This is an optimization exercise on Yosys and OpenROAD, whose aim is small area, a short achievable clock period and few clock cycles, not a production implementation. At most, simulation tests tie the RTL to the original design; equivalence was not proved. Some runs may be left out. An edit can pass the tests and still lose a function that they never use. No functional check of the RTL was part of runs 4, 5, 9 and 10.

## flow/design.v in outline (module list and top-level ports)
// module std_reg: 20 lines
// module std_add: 9 lines
// module std_mult_pipe: 43 lines
// module systolic_4x4: 4811 lines
// module mac_pe: 131 lines
module systolic_4x4 (
    input logic go,
    input logic clk,
    input logic reset,
    output logic done,
    output logic [4:0] t0_addr0,
    input logic [31:0] t0_read_data,
    output logic [4:0] t1_addr0,
    input logic [31:0] t1_read_data,
    output logic [4:0] t2_addr0,
    input logic [31:0] t2_read_data,
    output logic [4:0] t3_addr0,
    input logic [31:0] t3_read_data,
    output logic [4:0] l0_addr0,
    input logic [31:0] l0_read_data,
    output logic [4:0] l1_addr0,
    input logic [31:0] l1_read_data,
    output logic [4:0] l2_addr0,
    input logic [31:0] l2_read_data,
    output logic [4:0] l3_addr0,
    input logic [31:0] l3_read_data,
    output logic [4:0] out_mem_addr0,
    output logic [4:0] out_mem_addr1,
    output logic [31:0] out_mem_write_data,
    output logic out_mem_write_en
);
  // ...
==> flow/run.sh <==
#!/bin/bash
# synth_recipe.tcl (not shown) runs the flow's synth.tcl, then flattens the netlist and writes it again
# the make line also repeats each setting of config.mk as NAME=value (left out here)
make -C /OpenROAD-flow-scripts/flow DESIGN_CONFIG=/design/flow/config.mk WORK_HOME=/design/flow/orfs CLKGATE_MAP_FILE= SYNTH_SCRIPT=/design/flow/synth_recipe.tcl finish
==> flow/config.mk <==
export PLATFORM = sky130hd
export DESIGN_NAME = systolic_4x4
export DESIGN_NICKNAME = systolic_4x4
export VERILOG_FILES = /design/flow/design.v
export SDC_FILE = /design/flow/constraint.sdc
export NUM_CORES = 4
export LEC_CHECK = 0
export CAP_MARGIN = 20
export CORE_MARGIN = 2
export CORE_UTILIZATION = 22
export PLACE_DENSITY = 0.35
export SLEW_MARGIN = 20
==> flow/constraint.sdc <==
create_clock -name core_clock -period 10.0 [get_ports {clk}]
set_input_delay 2.0000 -clock core_clock [delete_from_list [all_inputs] [get_ports {clk}]]
set_output_delay 2.0000 -clock core_clock [all_outputs]
set_load 0.01 [all_outputs]
Figure 1. Clock wires, drivers and flops (run 1).
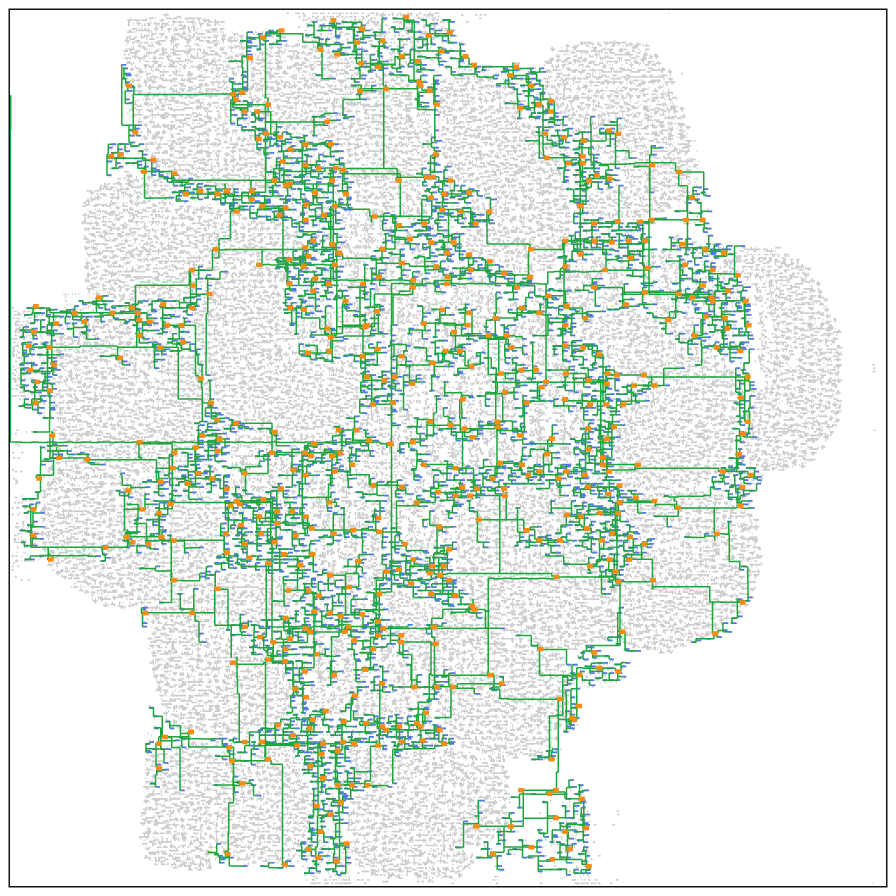
flip-flops: in blue, count 4332. cells driving clock nets: in orange, count 566. clock wires: in green, length 81.0 mm.
There are 567 routed clock nets.
Clock Latency Late Sink: 1.18 ns
Fin Clk Skew: 0.105 ns

Figure 2. Wires after detailed routing (run 1).
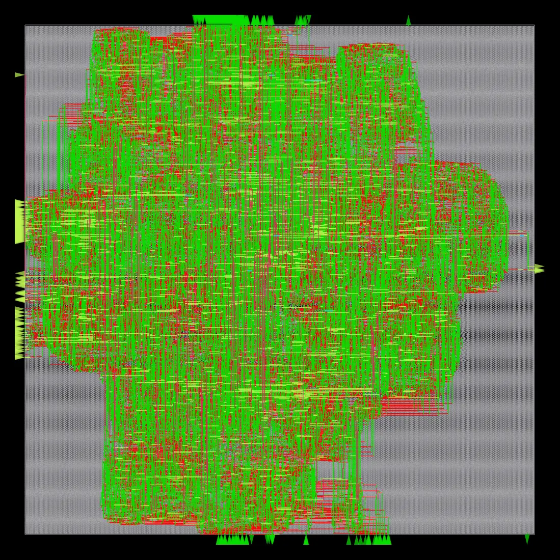
met1 wire length: 815000 um
drt wl/cell: 23.6 um
vias: 313000
final wirelength: 1740000 um
DR top layer: met5

Figure 3. Track usage over the die (run 1).
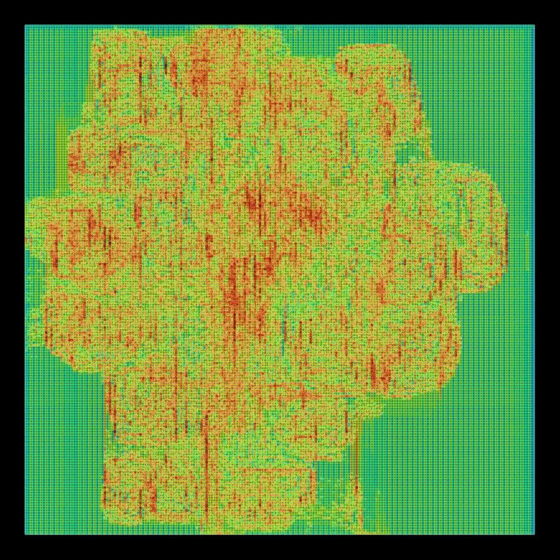
M2 GR Usage: 30.6%
GRT Util Overall: 18.0%
GR peak layer: met2
GRT met1 Usage: 24.9%
post-layout util: 24.8%

==> metrics.yaml, run 1 <==
critical_path:
  path_class: "input port to output pin"
  max_stage_delay_ns: 0.79
  rrSetupSlack_ns: 1.30
  crit_chain: "clkdlybuf4s50_1 -> buf_4 -> and2_1 -> nand2_1 -> nor2_2 -> a22o_1 -> a221oi_1 -> a31oi_1 -> a21oi_1 -> a31oi_1 -> a221o_1 -> clkdlybuf4s50_1"
  cp_num_cells: 12
  rr_worst_depth: 24
floorplan:
  pin_count: 343
  dieArea_um2: 1910000
  die_h_um: 1380
  die_w_um: 1380
  rows: 506
synth:
  syn_area_per_cell_um2: 8.53
  yosys.area.top_type: "fa_1"
  synthMuxAreaShare_pct: 0.138
  yosysTopAreaCellShare_pct: 31.3
  synth_common_cells: "10600 x nand2_1, 8467 x inv_1, 6544 x fa_1, 4749 x and2_1, 4332 x dfxtp_1"
  ys_seq_elements: 4332
  synth.distinct_cells: 110
  synth-simple-area-share_pct: 19.7
  synth_most_common_cell: "nand2_1"
cells_and_area:
  drive_gt1_share_pct: 4.58
  final_cell_mix: "10600 x nand2_1, 8466 x inv_1, 6544 x fa_1"
  nets: 57500
  final_common_cell: "nand2_1"
global_routing:
  gr-total-overflow: 0
  grt_antenna_before_repair: 186
  grt_pass1_wl_um: 2520000
  grt_pass1_vias: 331000
timing:
  drv_slew: 0
  hold_viol: 0
  setup_violations: 0
  post-route-period-util_pct: 94.9
  min_period_ns: 9.49
  fin_ws_ns: 0.509
clocking:
  ctsHoldBuffers: 0
  cts_tree: "done"
  cts_sinks: 4332
  cts_buffers: 566
  cts.clk_slew.worst_paths_ns: 0.06
placed_design:
  dp_worst_setup_slack_ns: 0.237
  post_dp_cell_area_um2: 451000
  post-dp-hpwl_um: 1410000
min_path:
  worstHoldPathCells: 1
run_status:
  status: "timing/DRC/antenna clean"
Testbench counts for the RTL of run 1, summed over its fixed seeds: cycles 25,680.
## run 1: final cells by class
| class | instances | area [um^2] | share of cell area, % |
|---|---|---|---|
| inverters | 8482 | 31800 | 6.76 |
| flip-flops and latches | 4332 | 86900 | 18.4 |
| well taps | 25100 | 31500 | 6.68 |
| clock inverters | 248 | 3500 | 0.744 |
| multi-input cells | 33500 | 290000 | 61.6 |
| clock buffers | 763 | 15900 | 3.37 |
| diodes | 165 | 413 | 0.0877 |
| repair buffers | 1299 | 11000 | 2.34 |
## run 1: metal layers
layer	wire length [um]	GRT usage [%]	vias up
met5	144	0	-
met2	828000	30.6	4932
met3	54800	1.51	1211
met4	44400	4.03	16
met1	815000	24.9	161000
li1	-	-	146000
## run 1: through the flow
step | hold WS (ns) | instances | utilization (%)
after floorplan | 0.399 | 49000 | -
after global routing | 0.337 | 73900 | 24.8
after global placement | 0.407 | 72800 | 23.8
final | 0.341 | 74000 | 24.8
after CTS | 0.319 | 73800 | 24.8
after detailed placement | 0.409 | 72800 | 23.8
Figure 4. Met1 routing (run 1).
Bar = 500 um. Cells faint in the background.
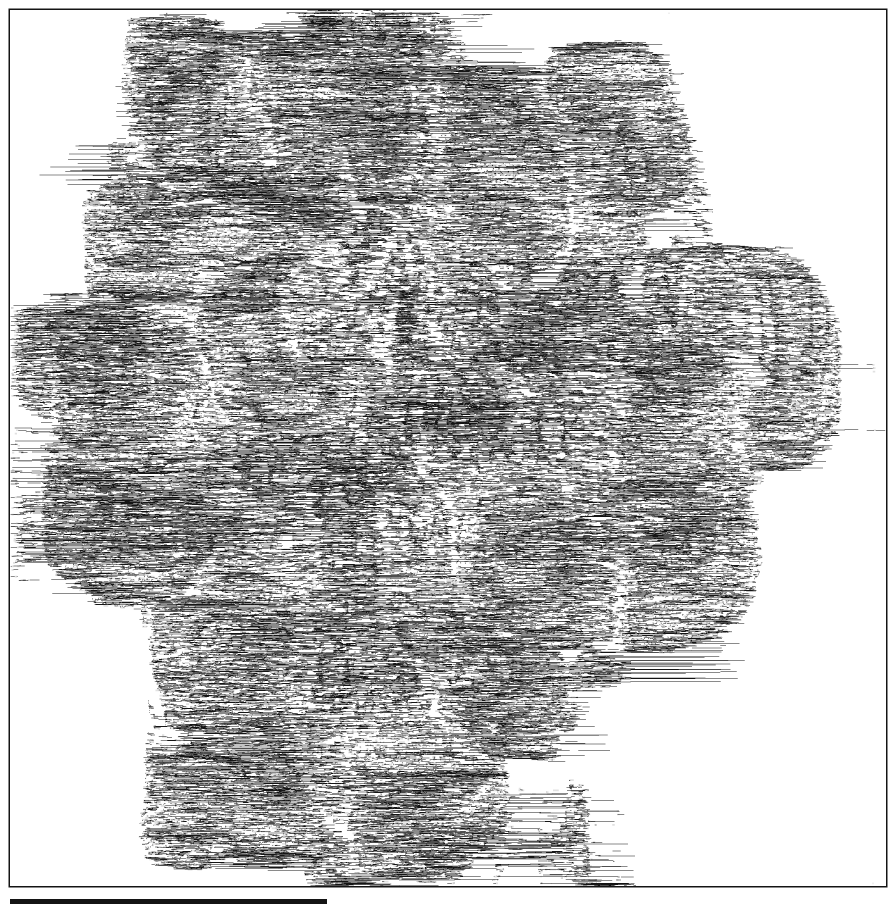

==> run 2: too many edits to list; what changed since run 1 <==
flow/design.v: 5016 -> 1723 lines; modules unchanged: 0
  systolic_4x4: edited, 4811 -> 128 lines
  mac32: new, 1595 lines
  removed: std_reg, std_add, std_mult_pipe, mac_pe
==> module systolic_4x4 as of run 2 <==
module systolic_4x4 (
    input logic go,
    input logic clk,
    input logic reset,
    output logic done,
    output logic [4:0] t0_addr0,
    input logic [31:0] t0_read_data,
    output logic [4:0] t1_addr0,
    input logic [31:0] t1_read_data,
    output logic [4:0] t2_addr0,
    input logic [31:0] t2_read_data,
    output logic [4:0] t3_addr0,
    input logic [31:0] t3_read_data,
    output logic [4:0] l0_addr0,
    input logic [31:0] l0_read_data,
    output logic [4:0] l1_addr0,
    input logic [31:0] l1_read_data,
    output logic [4:0] l2_addr0,
    input logic [31:0] l2_read_data,
    output logic [4:0] l3_addr0,
    input logic [31:0] l3_read_data,
    output logic [4:0] out_mem_addr0,
    output logic [4:0] out_mem_addr1,
    output logic [31:0] out_mem_write_data,
    output logic out_mem_write_en
);
  localparam int LAST = 69;
  logic [6:0] cnt;
  logic [3:0] l_addr;
  logic [3:0] t_addr [4];
  logic [1:0] row;           
  logic [31:0] lr [4];
  logic [15:0] t_one [4];
  logic [15:0] t_two [4];
  logic [15:0] t_neg [4];
  logic [3:0] first;
  logic [31:0] acc_s [4];    
  logic [31:0] acc_c [4];
  logic [31:0] ns [4];
  logic [31:0] nc [4];
  logic [3:0] fin;           
  logic [1:0] wr_row;
  logic [1:0] wr_col;
  logic [31:0] wr_data;
  logic wr_en;
  logic done_r;
  always_ff @(posedge clk) begin
    if (reset) begin
      cnt <= '0;
      l_addr <= '0;
      row <= '0;
      for (int j = 0; j < 4; j++) t_addr[j] <= 4'(-j);
      first <= '0;
      fin <= '0;
      wr_en <= 1'b0;
      done_r <= 1'b0;
    end else if (go) begin
      if (cnt != LAST) cnt <= cnt + 7'd1;
      l_addr <= l_addr + 4'd1;
      if (l_addr == 4'd15) row <= row + 2'd1;
      for (int j = 0; j < 4; j++) t_addr[j] <= t_addr[j] + 4'd1;
      for (int j = 0; j < 4; j++)
        first[j] <= (t_addr[j] == 4'd0) && (cnt >= 7'(j)) && (cnt < 7'(64 + j));
      for (int j = 0; j < 4; j++)
        fin[j] <= (t_addr[j] == 4'd0) && (cnt >= 7'(j + 16)) && (cnt <= 7'(j + 64));
      wr_en <= |fin;
      done_r <= (cnt == 7'(LAST - 1));
    end
  end
  function automatic [15:0] booth_one(input logic [31:0] b);
    for (int r = 0; r < 16; r++)
      booth_one[r] = b[2*r] ^ ((r > 0) ? b[2*r-1] : 1'b0);
  endfunction
  function automatic [15:0] booth_two(input logic [31:0] b);
    logic m;
    for (int r = 0; r < 16; r++) begin
      m = (r > 0) ? b[2*r-1] : 1'b0;
      booth_two[r] = (b[2*r+1] & ~b[2*r] & ~m) | (~b[2*r+1] & b[2*r] & m);
    end
  endfunction
  function automatic [15:0] booth_neg(input logic [31:0] b);
    for (int r = 0; r < 16; r++) booth_neg[r] = b[2*r+1];
  endfunction
  logic [31:0] td [4];
  assign td[0] = t0_read_data;
  assign td[1] = t1_read_data;
  assign td[2] = t2_read_data;
  assign td[3] = t3_read_data;
  always_ff @(posedge clk) begin
    logic [1:0] sel;
    lr[0] <= (row == 2'd0) ? l0_read_data :
             (row == 2'd1) ? l1_read_data :
             (row == 2'd2) ? l2_read_data : l3_read_data;
    for (int j = 1; j < 4; j++) lr[j] <= lr[j-1];
    for (int j = 0; j < 4; j++) begin
      t_one[j] <= booth_one(td[j]);
      t_two[j] <= booth_two(td[j]);
      t_neg[j] <= booth_neg(td[j]);
    end
    for (int j = 0; j < 4; j++) begin
      acc_s[j] <= ns[j];
      acc_c[j] <= nc[j];
    end
    sel = fin[1] ? 2'd1 : fin[2] ? 2'd2 : fin[3] ? 2'd3 : 2'd0;
    wr_data <= acc_s[sel] + acc_c[sel];
    wr_col <= sel;
    wr_row <= 2'((cnt - 7'(sel) - 7'd2) >> 4);
  end
  for (genvar j = 0; j < 4; j++) begin : g_mac
    mac32 u_mac (
        .a(lr[j]), .bone(t_one[j]), .btwo(t_two[j]), .bneg(t_neg[j]),
        .si(first[j] ? 32'd0 : acc_s[j]), .ci(first[j] ? 32'd0 : acc_c[j]),
        .so(ns[j]), .co(nc[j]));
  end
  assign done = done_r;
  assign out_mem_write_en = wr_en;
  assign out_mem_write_data = wr_data;
  assign out_mem_addr0 = {3'd0, wr_row};
  assign out_mem_addr1 = {3'd0, wr_col};
  assign l0_addr0 = {1'b0, l_addr};
  assign l1_addr0 = {1'b0, l_addr};
  assign l2_addr0 = {1'b0, l_addr};
  assign l3_addr0 = {1'b0, l_addr};
  assign t0_addr0 = {1'b0, t_addr[0]};
  assign t1_addr0 = {1'b0, t_addr[1]};
  assign t2_addr0 = {1'b0, t_addr[2]};
  assign t3_addr0 = {1'b0, t_addr[3]};
endmodule
==> flow/flow/run.sh (new file) <==
#!/bin/bash
# The standard layout, with timing repair aiming for a setup slack of
# MARGIN ns at the design's clock period (so the repair works on paths the
# 10 ns constraint alone would leave untouched).
set -euo pipefail
MARGIN=6.0
bash standard.sh SETUP_SLACK_MARGIN=$MARGIN finish > standard_finish.log 2>&1
==> flow/standard.sh (new file) <==
#!/bin/bash
# synth_recipe.tcl (not shown) runs the flow's synth.tcl, then flattens the netlist and writes it again
# the make line also repeats each setting of config.mk as NAME=value (left out here)
make -C /OpenROAD-flow-scripts/flow DESIGN_CONFIG=/design/flow/config.mk WORK_HOME=/design/flow/orfs CLKGATE_MAP_FILE= SYNTH_SCRIPT=/design/flow/synth_recipe.tcl "${@:-finish}"
--- a/flow/config.mk
+++ b/flow/config.mk
@@ -6,7 +6,8 @@
 export NUM_CORES = 4
 export LEC_CHECK = 0
+export ABC_AREA = 1
 export CAP_MARGIN = 20
 export CORE_MARGIN = 2
-export CORE_UTILIZATION = 22
-export PLACE_DENSITY = 0.35
+export CORE_UTILIZATION = 50
+export PLACE_DENSITY = 0.6
 export SLEW_MARGIN = 20
removed: flow/run.sh
Figure 5. Met1 routing (run 2).
Bar = 100 um. Cells faint in the background.
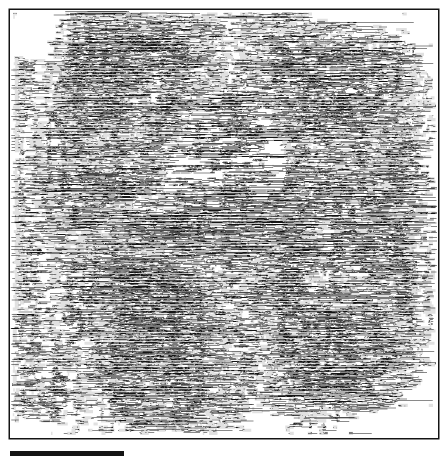
The layer holds 36% of the routed length. 9124 nets have wire on it.
vias: 61300
GRT met1 Usage: 50.0%
final wirelength: 288000 um

Figure 6. Clock wires, drivers and flops (run 2).
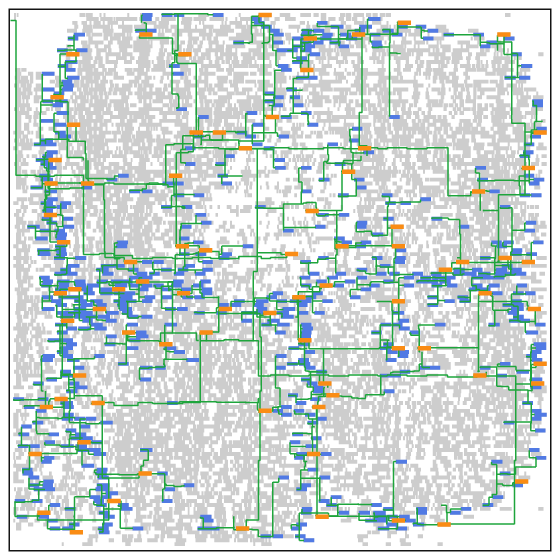
clock wires: in green, length 10900 um. cells driving clock nets: in orange, count 81. flip-flops: in blue, count 651.
There are 82 routed clock nets.
Fin Clk Skew: 0.0397 ns
Clock Latency Late Sink: 0.75 ns

==> run 2 against run 1 <==
  * Sequential share of layout area is 2.4 points lower
  * Via count fell by 80%
  * Hold slack improved by 0.0063 ns
  * Critical path depth is 8 higher
  * Wire length is 83% lower
  * Flip-flop and latch count fell by 3681
  * Clock skew is 0.066 ns lower
  * Global-route usage rose by 22 points
  * Register-to-register slack improved by 4.4 ns
  * Maximum frequency is 120% higher
==> metrics.yaml, run 2 <==
run_status:
  status: "timing/DRC/antenna clean"
floorplan:
  die_w_um: 375  # -73%
  die_h_um: 375  # -73%
  rows: 136  # -73%
  dieArea_um2: 140000  # -93%
  pin_count: 343  # unchanged
  n_tap_cell: 1794  # -93%
placed_design:
  post-dp-hpwl_um: 205000  # -86%
  dp_worst_setup_slack_ns: 4.81  # +4.57 ns
global_routing:
  grt_antenna_before_repair: 24  # -87%
  grt_use_met2_pct: 60.4  # +30 points
  top_usage_layer: "met2"
  grt_pass1_vias: 61100  # -82%
  grt_use_total_pct: 40.2  # +22 points
  grt_pass1_wl_um: 412000  # -84%
  grtUsageMet3_pct: 14.7  # +13 points
synth:
  ys_seq_elements: 651  # -85%
  synth_most_common_cell: "inv_1"
  yosysTopAreaCellShare_pct: 29.7  # -1.6 points
  synth-simple-area-share_pct: 9.35  # -10 points
  synthMuxAreaShare_pct: 1.45  # +1.3 points
  yosys.area.top_type: "fa_1"
  syn_area_per_cell_um2: 8.66  # +1.5%
cells_and_area:
  drive_gt1_share_pct: 18.3  # +14 points
  clock_buffers: 92  # -88%
  multi_input_gates: 5329  # -84%
  final_common_cell: "inv_1"
  largest_class: "multi-input gates"
  layout.nonclk_buf_share_pct: 9.97  # +7.6 points
  final-seq-area_um2: 13500  # -84%
  clkCellAreaFrac_pct: 3.44  # -0.68 points
  final_util_pct: 61.2  # +36 points
  multi_input_area_um2: 50100  # -83%
critical_path:
  rrSetupSlack_ns: 5.71  # +4.41 ns
  rr_worst_depth: 20  # -17%
  max_stage_delay_ns: 0.60  # -0.19 ns
  path_class: "flip-flop to flip-flop"
clocking:
  cts.clk_slew.worst_paths_ns: 0.06  # about the same
  cts_sinks: 651  # -85%
  cts_buffers: 81  # -86%
min_path:
  worstHoldPathCells: 0  # -1
routing:
  highest_layer: "met5"
  wl_met2_um: 123000  # -85%
  post_drt_wl_per_cell_um: 28.1  # +19%
timing:
  drv_slew: 0  # unchanged
Testbench counts for the RTL of run 2, summed over its fixed seeds: cycles 3,360.
==> run 2: timing repair <==
item                                    4_1_cts  5_1_grt
endpoints found under the setup margin      165      103
pin swaps                                   102      185
gates cloned                                 54       10
resized for setup                           783      439
hold endpoints to repair                      0        0
buffers inserted                            229      121
==> run 2: cell families (layout without fill, tap and decap cells) <==
group | Yosys count | after routing
fa+ha+maj | 1198 | 1198
flops | 651 | 651
xor+xnor | 1122 | 1122
other cells | 1 | 19
mux | 92 | 92
buf+inv | 1971 | 2478
compound gates | 1314 | 1314
simple gates | 1587 | 1589
==> run 2: metrics by stage <==
stage	instance area, um^2	cells	hold slack, ns
6_report	83900	10300	0.347
5_1_grt	83900	10300	0.355
4_1_cts	81000	10100	0.347
3_5_place_dp	73000	9688	0.344
3_3_place_gp	73000	9685	0.342
2_1_floorplan	68900	7949	0.326
Figure 7. Track usage over the die (run 2).
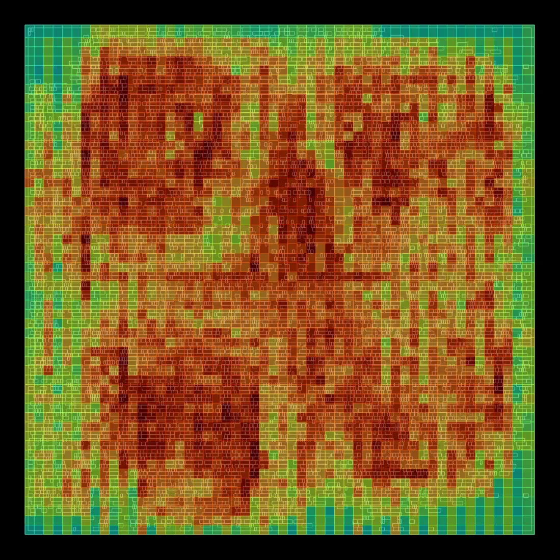

==> run 3: changes to the inputs <==
==> flow/run.sh (new file) <==
#!/bin/bash
# synth_recipe.tcl (not shown) runs the flow's synth.tcl, then flattens the netlist and writes it again
# the make line also repeats each setting of config.mk as NAME=value (left out here)
make -C /OpenROAD-flow-scripts/flow DESIGN_CONFIG=/design/flow/config.mk WORK_HOME=/design/flow/orfs CLKGATE_MAP_FILE= SYNTH_SCRIPT=/design/flow/synth_recipe.tcl finish
removed: flow/flow/run.sh
removed: flow/standard.sh
Figure 8. Track usage over the die (run 3).
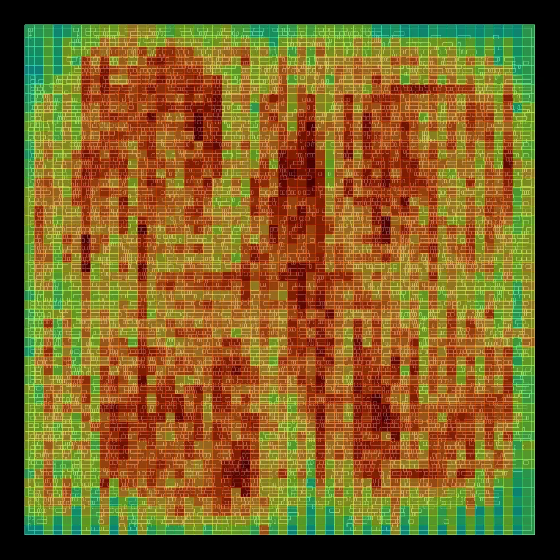
drt wl/cell: 27.1 um
M3 GR Usage: 10.3%
post-layout util: 55.3%

==> run 3 against run 2 <==
  * Register-to-register slack worse by 0.74 ns
  * Sequential share of layout area is 1.1 points higher
  * Critical path type unchanged
  * Wire length fell by 7.6%
  * Clock skew is 0.0086 ns lower
  * Utilization shrank 5.9 points
  * Highest routed layer unchanged
  * Critical endpoint unchanged
  * Synthesized cell count did not move
  * Synthesized area is the same
  * Via count down 5.4%
  * Die area did not move
==> metrics.yaml, run 3 <==
floorplan:
  dieArea_um2: 140000  # unchanged
  die_w_um: 375  # unchanged
  die_h_um: 375  # unchanged
placed_design:
  placedCellCount: 9691  # +0.031%
  post-dp-hpwl_um: 205000  # +0.27%
clocking:
  cts_sinks: 651  # unchanged
  cts_buffers: 80  # -1.2%
  cts.clk_slew.worst_paths_ns: 0.07  # about the same
cells_and_area:
  final_cells: 9842  # -4.0%
  design_area_um2: 75700  # -9.7%
  final_common_cell: "inv_1"
run_status:
  status: "timing/DRC/antenna clean"
global_routing:
  grt_use_met2_pct: 56.9  # -3.5 points
  grt_use_total_pct: 37.7  # -2.5 points
  grt_pass1_wl_um: 389000  # -5.7%
  top_usage_layer: "met2"
  grt.met1_usage_pct: 48.8  # -1.2 points
  grt_antenna_before_repair: 15  # -38%
routing:
  highest_layer: "met5"
synth:
  synth_most_common_cell: "inv_1"
  ys_seq_elements: 651  # unchanged
  yosys.area.top_type: "fa_1"
critical_path:
  rr_worst_depth: 20  # unchanged
  max_stage_delay_ns: 0.75  # +0.15 ns
  path_class: "flip-flop to flip-flop"
Figure 9. Clock wires, drivers and flops (run 3).
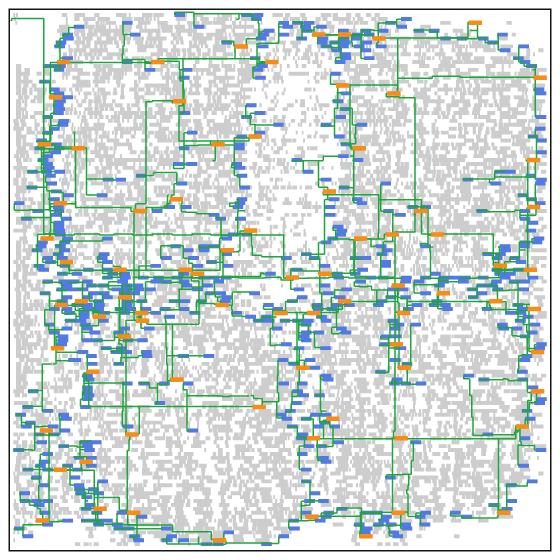
flip-flops: in blue, count 651. cells driving clock nets: in orange, count 80. clock wires: in green, length 10900 um.
Position of the flops: spread over the die. There are 81 routed clock nets.
Fin Clk Skew: 0.0311 ns
Clock Latency Late Sink: 0.71 ns

## run 3: worst max-delay path, delay by kind of cell (launching register included)
kind,cells,cell delay [ns]
simple gates,12,0.87
xor+xnor,1,0.26
compound gates,1,0.35
fa+ha+maj,4,1.90
buf+inv,2,0.79
flops,1,0.72
## run 3: area by class of cell
| type | instances | area [um^2] |
|---|---|---|
| sequential | 651 | 13000 |
| clock inverter | 31 | 455 |
| clock buffer | 115 | 2260 |
| inverter | 1484 | 5600 |
| antenna | 5 | 12.5 |
| timing repair buffer | 435 | 4080 |
| tap | 1794 | 2240 |
| multi-input combinational | 5327 | 48100 |
| fill | 12600 | 61200 |
## run 3: kinds of logic after synthesis
kind of cell    share of synthesized area (%)
buf+inv                                  11.2
simple gates                             9.35
compound gates                           11.8
fa+ha+maj                                33.0
xor+xnor                                 14.3
flops                                    19.0
mux                                      1.45
other cells                           0.00546
Figure 10. Signal wires by layer (run 3).
Only two layers are drawn.
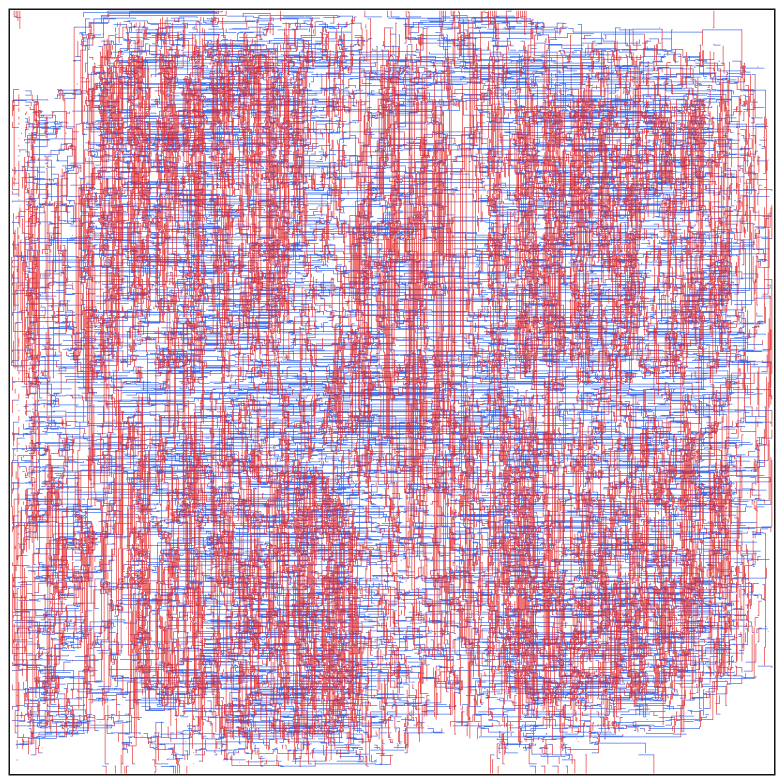

## Run 4: files that changed since run 3, shown whole
==> flow/design.v <==
module systolic_4x4 (
    input logic go,
    input logic clk,
    input logic reset,
    output logic done,
    output logic [4:0] t0_addr0,
    input logic [31:0] t0_read_data,
    output logic [4:0] t1_addr0,
    input logic [31:0] t1_read_data,
    output logic [4:0] t2_addr0,
    input logic [31:0] t2_read_data,
    output logic [4:0] t3_addr0,
    input logic [31:0] t3_read_data,
    output logic [4:0] l0_addr0,
    input logic [31:0] l0_read_data,
    output logic [4:0] l1_addr0,
    input logic [31:0] l1_read_data,
    output logic [4:0] l2_addr0,
    input logic [31:0] l2_read_data,
    output logic [4:0] l3_addr0,
    input logic [31:0] l3_read_data,
    output logic [4:0] out_mem_addr0,
    output logic [4:0] out_mem_addr1,
    output logic [31:0] out_mem_write_data,
    output logic out_mem_write_en
);
  localparam int LAST = 69;
  logic [6:0] cnt;
  logic [3:0] l_addr;
  logic [3:0] t_addr [4];
  logic [1:0] row;           
  logic [31:0] lr [4];
  logic [31:0] tr [4];
  logic [3:0] first;
  logic [31:0] acc [4];
  logic [3:0] fin;           
  logic [1:0] wr_row;
  logic [1:0] wr_col;
  logic [31:0] wr_data;
  logic wr_en;
  logic done_r;
  always_ff @(posedge clk) begin
    if (reset) begin
      cnt <= '0;
      l_addr <= '0;
      row <= '0;
      for (int j = 0; j < 4; j++) t_addr[j] <= 4'(-j);
      first <= '0;
      fin <= '0;
      wr_en <= 1'b0;
      done_r <= 1'b0;
    end else if (go) begin
      if (cnt != LAST) cnt <= cnt + 7'd1;
      l_addr <= l_addr + 4'd1;
      if (l_addr == 4'd15) row <= row + 2'd1;
      for (int j = 0; j < 4; j++) t_addr[j] <= t_addr[j] + 4'd1;
      for (int j = 0; j < 4; j++)
        first[j] <= (t_addr[j] == 4'd0) && (cnt >= 7'(j)) && (cnt < 7'(64 + j));
      for (int j = 0; j < 4; j++)
        fin[j] <= (t_addr[j] == 4'd0) && (cnt >= 7'(j + 16)) && (cnt <= 7'(j + 64));
      wr_en <= |fin;
      done_r <= (cnt == 7'(LAST - 1));
    end
  end
  always_ff @(posedge clk) begin
    logic [1:0] sel;
    lr[0] <= (row == 2'd0) ? l0_read_data :
             (row == 2'd1) ? l1_read_data :
             (row == 2'd2) ? l2_read_data : l3_read_data;
    for (int j = 1; j < 4; j++) lr[j] <= lr[j-1];
    tr[0] <= t0_read_data;
    tr[1] <= t1_read_data;
    tr[2] <= t2_read_data;
    tr[3] <= t3_read_data;
    for (int j = 0; j < 4; j++)
      acc[j] <= (first[j] ? 32'd0 : acc[j]) + lr[j] * tr[j];
    sel = fin[1] ? 2'd1 : fin[2] ? 2'd2 : fin[3] ? 2'd3 : 2'd0;
    wr_data <= acc[sel];
    wr_col <= sel;
    wr_row <= 2'((cnt - 7'(sel) - 7'd2) >> 4);
  end
  assign done = done_r;
  assign out_mem_write_en = wr_en;
  assign out_mem_write_data = wr_data;
  assign out_mem_addr0 = {3'd0, wr_row};
  assign out_mem_addr1 = {3'd0, wr_col};
  assign l0_addr0 = {1'b0, l_addr};
  assign l1_addr0 = {1'b0, l_addr};
  assign l2_addr0 = {1'b0, l_addr};
  assign l3_addr0 = {1'b0, l_addr};
  assign t0_addr0 = {1'b0, t_addr[0]};
  assign t1_addr0 = {1'b0, t_addr[1]};
  assign t2_addr0 = {1'b0, t_addr[2]};
  assign t3_addr0 = {1'b0, t_addr[3]};
endmodule
==> flow/config.mk <==
export PLATFORM = sky130hd
export DESIGN_NAME = systolic_4x4
export DESIGN_NICKNAME = systolic_4x4
export VERILOG_FILES = /design/flow/design.v
export SDC_FILE = /design/flow/constraint.sdc
export NUM_CORES = 4
export LEC_CHECK = 0
export CAP_MARGIN = 20
export CORE_MARGIN = 2
export CORE_UTILIZATION = 50
export PLACE_DENSITY = 0.6
export SLEW_MARGIN = 20
Figure 11. Signal wires by layer (run 4).
Only two layers are drawn.
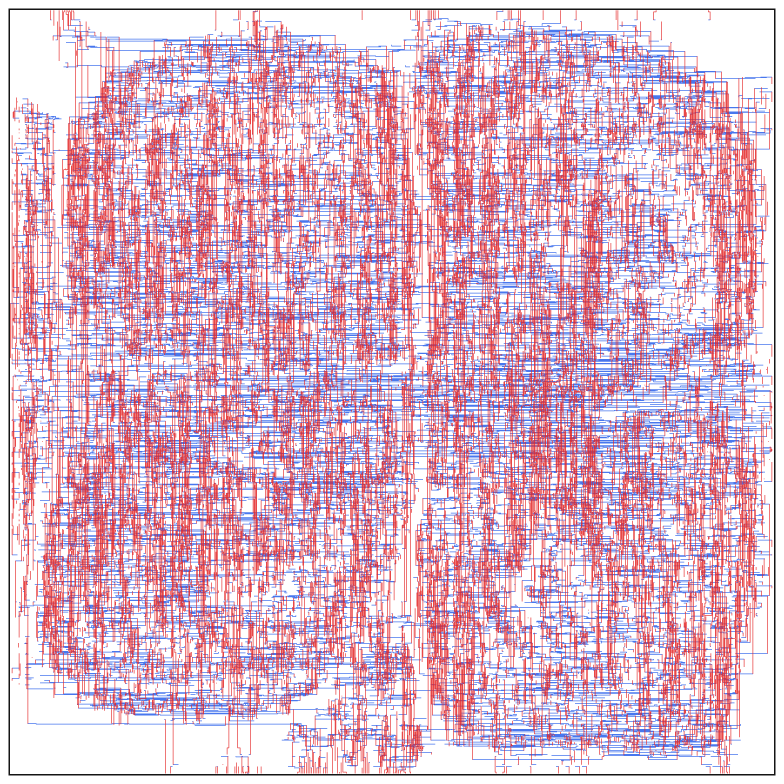
met1: in blue, wire length 95.3 mm. met2: in red, wire length 111 mm.
final wirelength: 234000 um
drt wl/cell: 21.5 um

==> run 4 against run 3 <==
  * Die area increased by 16%
  * Still clean on timing, DRC and antenna
  * Highest routed layer unchanged
  * Sequential share of layout area decreased by 6.7 points
  * Flip-flop and latch count shrank 192
  * First-iteration DRC count is 47% lower
==> metrics.yaml, run 4 <==
run_status:
  status: "timing/DRC/antenna clean"
cells_and_area:
  final_common_cell: "inv_1"
  design_area_um2: 87300  # +15%
synth:
  synth_xor_area_share_pct: 3.98  # -10 points
  synthMuxAreaShare_pct: 0.476  # -0.97 points
  ys_seq_elements: 459  # -29%
  synth_top_family_by_area: "adder cells"
  synthAdderAreaFrac_pct: 51.9  # +19 points
  synth_compound_area_share_pct: 3.57  # -8.2 points
  synth_most_common_cell: "inv_1"
critical_path:
  rr_worst_depth: 22  # +10%
  max_stage_delay_ns: 1.08  # +0.33 ns
  cp_num_cells: 22  # +10%
floorplan:
  dieArea_um2: 163000  # +16%
  die_w_um: 404  # +7.8%
global_routing:
  grt_pass1_wl_um: 368000  # -5.4%
  top_usage_layer: "met2"
  grt_antenna_before_repair: 22  # +7
  grtUsageMet3_pct: 5.30  # -5.0 points
placed_design:
  placedCellCount: 10700  # +11%
clocking:
  cts_sinks: 459  # -29%
  cts_buffers: 66  # -18%
  cts.clk_slew.worst_paths_ns: 0.06  # about the same
Figure 12. Wires after detailed routing (run 4).
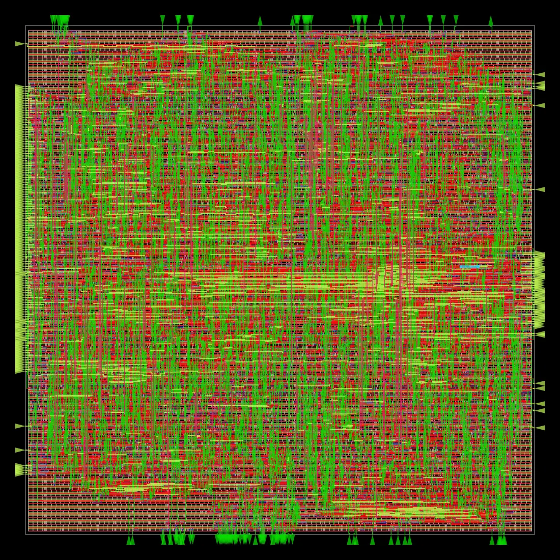
met3 wire length: 16100 um
GRT Util Overall: 29.8%
met1 wire length: 95300 um

==> run 4: changes by cell type in the layout (fill, tap and decap cells not counted), moves of 115 or more <==
| cell | delta |
|---|---|
| inv_1 | +665 |
| nor2_1 | -228 |
| dfxtp_1 | -204 |
| and2_1 | +1239 |
| o22ai_1 | -893 |
| ha_1 | +336 |
| nand3_1 | -115 |
| xor2_1 | -999 |
| xnor2_1 | +240 |
| fa_1 | +731 |
==> run 4: metal layers <==
metal | vias to the layer above | part of all wire (%)
met2 | 1888 | 48
met3 | 439 | 6.9
met1 | 29400 | 41
li1 | 25200 | -
met5 | - | 0.0056
met4 | 2 | 4.7
==> run 4: area by class of cell <==
| cell class | instances | area [um^2] |
|---|---|---|
| clock buffers | 84 | 1850 |
| inverters | 2021 | 7590 |
| multi-input cells | 5751 | 61500 |
| fillers | 14600 | 71300 |
| diodes | 7 | 17.5 |
| repair buffers | 433 | 4080 |
| well taps | 2072 | 2590 |
| clock inverters | 35 | 450 |
| flip-flops and latches | 459 | 9210 |
==> run 4: per-stage QoR <==
step	utilization [%]
finish	55.1
global route	55.1
CTS	55.0
detailed placement	53.6
global placement	53.6
floorplan	-
Figure 13. Where the registers sit (run 4).
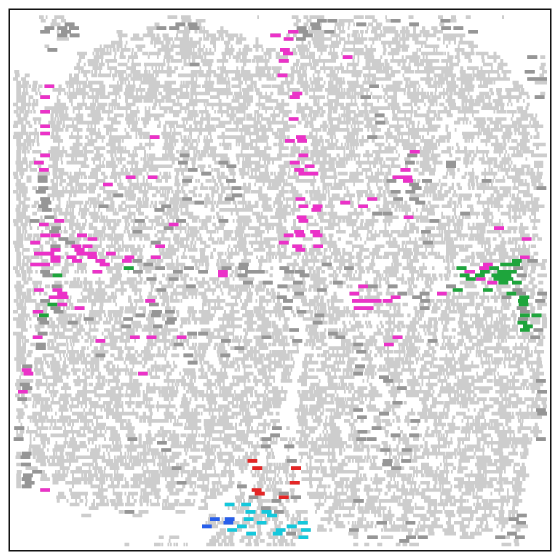

## Run 5: large edit since run 4, in outline
flow/design.v: 95 -> 1679 lines; modules unchanged: 0
  systolic_4x4: edited, 95 -> 130 lines
  mac32: new, 1549 lines
==> module systolic_4x4 as of run 5 <==
module systolic_4x4 (
    input logic go,
    input logic clk,
    input logic reset,
    output logic done,
    output logic [4:0] t0_addr0,
    input logic [31:0] t0_read_data,
    output logic [4:0] t1_addr0,
    input logic [31:0] t1_read_data,
    output logic [4:0] t2_addr0,
    input logic [31:0] t2_read_data,
    output logic [4:0] t3_addr0,
    input logic [31:0] t3_read_data,
    output logic [4:0] l0_addr0,
    input logic [31:0] l0_read_data,
    output logic [4:0] l1_addr0,
    input logic [31:0] l1_read_data,
    output logic [4:0] l2_addr0,
    input logic [31:0] l2_read_data,
    output logic [4:0] l3_addr0,
    input logic [31:0] l3_read_data,
    output logic [4:0] out_mem_addr0,
    output logic [4:0] out_mem_addr1,
    output logic [31:0] out_mem_write_data,
    output logic out_mem_write_en
);
  localparam int LAT = 2;
  localparam int LAST = 68 + LAT;
  logic [6:0] cnt;
  logic [3:0] l_addr;
  logic [3:0] t_addr [4];
  logic [1:0] row;           
  logic [31:0] lr [4];
  logic [15:0] t_one [4];
  logic [15:0] t_two [4];
  logic [15:0] t_neg [4];
  logic [3:0] first;
  logic [31:0] acc_s [4];    
  logic [31:0] acc_c [4];
  logic [31:0] ns [4];
  logic [31:0] nc [4];
  logic [3:0] fin;           
  logic [1:0] wr_row;
  logic [1:0] wr_col;
  logic [31:0] wr_data;
  logic wr_en;
  logic done_r;
  always_ff @(posedge clk) begin
    if (reset) begin
      cnt <= '0;
      l_addr <= '0;
      row <= '0;
      for (int j = 0; j < 4; j++) t_addr[j] <= 4'(-j);
      first <= '0;
      fin <= '0;
      wr_en <= 1'b0;
      done_r <= 1'b0;
    end else if (go) begin
      if (cnt != LAST) cnt <= cnt + 7'd1;
      l_addr <= l_addr + 4'd1;
      if (l_addr == 4'd15) row <= row + 2'd1;
      for (int j = 0; j < 4; j++) t_addr[j] <= t_addr[j] + 4'd1;
      for (int j = 0; j < 4; j++)
        first[j] <= (t_addr[j] == 4'(LAT - 1)) && (cnt >= 7'(j + LAT - 1)) && (cnt <= 7'(j + LAT + 47));
      for (int j = 0; j < 4; j++)
        fin[j] <= (t_addr[j] == 4'(LAT - 1)) && (cnt >= 7'(j + LAT + 15)) && (cnt <= 7'(j + LAT + 63));
      wr_en <= |fin;
      done_r <= (cnt == 7'(LAST - 1));
    end
  end
  function automatic [15:0] booth_one(input logic [31:0] b);
    for (int r = 0; r < 16; r++)
      booth_one[r] = b[2*r] ^ ((r > 0) ? b[2*r-1] : 1'b0);
  endfunction
  function automatic [15:0] booth_two(input logic [31:0] b);
    logic m;
    for (int r = 0; r < 16; r++) begin
      m = (r > 0) ? b[2*r-1] : 1'b0;
      booth_two[r] = (b[2*r+1] & ~b[2*r] & ~m) | (~b[2*r+1] & b[2*r] & m);
    end
  endfunction
  function automatic [15:0] booth_neg(input logic [31:0] b);
    for (int r = 0; r < 16; r++) booth_neg[r] = b[2*r+1];
  endfunction
  logic [31:0] td [4];
  assign td[0] = t0_read_data;
  assign td[1] = t1_read_data;
  assign td[2] = t2_read_data;
  assign td[3] = t3_read_data;
  always_ff @(posedge clk) begin
    logic [1:0] sel;
    lr[0] <= (row == 2'd0) ? l0_read_data :
             (row == 2'd1) ? l1_read_data :
             (row == 2'd2) ? l2_read_data : l3_read_data;
    for (int j = 1; j < 4; j++) lr[j] <= lr[j-1];
    for (int j = 0; j < 4; j++) begin
      t_one[j] <= booth_one(td[j]);
      t_two[j] <= booth_two(td[j]);
      t_neg[j] <= booth_neg(td[j]);
    end
    for (int j = 0; j < 4; j++) begin
      acc_s[j] <= ns[j];
      acc_c[j] <= nc[j];
    end
    sel = fin[1] ? 2'd1 : fin[2] ? 2'd2 : fin[3] ? 2'd3 : 2'd0;
    wr_data <= acc_s[sel] + acc_c[sel];
    wr_col <= sel;
    wr_row <= 2'((cnt - 7'(sel) - 7'(LAT + 1)) >> 4);
  end
  for (genvar j = 0; j < 4; j++) begin : g_mac
    mac32 u_mac (
        .clk(clk),
        .a(lr[j]), .bone(t_one[j]), .btwo(t_two[j]), .bneg(t_neg[j]),
        .si(first[j] ? 32'd0 : acc_s[j]), .ci(first[j] ? 32'd0 : acc_c[j]),
        .so(ns[j]), .co(nc[j]));
  end
  assign done = done_r;
  assign out_mem_write_en = wr_en;
  assign out_mem_write_data = wr_data;
  assign out_mem_addr0 = {3'd0, wr_row};
  assign out_mem_addr1 = {3'd0, wr_col};
  assign l0_addr0 = {1'b0, l_addr};
  assign l1_addr0 = {1'b0, l_addr};
  assign l2_addr0 = {1'b0, l_addr};
  assign l3_addr0 = {1'b0, l_addr};
  assign t0_addr0 = {1'b0, t_addr[0]};
  assign t1_addr0 = {1'b0, t_addr[1]};
  assign t2_addr0 = {1'b0, t_addr[2]};
  assign t3_addr0 = {1'b0, t_addr[3]};
endmodule
==> flow/flow/run.sh (new file) <==
#!/bin/bash
# The standard layout, with timing repair aiming for a setup slack of
# MARGIN ns at the design's clock period (so the repair works on paths the
# 10 ns constraint alone would leave untouched).
set -euo pipefail
MARGIN=6.3
bash standard.sh SETUP_SLACK_MARGIN=$MARGIN finish > standard_finish.log 2>&1
==> flow/standard.sh (new file) <==
#!/bin/bash
# synth_recipe.tcl (not shown) runs the flow's synth.tcl, then flattens the netlist and writes it again
# the make line also repeats each setting of config.mk as NAME=value (left out here)
make -C /OpenROAD-flow-scripts/flow DESIGN_CONFIG=/design/flow/config.mk WORK_HOME=/design/flow/orfs CLKGATE_MAP_FILE= SYNTH_SCRIPT=/design/flow/synth_recipe.tcl "${@:-finish}"
--- a/flow/config.mk
+++ b/flow/config.mk
@@ -6,4 +6,5 @@
 export NUM_CORES = 4
 export LEC_CHECK = 0
+export ABC_AREA = 1
 export CAP_MARGIN = 20
 export CORE_MARGIN = 2
removed: flow/run.sh
Figure 14. Where the registers sit (run 5).
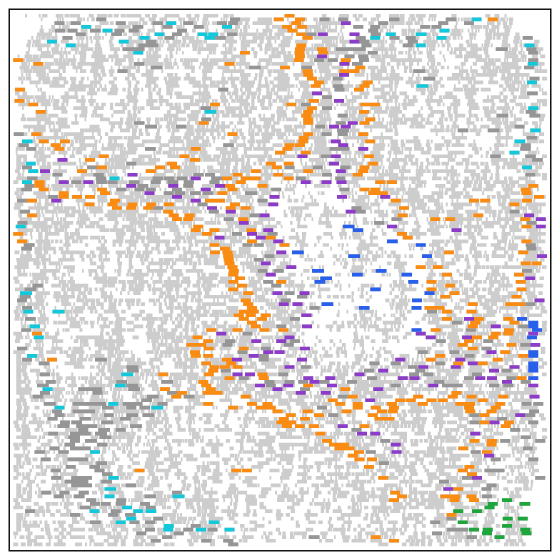
t_one: in cyan, sequential cells 64, where spread over the die. wr_data: in blue, sequential cells 32. g_mac.u_mac.p1: in orange, sequential cells 368. acc_s: in purple, sequential cells 128. t_addr: in green, sequential cells 16, where south-east.
Another 411 sequential cells are not coloured.
Seq area share: 23.3%
post-layout util: 57.9%

==> run 5 against run 4 <==
  * Still clean on timing, DRC and antenna
  * Worst setup slack better by 3.8 ns
  * Wire length increased by 26%
  * First-iteration DRC count is 100% higher
  * Flip-flop and latch count is 560 higher
  * Clock skew rose by 0.025 ns
  * Final area rose by 2.0%
  * Cell count up 1.8%
==> metrics.yaml, run 5 <==
cells_and_area:
  design_area_um2: 89100  # +2.0%
  layout.nonclk_buf_share_pct: 6.12  # +1.4 points
  drive_gt1_share_pct: 11.5
  largest_class: "multi-input gates"
  clkCellAreaFrac_pct: 4.52  # +1.9 points
  n_fill_cell: 14100  # -3.8%
  multi_input_area_share_pct: 54.3  # -16 points
  final-seq-area_um2: 20700  # +130%
  final_common_cell: "inv_1"
  multi_input_gates: 5281  # -8.2%
  non_clock_inverter_count: 1923  # -4.8%
  num-nonclk-buffers: 561  # +30%
  insertedDiodeCount: 24  # +17
  clock_buffers: 145  # +73%
  multi_input_area_um2: 48400  # -21%
  seq_cells: 1019  # +120%
routing:
  wl_met2_um: 123000  # +10%
  highest_layer: "met5"
  wl_met1_um: 120000  # +26%
  routed-wl-met3_um: 31000  # +92%
clocking:
  cts_buffers: 113  # +71%
  cts.clk_slew.worst_paths_ns: 0.07  # about the same
  cts_sinks: 1019  # +120%
floorplan:
  n_tap_cell: 2044  # -1.4%
  dieArea_um2: 158000  # -3.2%
  rows: 144
  die_w_um: 397  # -1.6%
synth:
  synthMuxAreaShare_pct: 1.35  # +0.87 points
  synth_compound_area_share_pct: 10.5  # +6.9 points
  ys_seq_elements: 1019  # +120%
  synthAdderAreaFrac_pct: 29.2  # -23 points
  yosysWarnings: 20
  synth_most_common_cell: "inv_1"
  synth_top_family_by_area: "adder cells"
  synth-simple-area-share_pct: 7.79
global_routing:
  grt_use_total_pct: 36.7  # +6.9 points
  gr-total-overflow: 0
  grt_antenna_before_repair: 21  # -4.5%
  top_usage_layer: "met2"
critical_path:
  max_stage_delay_ns: 0.51  # -0.57 ns
  rr_worst_depth: 21  # -4.5%
timing:
  skew_ns: 0.0624
  tightest_slew_ns: 1.05
placed_design:
  placedCellCount: 10600  # -1.1%
run_status:
  status: "timing/DRC/antenna clean"
Figure 15. Track usage over the die (run 5).
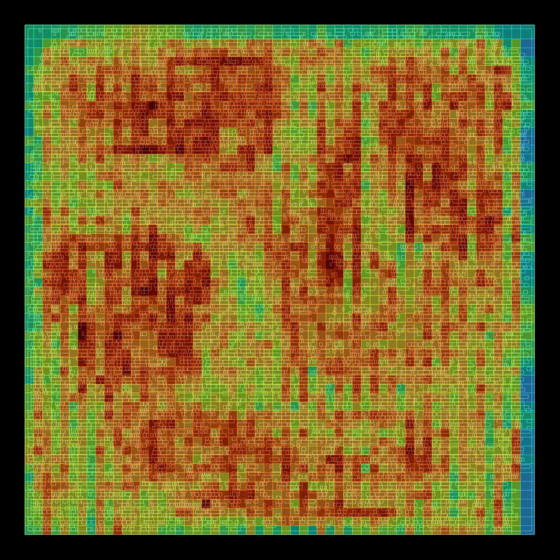
M3 GR Usage: 8.10%
M2 GR Usage: 53.6%
drt wl/cell: 26.5 um
GRT met1 Usage: 50.7%

[run 5: cell types whose count changed after synthesis, sizes merged, moves of 165 or more]
cell   previous run  this run
and2           1239         1
xor2             79      1089
o22ai            66       958
fa             1752      1017
dfxtp           459      1019
ha              514       177
xnor2           284        50
inv            2020      1814
buf              43       213
nor2            118       283
[run 5: timing repair]
item,in CTS,in global routing
resized for setup,452,214
pin swaps,22,37
setup buffers,100,59
endpoints found under the hold margin,0,0
setup endpoints to repair,230,74
gates cloned,39,15
[run 5: kinds of logic (layout without fill, tap and decap cells)]
| family | Yosys count | in the layout |
|---|---|---|
| AOI/OAI and AO/OA | 1324 | 1324 |
| xor gates and xnor gates | 1139 | 1139 |
| adders and majority gates | 1194 | 1194 |
| buffers and inverters | 2371 | 2691 |
| DFF | 1019 | 1019 |
| muxes | 96 | 96 |
| other | 1 | 38 |
| and+or+nand+nor | 1514 | 1514 |
[run 5: critical path: cells and delay by family, from the launching register on]
family	cells	cell delay [ns]
adders and majority gates	4	1.75
and+or+nand+nor	8	0.60
DFF	1	0.44
buffers and inverters	6	0.41
xor gates and xnor gates	2	0.35
AOI/OAI and AO/OA	1	0.20
Figure 16. Signal wires by layer (run 5).
Only two layers are drawn.
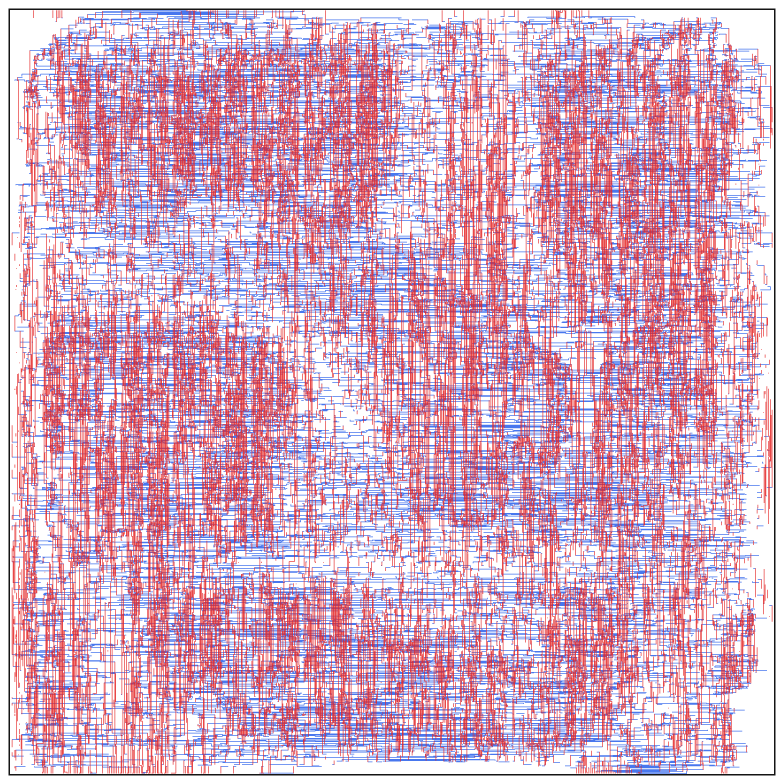

--- run 6: outline of the changes from run 5 ---
flow/design.v: 1679 -> 1679 lines; modules unchanged: 1
  mac32: edited, 1549 -> 1549 lines
--- a/flow/flow/run.sh
+++ b/flow/flow/run.sh
@@ -4,4 +4,4 @@
 # 10 ns constraint alone would leave untouched).
 set -euo pipefail
-MARGIN=6.3
+MARGIN=6.5
 bash standard.sh SETUP_SLACK_MARGIN=$MARGIN finish > standard_finish.log 2>&1
--- a/flow/config.mk
+++ b/flow/config.mk
@@ -9,5 +9,5 @@
 export CAP_MARGIN = 20
 export CORE_MARGIN = 2
-export CORE_UTILIZATION = 50
-export PLACE_DENSITY = 0.6
+export CORE_UTILIZATION = 65
+export PLACE_DENSITY = 0.72
 export SLEW_MARGIN = 20
Figure 17. Signal wires by layer (run 6).
Only two layers are drawn.
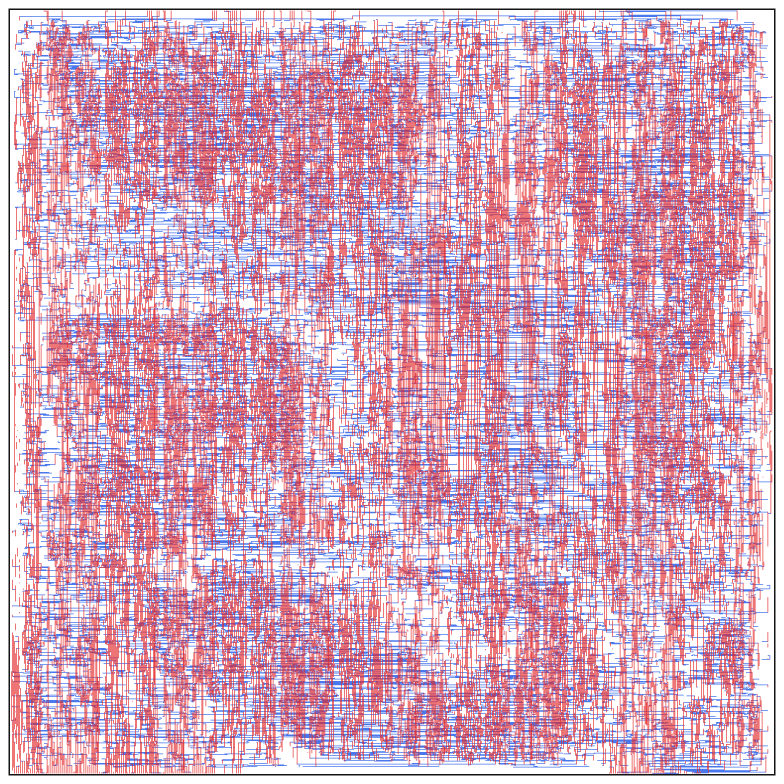
met2: in red, wire length 118 mm. met1: in blue, wire length 102 mm.
vias: 65600
final wirelength: 284000 um
drt wl/cell: 26.4 um
GRT Util Overall: 45.0%

Figure 18. Where the registers sit (run 6).
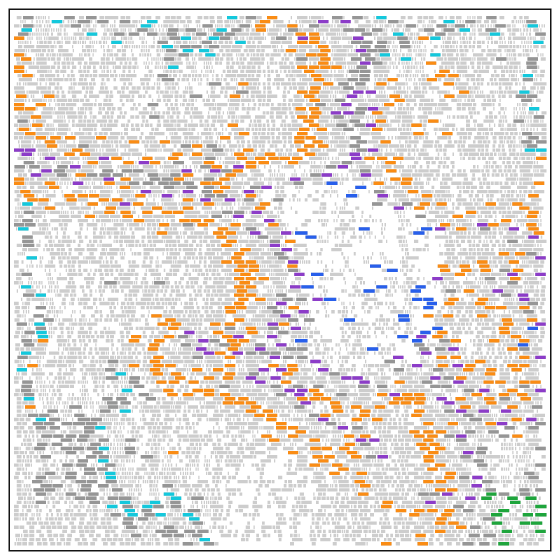
t_one: in cyan, sequential cells 64, where spread over the die. t_addr: in green, sequential cells 16, where south-east. g_mac.u_mac.p1: in orange, sequential cells 476, where spread over the die. acc_s: in purple, sequential cells 128. wr_data: in blue, sequential cells 32, where east.
FF+latch area: 22700 um^2
Seq area share: 25.4%
post-layout util: 73.5%

==> run 6 against run 5 <==
  * Die area decreased by 20%
  * Flip-flop and latch count is 108 higher
  * Non-clock buffer count shrank 54
  * Hold slack better by 0.038 ns
  * Cell count down 2.8%
  * Maximum frequency increased by 8.7%
  * Final area rose by 0.62%
  * Critical path depth is 13 lower
  * Wire length is 3.1% lower
==> metrics.yaml, run 6 <==
cells_and_area:
  n_fill_cell: 8826  # -37%
  insertedDiodeCount: 21  # -13%
  multi_input_gates: 5366  # +1.6%
  largest_class: "multi-input gates"
  seq_cells: 1127  # +11%
  clock_buffers: 150  # +3.4%
  areaGrowthSynthToFinish_pct: 12.2
  num-nonclk-buffers: 507  # -9.6%
  multi_input_area_share_pct: 53.9  # -0.43 points
  non_clock_inverter_count: 1888  # -1.8%
  drive_gt1_share_pct: 8.64  # -2.9 points
  layout.nonclk_buf_share_pct: 5.44  # -0.68 points
  multi_input_area_um2: 48300  # -0.18%
  final_common_cell: "inv_1"
  clkCellAreaFrac_pct: 4.66  # +0.15 points
clocking:
  ctsResizeCount: 236  # -48%
  cts_setup_buffers: 47  # -53%
  cts.clk_slew.worst_paths_ns: 0.06  # about the same
  clockBufferDepth: 3
  clk_latency_ns: 0.79
  cts_tree: "done"
  cts_sinks: 1127  # +11%
  cts_buffers: 116  # +2.7%
  htreeDepth: 3
synth:
  yosysWarnings: 20  # unchanged
  synth_most_common_cell: "inv_1"
  yosys.area.top_type: "dfxtp_1"
  ys_seq_elements: 1127  # +11%
  postSynthCellCount: 8833
  synth_common_cells: "1743 x inv_1, 1127 x dfxtp_1, 1081 x xor2_1, 1019 x nand2_1, 1017 x fa_1"
floorplan:
  dieArea_um2: 126000  # -20%
  die_w_um: 354  # -11%
  n_tap_cell: 1625  # -20%
  initial_core_util_pct: 65.5
  core_area_um2: 122000
  rows: 128  # -11%
critical_path:
  rrSetupSlack_ns: 6.42
  crit_buf_inv: 3  # -3
  cp_num_cells: 8  # -62%
  path_class: "flip-flop to flip-flop"
  max_stage_delay_ns: 0.90  # +0.39 ns
  path_delay_family: "adder cells"
  rr_worst_depth: 8  # -62%
  crit_chain: "clkinvlp_4 -> buf_4 -> o22ai_1 -> xor2_1 -> fa_1 -> inv_1 -> fa_1 -> fa_1"
  end_kind: "flip-flop"
timing:
  hold_viol: 0
  fmax_ghz: 0.279
  skew_ns: 0.0637  # +0.00131 ns
  tightest_slew_ns: 1.05  # -0.00284 ns
placed_design:
  io_buffers: 328
routing:
  drt_iter0_drc: 8854
run_status:
  status: "timing/DRC/antenna clean"
global_routing:
  grt_antenna_before_repair: 26  # +24%
  gr-total-overflow: 0  # unchanged
Testbench counts for the RTL of run 6, summed over its fixed seeds: cycles 3,408.
-- run 6: cell count changes after synthesis, sizes merged, moves of 8 or more --
cell / change
a21oi: -22
a22oi: +18
a31oi: -12
buf: +16
clkbuf: -18
clkinv: -9
dfxtp: +108
nand2: -24
nand3: +44
nor2: +87
o21ai: -8
-- run 6: cells by family after synthesis --
group                      Yosys count  share of synthesized area, %
AOI/OAI and AO/OA                 1314                          10.2
buffers and inverters             2353                          11.5
xor gates and xnor gates          1128                          12.4
and+or+nand+nor                   1620                          8.12
muxes                               96                          1.30
other                                1                       0.00470
adders and majority gates         1194                          28.3
DFF                               1127                          28.3
-- run 6: metal layers --
layer	vias to the layer above	GRT usage (%)	wire (um)
li1	27700	-	-
met1	31500	56.9	102000
met2	5060	64.7	118000
met3	1323	16.6	39600
met4	22	29.4	24300
met5	-	0.151	256
-- run 6: per-stage QoR --
step	setup slack [ns]	cells	cell area, um^2	utilization [%]
floorplan	6.68	8846	79900	-
global placement	5.62	10400	83600	68.6
detailed placement	5.58	10400	83700	68.6
CTS	6.47	10700	88600	72.7
global route	6.36	10700	89600	73.5
finish	6.42	10800	89600	73.5
Figure 19. Track usage over the die (run 6).
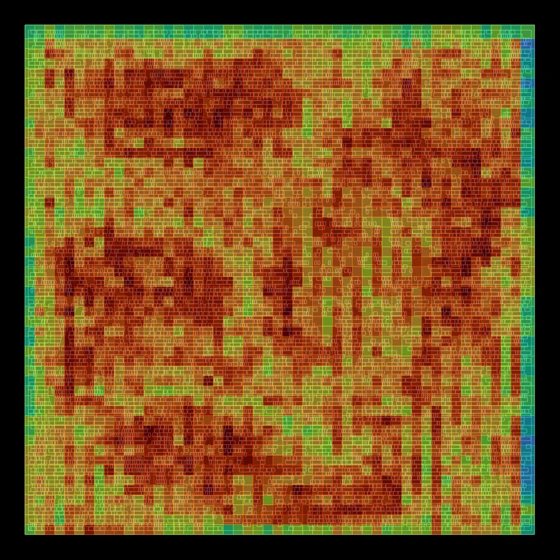

==> run 7: changes to the inputs <==
--- a/flow/config.mk
+++ b/flow/config.mk
@@ -9,5 +9,5 @@
 export CAP_MARGIN = 20
 export CORE_MARGIN = 2
-export CORE_UTILIZATION = 65
-export PLACE_DENSITY = 0.72
+export CORE_UTILIZATION = 50
+export PLACE_DENSITY = 0.6
 export SLEW_MARGIN = 20
Figure 20. Track usage over the die (run 7).
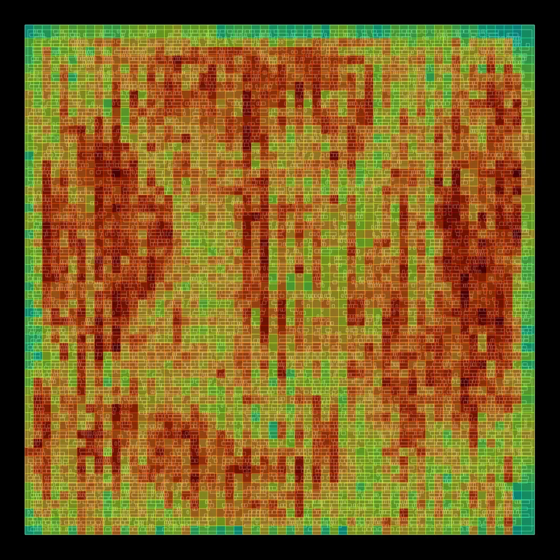
post-layout util: 57.1%
GRT Util Overall: 37.9%
M3 GR Usage: 8.49%

Figure 21. Where the registers sit (run 7).
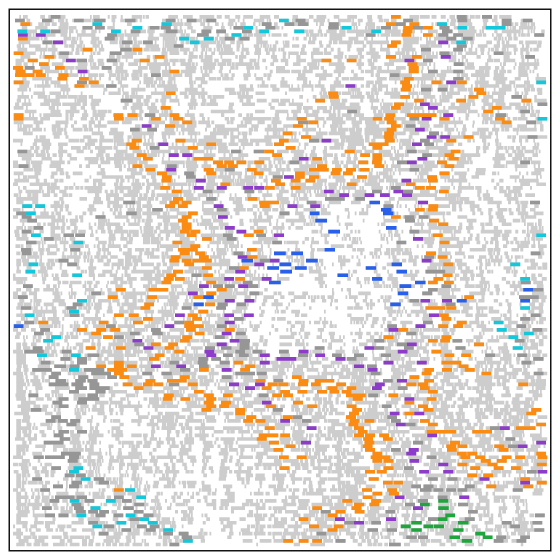
wr_data: in blue, sequential cells 32. acc_s: in purple, sequential cells 128. t_one: in cyan, sequential cells 64, where spread over the die. t_addr: in green, sequential cells 16, where south-east. g_mac.u_mac.p1: in orange, sequential cells 476, where spread over the die.
Another 411 sequential cells are not coloured.
FF+latch area: 22700 um^2
Seq area share: 25.1%

==> run 7 against run 6 <==
  * First-iteration DRC count is 28% lower
  * Die area rose by 30%
  * Utilization decreased by 16 points
  * Highest routed layer unchanged
  * Final area increased by 1.1%
  * Synthesized cell count is the same
  * Sequential share of layout area fell by 0.25 points
  * Cell count up 4.4%
  * Clock skew shrank 0.036 ns
==> metrics.yaml, run 7 <==
timing:
  skew_ns: 0.0272  # -0.0365 ns
  tightest_slew_ns: 1.08  # +0.0322 ns
  fmax_ghz: 0.288  # +3.2%
  hold_viol: 0  # unchanged
routing:
  drt_iter0_drc: 6403  # -28%
  vias: 63100  # -3.8%
placed_design:
  post_dp_cell_area_um2: 84400  # +0.88%
  io_buffers: 328  # unchanged
  placedCellCount: 10900  # +4.5%
global_routing:
  grt_antenna_before_repair: 36  # +38%
  grt_use_met2_pct: 57.5  # -7.2 points
  grt.met1_usage_pct: 49.0  # -8.0 points
  top_usage_layer: "met2"
clocking:
  clk_latency_ns: 0.79  # about the same
  cts_sinks: 1127  # unchanged
  cts_setup_buffers: 41  # -13%
  cts.clk_slew.worst_paths_ns: 0.06  # about the same
  ctsResizeCount: 257  # +8.9%
synth:
  ys_seq_elements: 1127  # unchanged
  postSynthCellCount: 8833  # unchanged
  yosys.area.top_type: "dfxtp_1"
  yosysWarnings: 20  # unchanged
  synth_common_cells: "1743 x inv_1, 1127 x dfxtp_1, 1081 x xor2_1, 1019 x nand2_1, 1017 x fa_1"
cells_and_area:
  drive_gt1_share_pct: 8.82  # +0.18 points
  design_area_um2: 90600  # +1.1%
critical_path:
  rrSetupSlack_ns: 6.53  # +0.11 ns
floorplan:
  initial_core_util_pct: 50.4  # -15 points
  dieArea_um2: 163000  # +30%
run_status:
  status: "timing/DRC/antenna clean"
-- run 7: worst max-delay path, cell delays in order (launching register included) --
cell and delay (ns):
dfxtp_1 0.55, clkinv_2 0.29, o22ai_1 0.28, xor2_1 0.23, fa_1 0.47, fa_1 0.52
inv_1 0.05, fa_1 0.47, inv_1 0.05, fa_1 0.43
-- run 7: final cells by class --
class / count / area [um^2]
tap: 2072 / 2590
fill: 14400 / 68000
clock inverter: 61 / 930
multi-input combinational: 5367 / 48200
clock buffer: 185 / 3730
inverter: 1862 / 7310
timing repair inverter: 22 / 113
antenna: 6 / 15.0
sequential: 1127 / 22700
timing repair buffer: 523 / 4910
-- run 7: cell families after synthesis --
family | count (synthesis) | synth area share (%)
buf+inv | 2353 | 11.5
flops | 1127 | 28.3
other cells | 1 | 0.00470
mux | 96 | 1.30
simple gates | 1620 | 8.12
fa+ha+maj | 1194 | 28.3
xor+xnor | 1128 | 12.4
compound gates | 1314 | 10.2
-- run 7: routing by layer --
layer  vias up  wire (um)
met5         -        103
met1     31100     122000
met3       805      29100
met4        16      23600
li1      27800          -
met2      3362     135000
Figure 22. Signal wires by layer (run 7).
Only two layers are drawn.
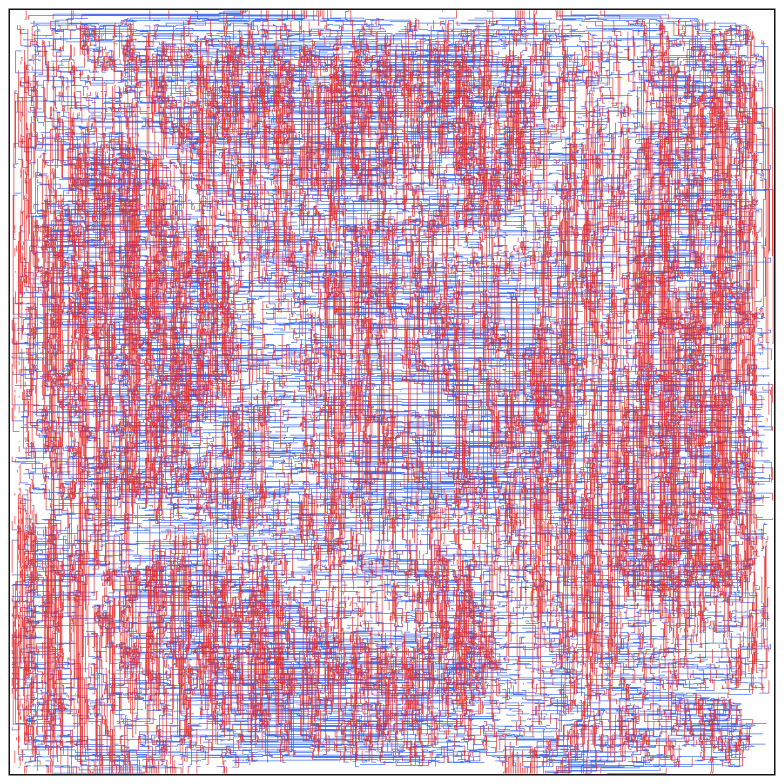

==> run 8: changes to the inputs <==
==> flow/flow/run.sh (replaced) <==
#!/bin/bash
# The standard layout, with timing repair aiming for a setup slack of
# MARGIN ns at the design's clock period (so the repair works on paths the
# 10 ns constraint alone would leave untouched), and the port buffers made
# with buf_2 cells.
set -euo pipefail
MARGIN=6.7
bash standard.sh SETUP_SLACK_MARGIN=$MARGIN \
  "BUFFER_PORTS_ARGS=-buffer_cell sky130_fd_sc_hd__buf_2" finish > standard_finish.log 2>&1
--- a/flow/config.mk
+++ b/flow/config.mk
@@ -10,4 +10,6 @@
 export CORE_MARGIN = 2
 export CORE_UTILIZATION = 50
+export CTS_CLUSTER_DIAMETER = 100
+export CTS_CLUSTER_SIZE = 20
 export PLACE_DENSITY = 0.6
 export SLEW_MARGIN = 20
Figure 23. Signal wires by layer (run 8).
Only two layers are drawn.
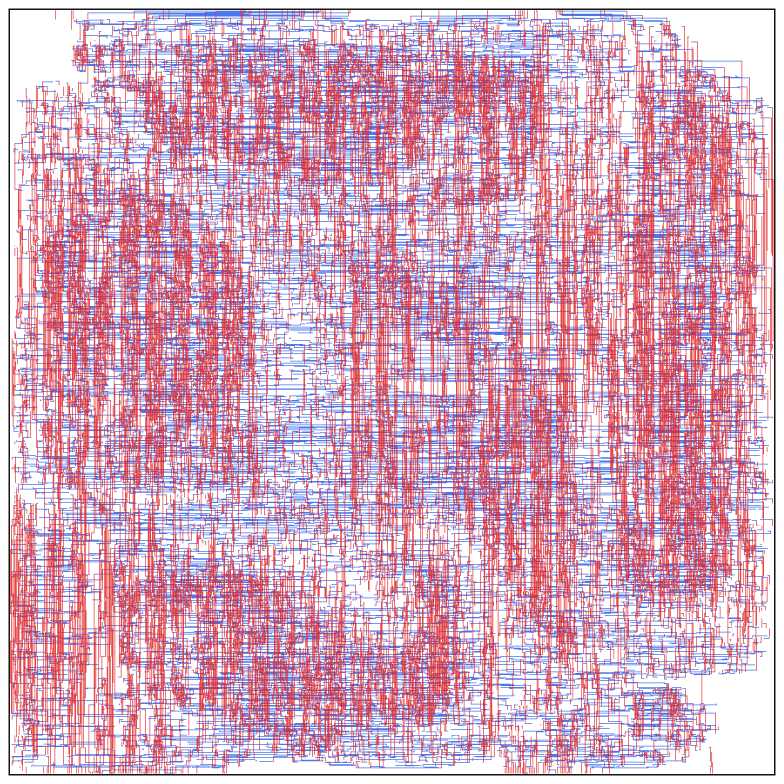
met2: in red, wire length 133 mm. met1: in blue, wire length 118 mm.
vias: 63200
GRT Util Overall: 36.8%
drt wl/cell: 27.2 um

==> run 8 against run 7 <==
  * Still clean
  * Maximum frequency rose by 4.8%
  * Flip-flop and latch count did not move
  * Critical endpoint is now g_mac[2].u_mac.p1[72]$_DFF_P_
  * Global-route usage fell by 1.1 points
  * Synthesized area did not move
  * Worst setup slack improved by 0.16 ns
  * Register-to-register slack improved by 0.16 ns
  * Hold slack improved by 0.0030 ns
  * Die area did not move
  * Highest routed layer unchanged
==> metrics.yaml, run 8 <==
routing:
  wl_met2_um: 133000  # -1.4%
  routed-wl-met3_um: 30800  # +6.1%
  wl_met1_um: 118000  # -3.2%
  highest_layer: "met5"
min_path:
  worstHoldPathCells: 0
floorplan:
  die_h_um: 404
  initial_core_util_pct: 50.4  # unchanged
  n_tap_cell: 2072  # unchanged
  dieArea_um2: 163000  # unchanged
cells_and_area:
  seq_cells: 1127  # unchanged
  design_area_um2: 88200  # -2.6%
  final_util_pct: 55.7  # -1.5 points
  multi_input_area_um2: 48700  # +0.92%
  insertedDiodeCount: 8  # +2
  clkCellAreaFrac_pct: 2.57  # -2.6 points
  seqAreaFraction_pct: 25.9  # +0.80 points
  clock_buffers: 79  # -57%
  non_clock_inverter_count: 1892  # +0.42%
  multi_input_area_share_pct: 55.2  # +1.9 points
  largest_class: "multi-input gates"
  multi_input_gates: 5366  # -0.019%
  num-nonclk-buffers: 571  # +9.2%
  final-seq-area_um2: 22900  # +0.53%
  nets: 10500
  layout.nonclk_buf_share_pct: 4.67  # -0.74 points
  n_fill_cell: 14600  # +1.0%
  drive_gt1_share_pct: 13.2  # +4.4 points
critical_path:
  crit_buf_inv: 3  # unchanged
  path_delay_family: "adder cells"
  cp_num_cells: 8  # -1
  crit_chain: "clkinvlp_2 -> o22ai_1 -> xor2_1 -> ha_1 -> inv_1 -> fa_1 -> inv_1 -> fa_1"
  max_stage_delay_ns: 0.65  # +0.10 ns
  slowest_stage: "clkinvlp_2"
  rrSetupSlack_ns: 6.69  # +0.16 ns
global_routing:
  grtUsageMet3_pct: 9.19  # +0.70 points
  grt_pass1_wl_um: 435000
  top_usage_layer: "met2"
  grt_antenna_before_repair: 20  # -44%
  grt_use_met2_pct: 56.2  # -1.3 points
clocking:
  cts.clk_slew.worst_paths_ns: 0.08  # +0.02 ns
  cts_sinks: 1127  # unchanged
  clk_latency_ns: 0.72  # -0.07 ns
run_status:
  status: "timing/DRC/antenna clean"
placed_design:
  post_dp_cell_area_um2: 82700  # -2.0%
  io_buffers: 328  # unchanged
  placedCellCount: 10800  # -0.055%
synth:
  synth.distinct_cells: 49
  yosys.area.top_type: "dfxtp_1"
  yosysWarnings: 20  # unchanged
  synth_common_cells: "1743 x inv_1, 1127 x dfxtp_1, 1081 x xor2_1, 1019 x nand2_1, 1017 x fa_1"
  postSynthCellCount: 8833  # unchanged
  ys_seq_elements: 1127  # unchanged
timing:
  skew_ns: 0.0357  # +0.00847 ns
  post-route-period-util_pct: 33.1
  hold_viol: 0  # unchanged
  fmax_ghz: 0.302  # +4.8%
  tightest_slew_ns: 1.10  # +0.0183 ns
  min_period_ns: 3.31
Figure 24. Met1 routing (run 8).
Bar = 100 um. Cells faint in the background.
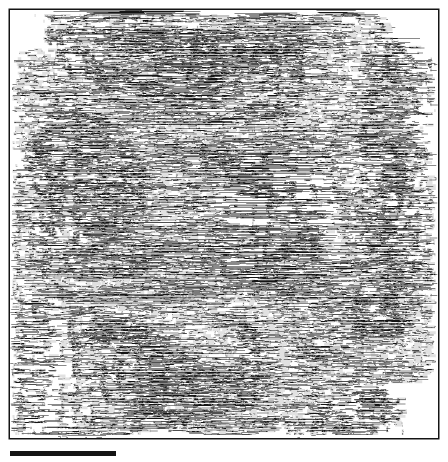
The longest straight run is 87.4 um. The layer carries 118 mm of wire. The wires run mostly horizontal.
final wirelength: 303000 um
GRT met1 Usage: 47.5%

run 8: worst reg2reg max path: stages, from the launching register on:
cell,delay [ns]
dfxtp_1,0.63
clkinvlp_2,0.65
o22ai_1,0.38
xor2_1,0.12
ha_1,0.29
inv_1,0.04
fa_1,0.49
inv_1,0.06
fa_1,0.50
run 8: cells by family (layout without fill, tap and decap cells):
logic type,Yosys count,in the layout,synth area share (%)
compound gates,1314,1314,10.2
xor+xnor,1128,1128,12.4
fa+ha+maj,1194,1194,28.3
buf+inv,2353,2566,11.5
flops,1127,1127,28.3
mux,96,96,1.30
other cells,1,22,0.00470
simple gates,1620,1620,8.12
run 8: repair_timing:
| item | CTS | global route |
|---|---|---|
| endpoints found under the hold margin | 0 | 0 |
| setup buffers | 63 | 74 |
| hold buffers | 0 | 0 |
| endpoints found under the setup margin | 266 | 127 |
| resized for setup | 311 | 236 |
| gates cloned | 29 | 13 |
| pin swaps | 5 | 23 |
Figure 25. Wires after detailed routing (run 8).
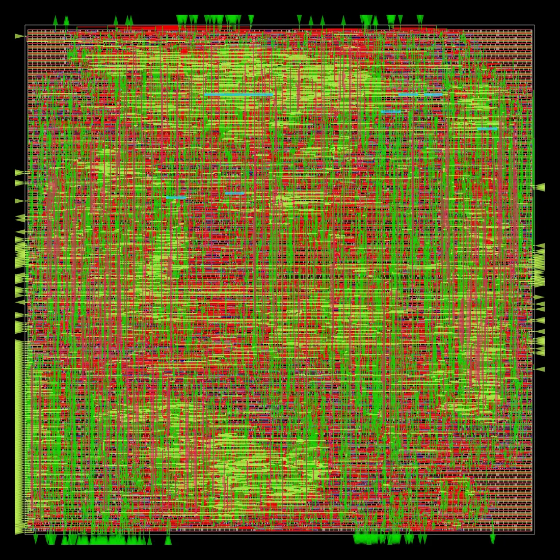

==> run 9: too many edits to list; what changed since run 8 <==
flow/design.v: 1679 -> 1580 lines; modules unchanged: 0
  systolic_4x4: edited, 130 -> 129 lines
  mac32: edited, 1549 -> 1451 lines
==> module systolic_4x4 as of run 9 <==
module systolic_4x4 (
    input logic go,
    input logic clk,
    input logic reset,
    output logic done,
    output logic [4:0] t0_addr0,
    input logic [31:0] t0_read_data,
    output logic [4:0] t1_addr0,
    input logic [31:0] t1_read_data,
    output logic [4:0] t2_addr0,
    input logic [31:0] t2_read_data,
    output logic [4:0] t3_addr0,
    input logic [31:0] t3_read_data,
    output logic [4:0] l0_addr0,
    input logic [31:0] l0_read_data,
    output logic [4:0] l1_addr0,
    input logic [31:0] l1_read_data,
    output logic [4:0] l2_addr0,
    input logic [31:0] l2_read_data,
    output logic [4:0] l3_addr0,
    input logic [31:0] l3_read_data,
    output logic [4:0] out_mem_addr0,
    output logic [4:0] out_mem_addr1,
    output logic [31:0] out_mem_write_data,
    output logic out_mem_write_en
);
  localparam int LAT = 2;
  localparam int D = 1;
  localparam int LAST = 67 + D + LAT;
  logic [6:0] cnt;
  logic [3:0] l_addr;
  logic [3:0] t_addr [4];
  logic [1:0] row;           
  logic [31:0] lr [4+D-1];
  logic [15:0] t_one [4];
  logic [15:0] t_two [4];
  logic [15:0] t_neg [4];
  logic [3:0] first;
  logic [31:0] acc [4];      
  logic [31:0] ns [4];
  logic [31:0] nc [4];
  logic [3:0] fin;           
  logic [1:0] wr_row;
  logic [1:0] wr_col;
  logic [31:0] wr_data;
  logic wr_en;
  logic done_r;
  always_ff @(posedge clk) begin
    if (reset) begin
      cnt <= '0;
      l_addr <= '0;
      row <= '0;
      for (int j = 0; j < 4; j++) t_addr[j] <= 4'(-(j + D - 1));
      first <= '0;
      fin <= '0;
      wr_en <= 1'b0;
      done_r <= 1'b0;
    end else if (go) begin
      if (cnt != LAST) cnt <= cnt + 7'd1;
      l_addr <= l_addr + 4'd1;
      if (l_addr == 4'd15) row <= row + 2'd1;
      for (int j = 0; j < 4; j++) t_addr[j] <= t_addr[j] + 4'd1;
      for (int j = 0; j < 4; j++)
        first[j] <= (t_addr[j] == 4'(LAT - 1)) && (cnt >= 7'(j + D + LAT - 2)) && (cnt <= 7'(j + D + LAT + 46));
      for (int j = 0; j < 4; j++)
        fin[j] <= (t_addr[j] == 4'(LAT - 1)) && (cnt >= 7'(j + D + LAT + 14)) && (cnt <= 7'(j + D + LAT + 62));
      wr_en <= |fin;
      done_r <= (cnt == 7'(LAST - 1));
    end
  end
  function automatic [15:0] booth_one(input logic [31:0] b);
    for (int r = 0; r < 16; r++)
      booth_one[r] = b[2*r] ^ ((r > 0) ? b[2*r-1] : 1'b0);
  endfunction
  function automatic [15:0] booth_two(input logic [31:0] b);
    logic m;
    for (int r = 0; r < 16; r++) begin
      m = (r > 0) ? b[2*r-1] : 1'b0;
      booth_two[r] = (b[2*r+1] & ~b[2*r] & ~m) | (~b[2*r+1] & b[2*r] & m);
    end
  endfunction
  function automatic [15:0] booth_neg(input logic [31:0] b);
    for (int r = 0; r < 16; r++) booth_neg[r] = b[2*r+1];
  endfunction
  logic [31:0] td [4];
  assign td[0] = t0_read_data;
  assign td[1] = t1_read_data;
  assign td[2] = t2_read_data;
  assign td[3] = t3_read_data;
  always_ff @(posedge clk) begin
    logic [1:0] sel;
    lr[0] <= (row == 2'd0) ? l0_read_data :
             (row == 2'd1) ? l1_read_data :
             (row == 2'd2) ? l2_read_data : l3_read_data;
    for (int j = 1; j < 4; j++) lr[j] <= lr[j-1];
    for (int j = 0; j < 4; j++) begin
      t_one[j] <= booth_one(td[j]);
      t_two[j] <= booth_two(td[j]);
      t_neg[j] <= booth_neg(td[j]);
    end
    for (int j = 0; j < 4; j++) begin
      acc[j] <= ns[j] + nc[j];
    end
    sel = fin[1] ? 2'd1 : fin[2] ? 2'd2 : fin[3] ? 2'd3 : 2'd0;
    wr_data <= acc[sel];
    wr_col <= sel;
    wr_row <= 2'((cnt - 7'(sel) - 7'(D + LAT)) >> 4);
  end
  for (genvar j = 0; j < 4; j++) begin : g_mac
    mac32 u_mac (
        .clk(clk),
        .a(lr[j]), .bone(t_one[j]), .btwo(t_two[j]), .bneg(t_neg[j]),
        .si(first[j] ? 32'd0 : acc[j]),
        .so(ns[j]), .co(nc[j]));
  end
  assign done = done_r;
  assign out_mem_write_en = wr_en;
  assign out_mem_write_data = wr_data;
  assign out_mem_addr0 = {3'd0, wr_row};
  assign out_mem_addr1 = {3'd0, wr_col};
  assign l0_addr0 = {1'b0, l_addr};
  assign l1_addr0 = {1'b0, l_addr};
  assign l2_addr0 = {1'b0, l_addr};
  assign l3_addr0 = {1'b0, l_addr};
  assign t0_addr0 = {1'b0, t_addr[0]};
  assign t1_addr0 = {1'b0, t_addr[1]};
  assign t2_addr0 = {1'b0, t_addr[2]};
  assign t3_addr0 = {1'b0, t_addr[3]};
endmodule
Figure 26. Wires after detailed routing (run 9).
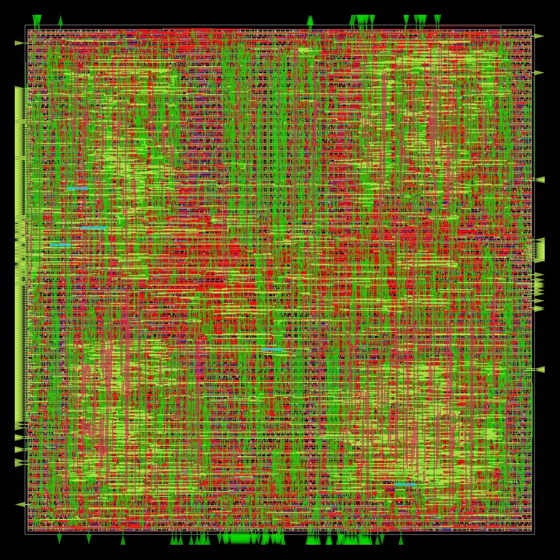
GRT Util Overall: 36.5%
met1 wire length: 116000 um
vias: 64300
drt wl/cell: 26.0 um

==> run 9 against run 8 <==
  * Still clean
  * Worst setup slack worse by 0.010 ns
  * Global-route usage fell by 0.31 points
  * Largest cell class unchanged
  * Highest routed layer unchanged
==> metrics.yaml, run 9 <==
routing:
  routed-wl-met3_um: 29200  # -5.3%
  finalWirelength_um: 293000  # -3.3%
synth:
  synthAdderAreaFrac_pct: 27.5  # -0.79 points
  synth_top_family_by_area: "adder cells"
  yosys.area.top_type: "dfxtp_1"
  synth_compound_area_share_pct: 11.3  # +1.1 points
  synth_xor_area_share_pct: 13.6  # +1.2 points
  synth_common_cells: "1575 x inv_1, 1127 x xor2_1, 1106 x nand2_1, 999 x dfxtp_1, 965 x o22ai_1"
  synth.distinct_cells: 58  # +18%
  synthMuxAreaShare_pct: 1.34  # +0.037 points
  yosysWarnings: 18  # -10%
floorplan:
  dieArea_um2: 158000  # -2.8%
  initial_core_util_pct: 50.4  # about the same
timing:
  skew_ns: 0.0340  # -0.00163 ns
  post-route-period-util_pct: 33.2  # +0.10 points
  tightest_slew_ns: 1.01  # -0.0918 ns
  min_period_ns: 3.32  # +0.0102 ns
clocking:
  cts.clk_slew.worst_paths_ns: 0.09  # about the same
  cts_sinks: 999  # -11%
global_routing:
  grtUsageMet3_pct: 8.90  # -0.29 points
  grt_use_met2_pct: 56.9  # +0.61 points
  grt_antenna_before_repair: 22  # +10%
run_status:
  status: "timing/DRC/antenna clean"
critical_path:
  slowest_stage: "dfxtp_1"
  max_stage_delay_ns: 0.69  # +0.04 ns
  cp_num_cells: 8  # unchanged
  crit_chain: "clkinvlp_4 -> o22ai_1 -> xor2_1 -> fa_1 -> inv_1 -> fa_1 -> inv_1 -> fa_1"
  crit_buf_inv: 3  # unchanged
min_path:
  worstHoldPathCells: 0  # unchanged
placed_design:
  io_buffers: 328  # unchanged
  placedCellCount: 10900  # +0.65%
cells_and_area:
  drive_gt1_share_pct: 19.3  # +6.1 points
  design_area_um2: 89100  # +0.93%
  multi_input_area_um2: 52900  # +8.6%
Figure 27. Where the registers sit (run 9).
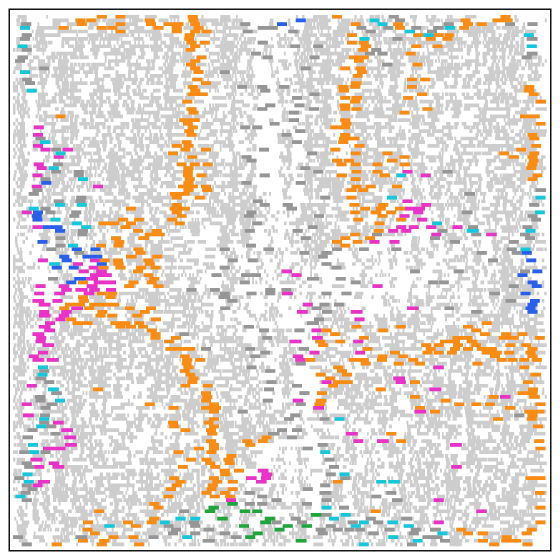
g_mac.u_mac.p1: in orange, sequential cells 476, where spread over the die. wr_data: in blue, sequential cells 32, where a band across the middle. t_addr: in green, sequential cells 16, where south. t_one: in cyan, sequential cells 64, where spread over the die. lr: in magenta, sequential cells 128.
FF+latch area: 20300 um^2
Seq area share: 22.8%
post-layout util: 57.8%

==> run 9: stage by stage <==
stage | hold WS [ns] | utilization (%)
CTS | 0.371 | 55.3
floorplan | 0.326 | -
detailed placement | 0.359 | 52.3
global route | 0.379 | 57.8
finish | 0.369 | 57.8
global placement | 0.356 | 52.3
==> run 9: layout make-up <==
type / instances / area share, %
repair inverters: 29 / 0.199
multi-input cells: 5762 / 59.4
diodes: 9 / 0.0253
flip-flops and latches: 999 / 22.8
inverters: 1694 / 7.63
well taps: 2044 / 2.87
clock inverters: 18 / 0.229
repair buffers: 639 / 4.89
clock buffers: 77 / 2.03
==> run 9: what timing repair did <==
item | CTS | global route
hold endpoints to repair | 0 | 0
resized for setup | 563 | 716
pin swaps | 62 | 216
endpoints found under the setup margin | 264 | 159
setup buffers | 60 | 158
gates cloned | 22 | 8
==> run 9: kinds of logic (layout without fill, tap and decap cells) <==
kind of cell	after synthesis	count (layout)
muxes	96	96
and+or+nand+nor	1830	1830
xor gates and xnor gates	1203	1203
AOI/OAI and AO/OA	1454	1454
other	1	23
adders and majority gates	1165	1165
buffers and inverters	2156	2457
DFF	999	999
Figure 28. Track usage over the die (run 9).
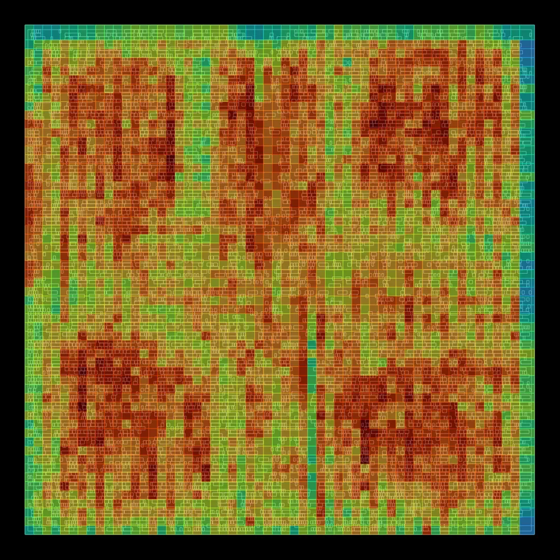

--- run 10: outline of the changes from run 9 ---
flow/design.v: 1580 -> 1262 lines; modules unchanged: 0
  systolic_4x4: edited, 129 -> 142 lines
  mac32: edited, 1451 -> 1120 lines
==> module systolic_4x4 as of run 10 <==
module systolic_4x4 (
    input logic go,
    input logic clk,
    input logic reset,
    output logic done,
    output logic [4:0] t0_addr0,
    input logic [31:0] t0_read_data,
    output logic [4:0] t1_addr0,
    input logic [31:0] t1_read_data,
    output logic [4:0] t2_addr0,
    input logic [31:0] t2_read_data,
    output logic [4:0] t3_addr0,
    input logic [31:0] t3_read_data,
    output logic [4:0] l0_addr0,
    input logic [31:0] l0_read_data,
    output logic [4:0] l1_addr0,
    input logic [31:0] l1_read_data,
    output logic [4:0] l2_addr0,
    input logic [31:0] l2_read_data,
    output logic [4:0] l3_addr0,
    input logic [31:0] l3_read_data,
    output logic [4:0] out_mem_addr0,
    output logic [4:0] out_mem_addr1,
    output logic [31:0] out_mem_write_data,
    output logic out_mem_write_en
);
  localparam int LAT = 2;
  localparam int LAST = 68 + LAT;
  logic [6:0] cnt;
  logic [3:0] l_addr;
  logic [3:0] t_addr [4];
  logic [1:0] row;           
  logic [31:0] lr [4];
  logic [31:0] lr3 [4];      
  logic [9:0] t_s1 [4];
  logic [9:0] t_s2 [4];
  logic [9:0] t_s3 [4];
  logic [9:0] t_s4 [4];
  logic [9:0] t_neg [4];
  logic [1:0] t_e [4];
  logic [3:0] first;
  logic [31:0] acc_s [4];    
  logic [31:0] acc_c [4];
  logic [31:0] ns [4];
  logic [31:0] nc [4];
  logic [3:0] fin;           
  logic [1:0] wr_row;
  logic [1:0] wr_col;
  logic [31:0] wr_data;
  logic wr_en;
  logic done_r;
  always_ff @(posedge clk) begin
    if (reset) begin
      cnt <= '0;
      l_addr <= '0;
      row <= '0;
      for (int j = 0; j < 4; j++) t_addr[j] <= 4'(-j);
      first <= '0;
      fin <= '0;
      wr_en <= 1'b0;
      done_r <= 1'b0;
    end else if (go) begin
      if (cnt != LAST) cnt <= cnt + 7'd1;
      l_addr <= l_addr + 4'd1;
      if (l_addr == 4'd15) row <= row + 2'd1;
      for (int j = 0; j < 4; j++) t_addr[j] <= t_addr[j] + 4'd1;
      for (int j = 0; j < 4; j++)
        first[j] <= (t_addr[j] == 4'(LAT - 1)) && (cnt >= 7'(j + LAT - 1)) && (cnt <= 7'(j + LAT + 47));
      for (int j = 0; j < 4; j++)
        fin[j] <= (t_addr[j] == 4'(LAT - 1)) && (cnt >= 7'(j + LAT + 15)) && (cnt <= 7'(j + LAT + 63));
      wr_en <= |fin;
      done_r <= (cnt == 7'(LAST - 1));
    end
  end
  function automatic [9:0] booth_sel(input logic [31:0] b, input int k);
    logic [2:0] v;
    logic x3;
    for (int r = 0; r < 10; r++) begin
      v = 3'({1'b0, b[3*r+1], 1'b0}) + 3'(b[3*r]) + 3'((r > 0) ? b[3*r-1] : 1'b0);
      x3 = b[3*r+2];
      booth_sel[r] = x3 ? (3'(4 - k) == v) : (3'(k) == v);
    end
  endfunction
  function automatic [9:0] booth_neg(input logic [31:0] b);
    for (int r = 0; r < 10; r++) booth_neg[r] = b[3*r+2];
  endfunction
  logic [31:0] td [4];
  assign td[0] = t0_read_data;
  assign td[1] = t1_read_data;
  assign td[2] = t2_read_data;
  assign td[3] = t3_read_data;
  logic [31:0] ld;
  assign ld = (row == 2'd0) ? l0_read_data :
              (row == 2'd1) ? l1_read_data :
              (row == 2'd2) ? l2_read_data : l3_read_data;
  always_ff @(posedge clk) begin
    logic [1:0] sel;
    lr[0] <= ld;
    lr3[0] <= ld + {ld[30:0], 1'b0};
    for (int j = 1; j < 4; j++) begin
      lr[j] <= lr[j-1];
      lr3[j] <= lr3[j-1];
    end
    for (int j = 0; j < 4; j++) begin
      t_s1[j] <= booth_sel(td[j], 1);
      t_s2[j] <= booth_sel(td[j], 2);
      t_s3[j] <= booth_sel(td[j], 3);
      t_s4[j] <= booth_sel(td[j], 4);
      t_neg[j] <= booth_neg(td[j]);
      t_e[j] <= {td[j][31] ^ (td[j][30] & td[j][29]), td[j][30] ^ td[j][29]};
    end
    for (int j = 0; j < 4; j++) begin
      acc_s[j] <= ns[j];
      acc_c[j] <= nc[j];
    end
    sel = fin[1] ? 2'd1 : fin[2] ? 2'd2 : fin[3] ? 2'd3 : 2'd0;
    wr_data <= acc_s[sel] + acc_c[sel];
    wr_col <= sel;
    wr_row <= 2'((cnt - 7'(sel) - 7'(LAT + 1)) >> 4);
  end
  for (genvar j = 0; j < 4; j++) begin : g_mac
    mac32 u_mac (
        .clk(clk),
        .a(lr[j]), .a3(lr3[j]), .bs1(t_s1[j]), .bs2(t_s2[j]), .bs3(t_s3[j]), .bs4(t_s4[j]),
        .bneg(t_neg[j]), .be(t_e[j]),
        .si(first[j] ? 32'd0 : acc_s[j]), .ci(first[j] ? 32'd0 : acc_c[j]),
        .so(ns[j]), .co(nc[j]));
  end
  assign done = done_r;
  assign out_mem_write_en = wr_en;
  assign out_mem_write_data = wr_data;
  assign out_mem_addr0 = {3'd0, wr_row};
  assign out_mem_addr1 = {3'd0, wr_col};
  assign l0_addr0 = {1'b0, l_addr};
  assign l1_addr0 = {1'b0, l_addr};
  assign l2_addr0 = {1'b0, l_addr};
  assign l3_addr0 = {1'b0, l_addr};
  assign t0_addr0 = {1'b0, t_addr[0]};
  assign t1_addr0 = {1'b0, t_addr[1]};
  assign t2_addr0 = {1'b0, t_addr[2]};
  assign t3_addr0 = {1'b0, t_addr[3]};
endmodule
==> flow/flow/run.sh (replaced) <==
#!/bin/bash
# The standard layout, with timing repair aiming for a setup slack of
# MARGIN ns at the design's clock period (so the repair works on paths the
# 10 ns constraint alone would leave untouched).
set -euo pipefail
MARGIN=6.6
bash standard.sh SETUP_SLACK_MARGIN=$MARGIN finish > standard_finish.log 2>&1
--- a/flow/config.mk
+++ b/flow/config.mk
@@ -10,6 +10,4 @@
 export CORE_MARGIN = 2
 export CORE_UTILIZATION = 50
-export CTS_CLUSTER_DIAMETER = 100
-export CTS_CLUSTER_SIZE = 20
 export PLACE_DENSITY = 0.6
 export SLEW_MARGIN = 20
Figure 29. Track usage over the die (run 10).
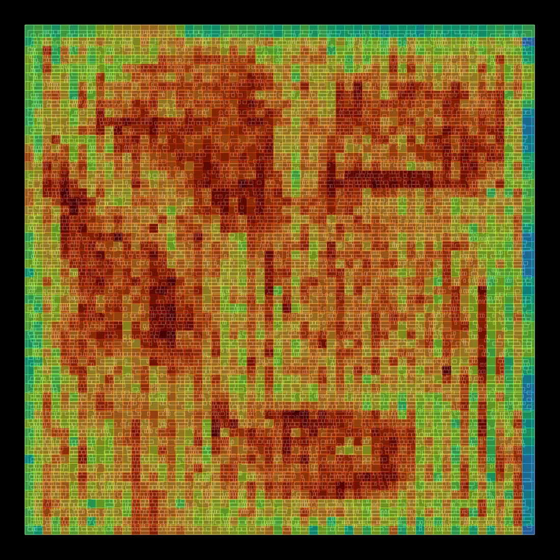
GRT met1 Usage: 52.3%
M3 GR Usage: 13.4%

Figure 30. Met1 routing (run 10).
Bar = 100 um. Cells faint in the background.
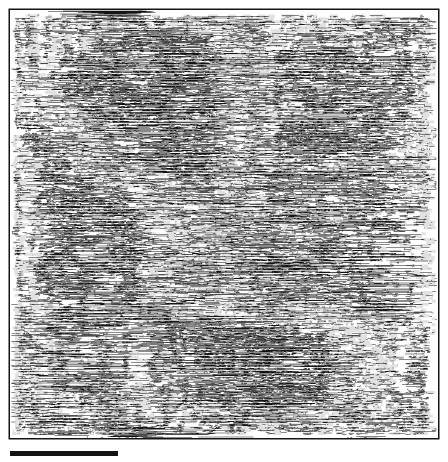
The layer carries 126 mm of wire. 9844 nets have wire on it. The layer holds 39% of the routed length. The wires run mostly horizontal.
final wirelength: 324000 um
vias: 68600

==> run 10 against run 9 <==
  * Clock-buffer cell count increased by 104
  * Maximum frequency decreased by 6.2%
  * Via count increased by 6.7%
  * Critical path depth increased by 9
  * Register-to-register slack got worse by 0.14 ns
  * Largest cell class unchanged
  * Cell count about the same
  * Final area increased by 2.6%
  * First-iteration DRC count increased by 48%
  * Wire length increased by 10%
==> metrics.yaml, run 10 <==
clocking:
  ctsResizeCount: 799  # +42%
  cts_tree: "done"
  cts_setup_buffers: 153  # +160%
  cts.clk_slew.worst_paths_ns: 0.06  # -0.03 ns
  cts_sinks: 1147  # +15%
critical_path:
  cp_max_fo: 4
  path_class: "input port to flip-flop"
  crit_chain: "clkdlybuf4s15_1 -> a21oi_2 -> o31ai_2 -> o21a_2 -> buf_6 -> ha_4 -> inv_4 -> fa_2 -> inv_2 -> nand2_4 -> o21ai_4 -> a21boi_2 -> o21ai_2 -> buf_6 -> nand4_1 -> nand3b_1 -> nand2_1"
  crit_buf_inv: 5  # +2
  max_stage_delay_ns: 0.34  # -0.35 ns
  slowest_stage: "fa_2"
  cp_num_cells: 17  # +9
  cp-start-kind: "input port"
timing:
  min_period_ns: 3.54  # +0.218 ns
  skew_ns: 0.0317  # -0.00232 ns
  post-route-period-util_pct: 35.4  # +2.2 points
  whs_ns: 0.361  # -0.00767 ns
  tightest_slew_ns: 1.08  # +0.0687 ns
  hold_viol: 0
routing:
  post_drt_wl_per_cell_um: 28.7  # +10%
  routed-wl-met3_um: 39300  # +35%
  wl_met1_um: 126000  # +8.6%
  drt_iter0_drc: 9835
  avgViaCountPerCell: 6.08
global_routing:
  grt_antenna_before_repair: 32  # +45%
  grt_use_total_pct: 40.1  # +3.7 points
  gr-total-overflow: 0
  grt_use_met2_pct: 58.3  # +1.4 points
cells_and_area:
  final_util_pct: 60.0  # +2.2 points
  design_area_um2: 91400  # +2.6%
  drive_gt1_share_pct: 15.2  # -4.1 points
  n_fill_cell: 13400
floorplan:
  initial_core_util_pct: 50.4  # about the same
  dieArea_um2: 157000  # -1.1%
synth:
  yosys.area.top_type: "dfxtp_1"
  yosysWarnings: 28  # +10
  async_flop_share_pct: 0
  synth_common_cells: "1580 x inv_1, 1147 x dfxtp_1, 1022 x nand2_1, 780 x xor2_1, 702 x fa_1"
  synth.distinct_cells: 57  # -1.7%
placed_design:
  placedCellCount: 10700  # -1.8%
  post_dp_cell_area_um2: 81000
  io_buffers: 328  # unchanged
min_path:
  worstHoldPathCells: 0  # unchanged
run_status:
  status: "timing/DRC/antenna clean"
[run 10: cell types whose count changed in the layout (fill, tap and decap cells not counted), moves of 70 or more]
| cell | delta |
|---|---|
| a221oi_1 | +619 |
| buf_2 | -295 |
| clkbuf_16 | +70 |
| clkdlybuf4s50_1 | +186 |
| dfxtp_1 | +128 |
| fa_1 | -162 |
| nand3_1 | -125 |
| nor3_1 | +152 |
| o21ai_0 | +117 |
| o22ai_1 | -335 |
| xor2_1 | -344 |
[run 10: logic make-up after synthesis]
family	count (synthesis)	share of synthesized area, %
buf+inv	2240	11.6
compound gates	1883	16.9
simple gates	1657	8.79
flops	1147	29.9
fa+ha+maj	980	22.8
xor+xnor	877	10.0
other cells	1	0.00488
[run 10: layout make-up]
cell class | instances | area, um^2 | area share [%]
well taps | 2030 | 2540 | 2.78
repair inverters | 36 | 203 | 0.222
diodes | 13 | 32.5 | 0.0356
repair buffers | 698 | 6540 | 7.15
multi-input cells | 5414 | 47400 | 51.9
inverters | 1697 | 6850 | 7.49
clock inverters | 57 | 785 | 0.858
clock buffers | 181 | 3770 | 4.13
flip-flops and latches | 1147 | 23300 | 25.5
Figure 31. Signal wires by layer (run 10).
Only two layers are drawn.
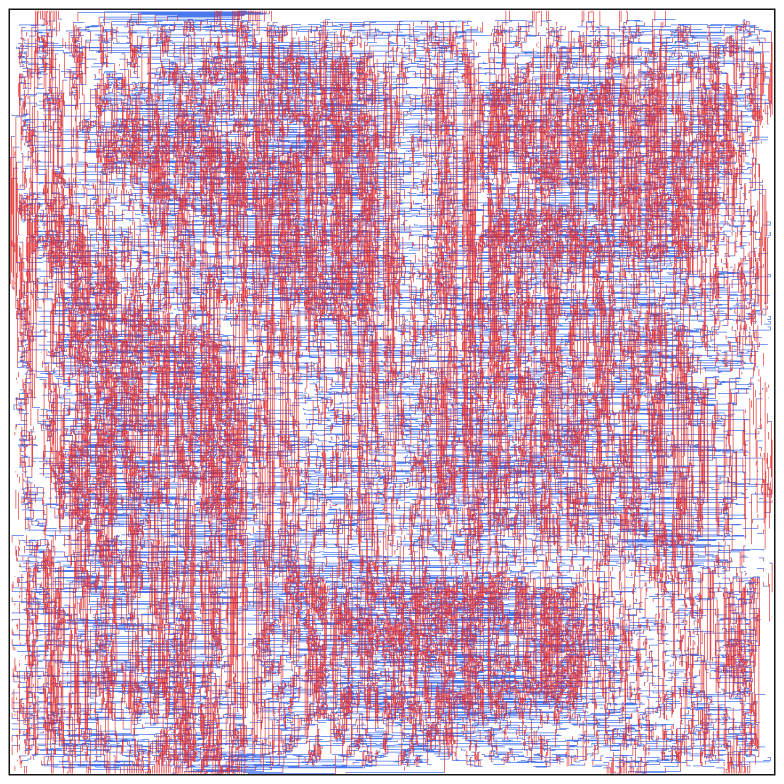

--- run 11: outline of the changes from run 10 ---
flow/design.v: 1262 -> 1261 lines; modules unchanged: 0
  systolic_4x4: edited, 142 -> 141 lines
  mac32: edited, 1120 -> 1120 lines
--- a/flow/flow/run.sh
+++ b/flow/flow/run.sh
@@ -4,4 +4,4 @@
 # 10 ns constraint alone would leave untouched).
 set -euo pipefail
-MARGIN=6.6
+MARGIN=6.8
 bash standard.sh SETUP_SLACK_MARGIN=$MARGIN finish > standard_finish.log 2>&1
Figure 32. Signal wires by layer (run 11).
Only two layers are drawn.
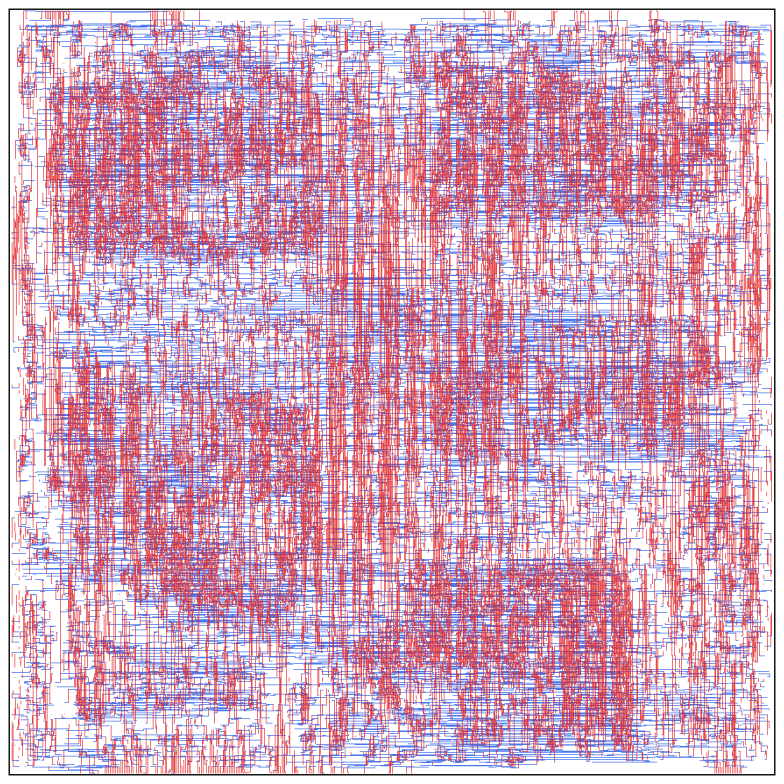
met1: in blue, wire length 127 mm. met2: in red, wire length 132 mm.
final wirelength: 327000 um
drt wl/cell: 29.3 um
GRT Util Overall: 39.3%

==> run 11 against run 10 <==
  * Cell count fell by 0.87%
  * Largest cell class unchanged
  * Register-to-register slack improved by 0.20 ns
  * Still clean
  * Critical path type is now flip-flop to output pin
  * Global-route usage fell by 0.84 points
  * First-iteration DRC count rose by 3.4%
  * Non-clock buffer count fell by 110
  * Sequential share of layout area rose by 2.8 points
==> metrics.yaml, run 11 <==
cells_and_area:
  n_fill_cell: 14000  # +5.0%
  drive_gt1_share_pct: 10.2  # -5.0 points
  clkCellAreaFrac_pct: 5.66  # +0.67 points
  largest_class: "multi-input gates"
  clock_buffers: 184  # +1.7%
  seq_cells: 1275  # +11%
  layout.nonclk_buf_share_pct: 6.23  # -0.93 points
  seqAreaFraction_pct: 28.3  # +2.8 points
  num-nonclk-buffers: 588  # -16%
  multi_input_area_share_pct: 50.0  # -1.9 points
  multi_input_gates: 5378  # -0.66%
  insertedDiodeCount: 18  # +5
  final-seq-area_um2: 25700  # +11%
  final_util_pct: 58.1  # -1.9 points
  multi_input_area_um2: 45400  # -4.2%
  non_clock_inverter_count: 1597  # -7.8%
  design_area_um2: 90900  # -0.58%
placed_design:
  post_dp_cell_area_um2: 83300  # +2.9%
  io_buffers: 328  # unchanged
critical_path:
  cp_num_cells: 1  # -16
  max_stage_delay_ns: 0.46  # +0.12 ns
  path_class: "flip-flop to output pin"
  cp_max_fo: 1  # -3
  worstPathRequired_ns: 8.00
  slowest_stage: "dfxtp_4"
  crit_buf_inv: 1  # -4
  cp-start-kind: "flip-flop"
  crit_chain: "buf_6"
clocking:
  ctsHoldBuffers: 0
  cts.clk_slew.worst_paths_ns: 0.06  # about the same
  cts_sinks: 1275  # +11%
floorplan:
  rows: 145
  initial_core_util_pct: 50.4  # about the same
  dieArea_um2: 161000  # +2.7%
  n_tap_cell: 2058  # +1.4%
global_routing:
  gr-total-overflow: 0  # unchanged
  grt_use_met2_pct: 55.3  # -2.9 points
  grt_antenna_before_repair: 34  # +6.3%
  grtUsageMet3_pct: 15.1  # +1.7 points
synth:
  synth_common_cells: "1476 x inv_1, 1275 x dfxtp_1, 902 x nand2_1, 778 x xor2_1, 702 x fa_1"
  yosysWarnings: 28  # unchanged
  synth.distinct_cells: 52  # -8.8%
routing:
  drt_iter0_drc: 10200  # +3.4%
  avgViaCountPerCell: 6.13  # +0.69%
timing:
  whs_ns: 0.353  # -0.00820 ns
  min_period_ns: 3.41  # -0.131 ns
  hold_viol: 0  # unchanged
  skew_ns: 0.0354  # +0.00371 ns
  tightest_slew_ns: 1.11  # +0.0363 ns
run_status:
  status: "timing/DRC/antenna clean"
min_path:
  worstHoldPathCells: 0  # unchanged
Testbench counts for the RTL of run 11, summed over its fixed seeds: cycles 3,456.
Figure 33. Wires after detailed routing (run 11).
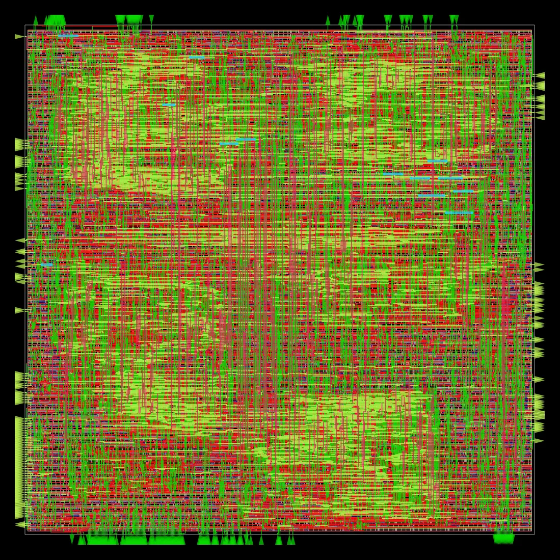
met2 wire length: 132000 um
vias: 68500
met3 wire length: 45000 um
met1 wire length: 127000 um

run 11: cell types whose count changed after synthesis, sizes merged, moves of 32 or more:
cell,previous run,this run
nand2,1026,902
clkbuf,252,211
o21ai,262,203
inv,1609,1501
buf,291,331
nor2,303,400
dfxtp,1147,1275
mux2i,0,32
run 11: per-layer routing:
layer	wire, um	part of all wire, %	vias to the layer above
li1	-	-	29400
met1	127000	39	33100
met5	178	0.054	-
met4	22400	6.8	26
met3	45000	14	1154
met2	132000	40	4769
run 11: repair_timing:
action,CTS,global route
setup endpoints to repair,177,146
pin swaps,3,24
resized for setup,522,192
cloned,15,14
setup buffers,49,68
run 11: cell families after synthesis:
group | after synthesis | share of synthesized area, %
other | 1 | 0.00475
XOR/XNOR | 873 | 9.70
buffers and inverters | 2123 | 10.7
flip-flops | 1275 | 32.4
adder cells (fa/ha/maj) | 980 | 22.2
multiplexers | 32 | 0.406
AO/OA/AOI/OAI | 1852 | 16.2
AND/OR/NAND/NOR | 1625 | 8.41
Figure 34. Met1 routing (run 11).
Bar = 100 um. Cells faint in the background.
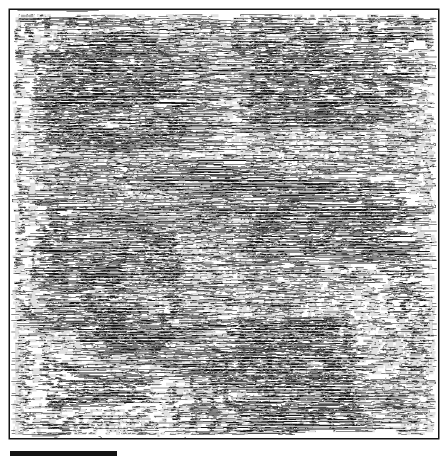

==> run 12: changes to the inputs <==
==> flow/flow/run.sh (replaced) <==
#!/bin/bash
# The standard layout, with timing repair aiming for a setup slack of
# MARGIN ns at the design's clock period (so the repair works on paths the
# 10 ns constraint alone would leave untouched), and the port buffers made
# with buf_2 cells.
set -euo pipefail
MARGIN=7.0
bash standard.sh SETUP_SLACK_MARGIN=$MARGIN \
  "BUFFER_PORTS_ARGS=-buffer_cell sky130_fd_sc_hd__buf_2" finish > standard_finish.log 2>&1
--- a/flow/config.mk
+++ b/flow/config.mk
@@ -10,4 +10,6 @@
 export CORE_MARGIN = 2
 export CORE_UTILIZATION = 50
+export CTS_CLUSTER_DIAMETER = 100
+export CTS_CLUSTER_SIZE = 20
 export PLACE_DENSITY = 0.6
 export SLEW_MARGIN = 20
Figure 35. Met1 routing (run 12).
Bar = 100 um. Cells faint in the background.
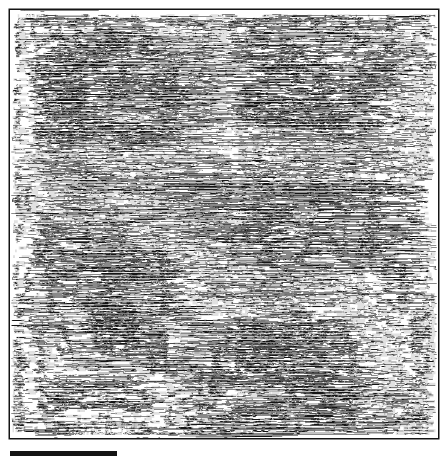
The wires run mostly horizontal. The layer holds 40% of the routed length. The longest straight run is 203 um. 9611 nets have wire on it. The layer carries 131 mm of wire.
GRT met1 Usage: 53.1%
final wirelength: 326000 um
vias: 67800

Figure 36. Signal wires by layer (run 12).
Only two layers are drawn.
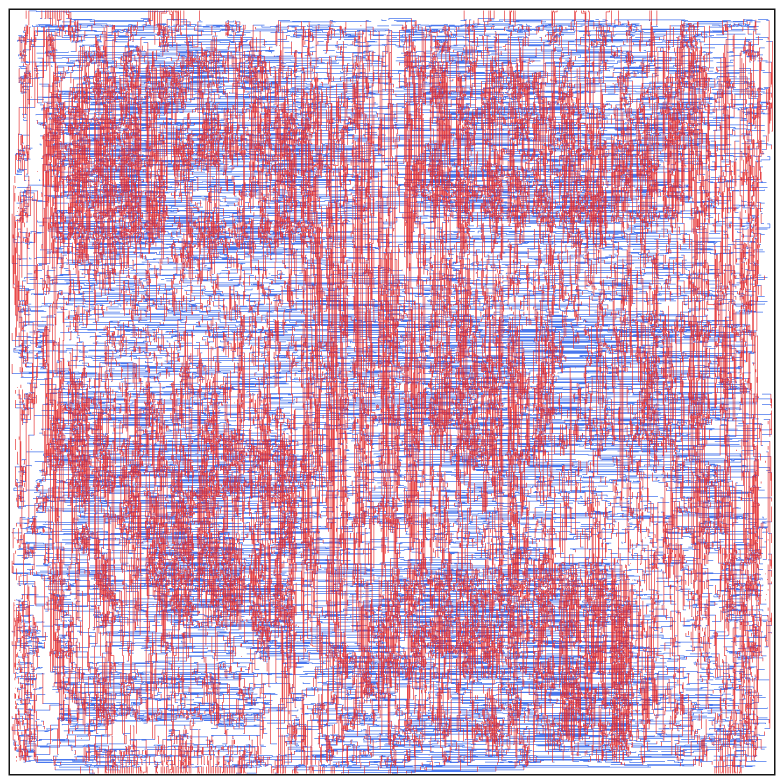
met1: in blue, wire length 131 mm. met2: in red, wire length 132 mm.
drt wl/cell: 29.5 um
GRT Util Overall: 39.4%

==> run 12 against run 11 <==
  * Global-route usage rose by 0.084 points
  * Non-clock buffer count rose by 25
  * Synthesized cell count did not move
  * Maximum frequency rose by 1.6%
  * Clock-buffer cell count fell by 102
  * Still clean
  * Synthesized area did not move
  * Critical endpoint is now out_mem_write_data[17]
  * Flip-flop and latch count did not move
  * Worst setup slack improved by 0.053 ns
  * Highest routed layer unchanged
==> metrics.yaml, run 12 <==
run_status:
  status: "timing/DRC/antenna clean"
critical_path:
  cp_max_fo: 1  # unchanged
  crit_buf_inv: 1  # unchanged
  slowest_stage: "dfxtp_4"
  worstPathRequired_ns: 8.00  # about the same
  cp-start-kind: "flip-flop"
  path_class: "flip-flop to output pin"
  crit_chain: "buf_6"
  max_stage_delay_ns: 0.47  # about the same
timing:
  min_period_ns: 3.35  # -0.0530 ns
  whs_ns: 0.361  # +0.00800 ns
  skew_ns: 0.0343  # -0.00114 ns
  hold_viol: 0  # unchanged
clocking:
  cts_sinks: 1275  # unchanged
  cts.clk_slew.worst_paths_ns: 0.10  # +0.04 ns
  ctsResizeCount: 345  # -34%
  cts_setup_buffers: 71  # +45%
  ctsHoldBuffers: 0  # unchanged
floorplan:
  initial_core_util_pct: 50.4  # unchanged
  rows: 145  # unchanged
  dieArea_um2: 161000  # unchanged
global_routing:
  grt_antenna_before_repair: 22  # -35%
  gr-total-overflow: 0  # unchanged
placed_design:
  post_dp_cell_area_um2: 81600  # -2.1%
synth:
  yosysWarnings: 28  # unchanged
  synth.distinct_cells: 52  # unchanged
routing:
  drt_iter0_drc: 10100  # -0.61%
  avgViaCountPerCell: 6.14  # +0.31%
cells_and_area:
  multi_input_area_um2: 45900  # +1.0%
  design_area_um2: 87700  # -3.5%
  n_fill_cell: 14400  # +2.8%
  drive_gt1_share_pct: 13.7  # +3.4 points
  final-seq-area_um2: 25800  # +0.23%
min_path:
  worstHoldPathCells: 0  # unchanged
run 12: cell counts after synthesis:
No cell type changed its count.
run 12: final cells by class:
| class | count | area share (%) |
|---|---|---|
| Tap cell | 2058 | 2.94 |
| Multi-Input combinational cell | 5378 | 52.3 |
| Clock buffer | 82 | 2.29 |
| Antenna cell | 12 | 0.0342 |
| Timing Repair Buffer | 613 | 5.39 |
| Timing Repair inverter | 21 | 0.123 |
| Clock inverter | 20 | 0.350 |
| Sequential cell | 1275 | 29.4 |
| Inverter | 1581 | 7.15 |
run 12: cell families (layout without fill, tap and decap cells):
group,count (synthesis),count (layout),synth area share [%]
flip-flops,1275,1275,32.4
buffers and inverters,2123,2317,10.7
multiplexers,32,32,0.406
AND/OR/NAND/NOR,1625,1627,8.41
other,1,26,0.00475
AO/OA/AOI/OAI,1852,1852,16.2
adder cells (fa/ha/maj),980,980,22.2
XOR/XNOR,873,873,9.70
run 12: per-layer routing:
| layer | track usage [%] | part of all wire, % |
|---|---|---|
| met4 | 20.4 | 6.4 |
| met5 | 0.506 | 0.075 |
| met1 | 53.1 | 40 |
| met2 | 55.3 | 40 |
| met3 | 13.8 | 13 |

==> gallery <==
Wires after detailed routing.
panel A
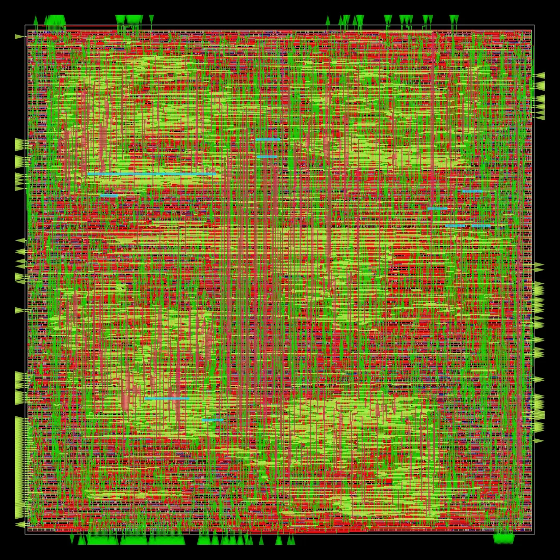
panel B
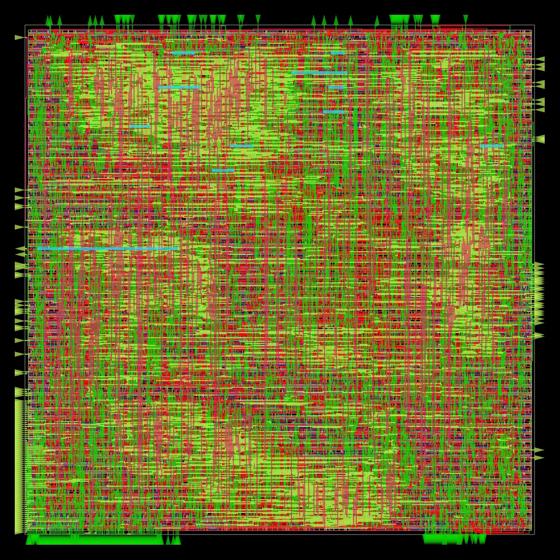
panel C
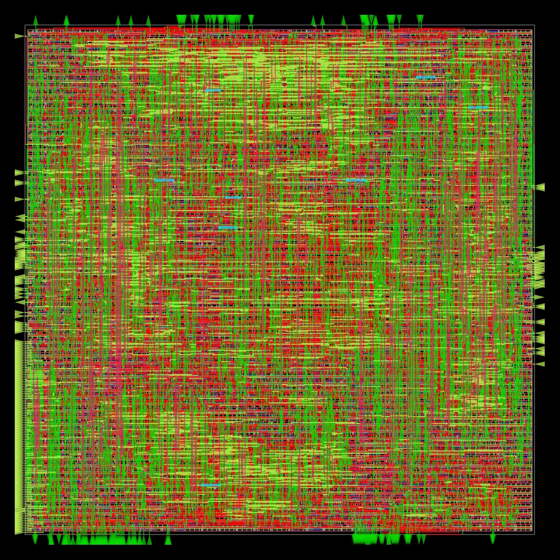
panel D
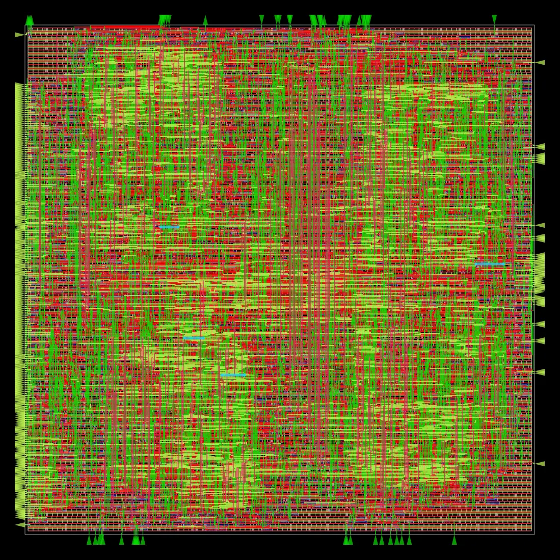
panel E
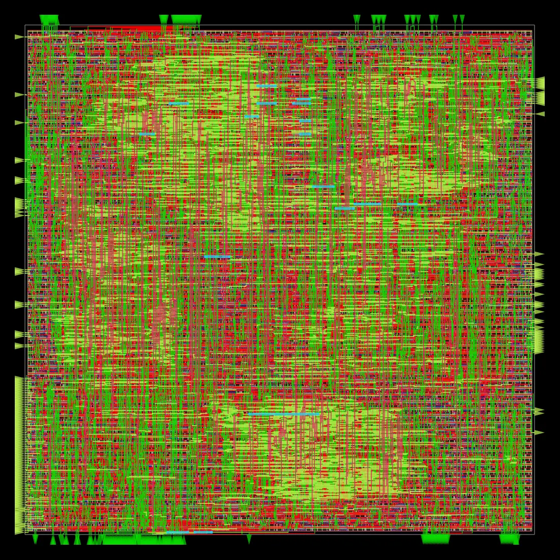
For run 12, see panel A.
For run 7, see panel C.
For run 3, see panel D.
For run 6, see panel B.
For run 10, see panel E.


==> layout pictures side by side <==
Met1 routing.
Bar = 100 um. Cells faint in the background.
picture 1
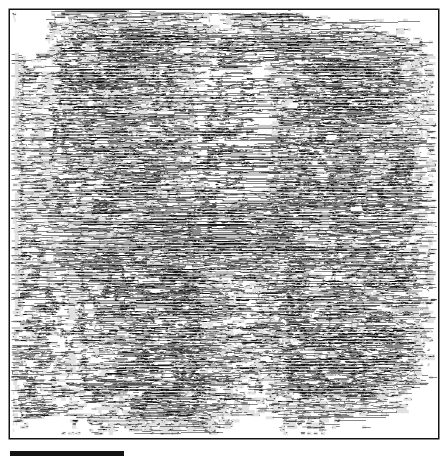
picture 2
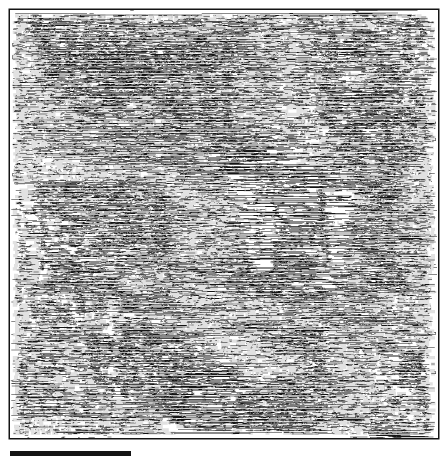
- run 6 = picture 2
- run 3 = picture 1

[separate check: timing with driven ports]
In the flow no input, the clock included, has a driving cell. The finished layouts below were timed again as built, in two steps. Step 1: set_driving_cell puts a clkbuf_16 on clk and a buf_2 on each other input, an assumption about the parent block. Step 2 adds t to the input delays and takes it off the output delays; t is the mean of the earliest and latest rising clock arrival at the registers after step 1. Input paths then give back, and output paths get back, about the clock's delay inside the block. Slacks: no drivers / after step 1 / after step 2; pairs: no drivers / after step 1.
run | shift t [ns] | slack for setup (ns) | hold WS [ns] | pins driven straight from the clock port
run 1 | 1.322 | 0.509 / 0.230 / 0.042 | 0.341 / 0.341 / 0.341 | 1
run 2 | 0.821 | 5.706 / 5.706 / 5.504 | 0.347 / 0.347 / 0.347 | 1
run 3 | 0.784 | 4.967 / 4.967 / 4.967 | 0.363 / 0.363 / 0.363 | 1
run 4 | 0.774 | 2.265 / 2.265 / 2.265 | 0.389 / 0.389 / 0.389 | 1
run 5 | 0.837 | 6.111 / 6.111 / 5.792 | 0.346 / 0.346 / 0.346 | 1
run 6 | 0.840 | 6.422 / 6.421 / 5.946 | 0.384 / 0.384 / 0.384 | 1
run 7 | 0.858 | 6.533 / 6.458 / 6.021 | 0.354 / 0.354 / 0.354 | 1
run 8 | 0.790 | 6.691 / 6.638 / 6.195 | 0.357 / 0.357 / 0.357 | 1
run 9 | 0.793 | 6.681 / 6.634 / 6.265 | 0.369 / 0.369 / 0.369 | 1
run 10 | 0.873 | 6.463 / 6.518 / 5.645 | 0.361 / 0.361 / 0.361 | 1
run 11 | 0.883 | 6.594 / 6.504 / 6.063 | 0.353 / 0.353 / 0.353 | 1
run 12 | 0.813 | 6.647 / 6.559 / 6.308 | 0.361 / 0.361 / 0.361 | 1
After both steps every run listed still meets setup and hold. The setup slack of run 10, which loses most, moves by +0.055 ns with the drivers and by -0.818 ns with both steps.
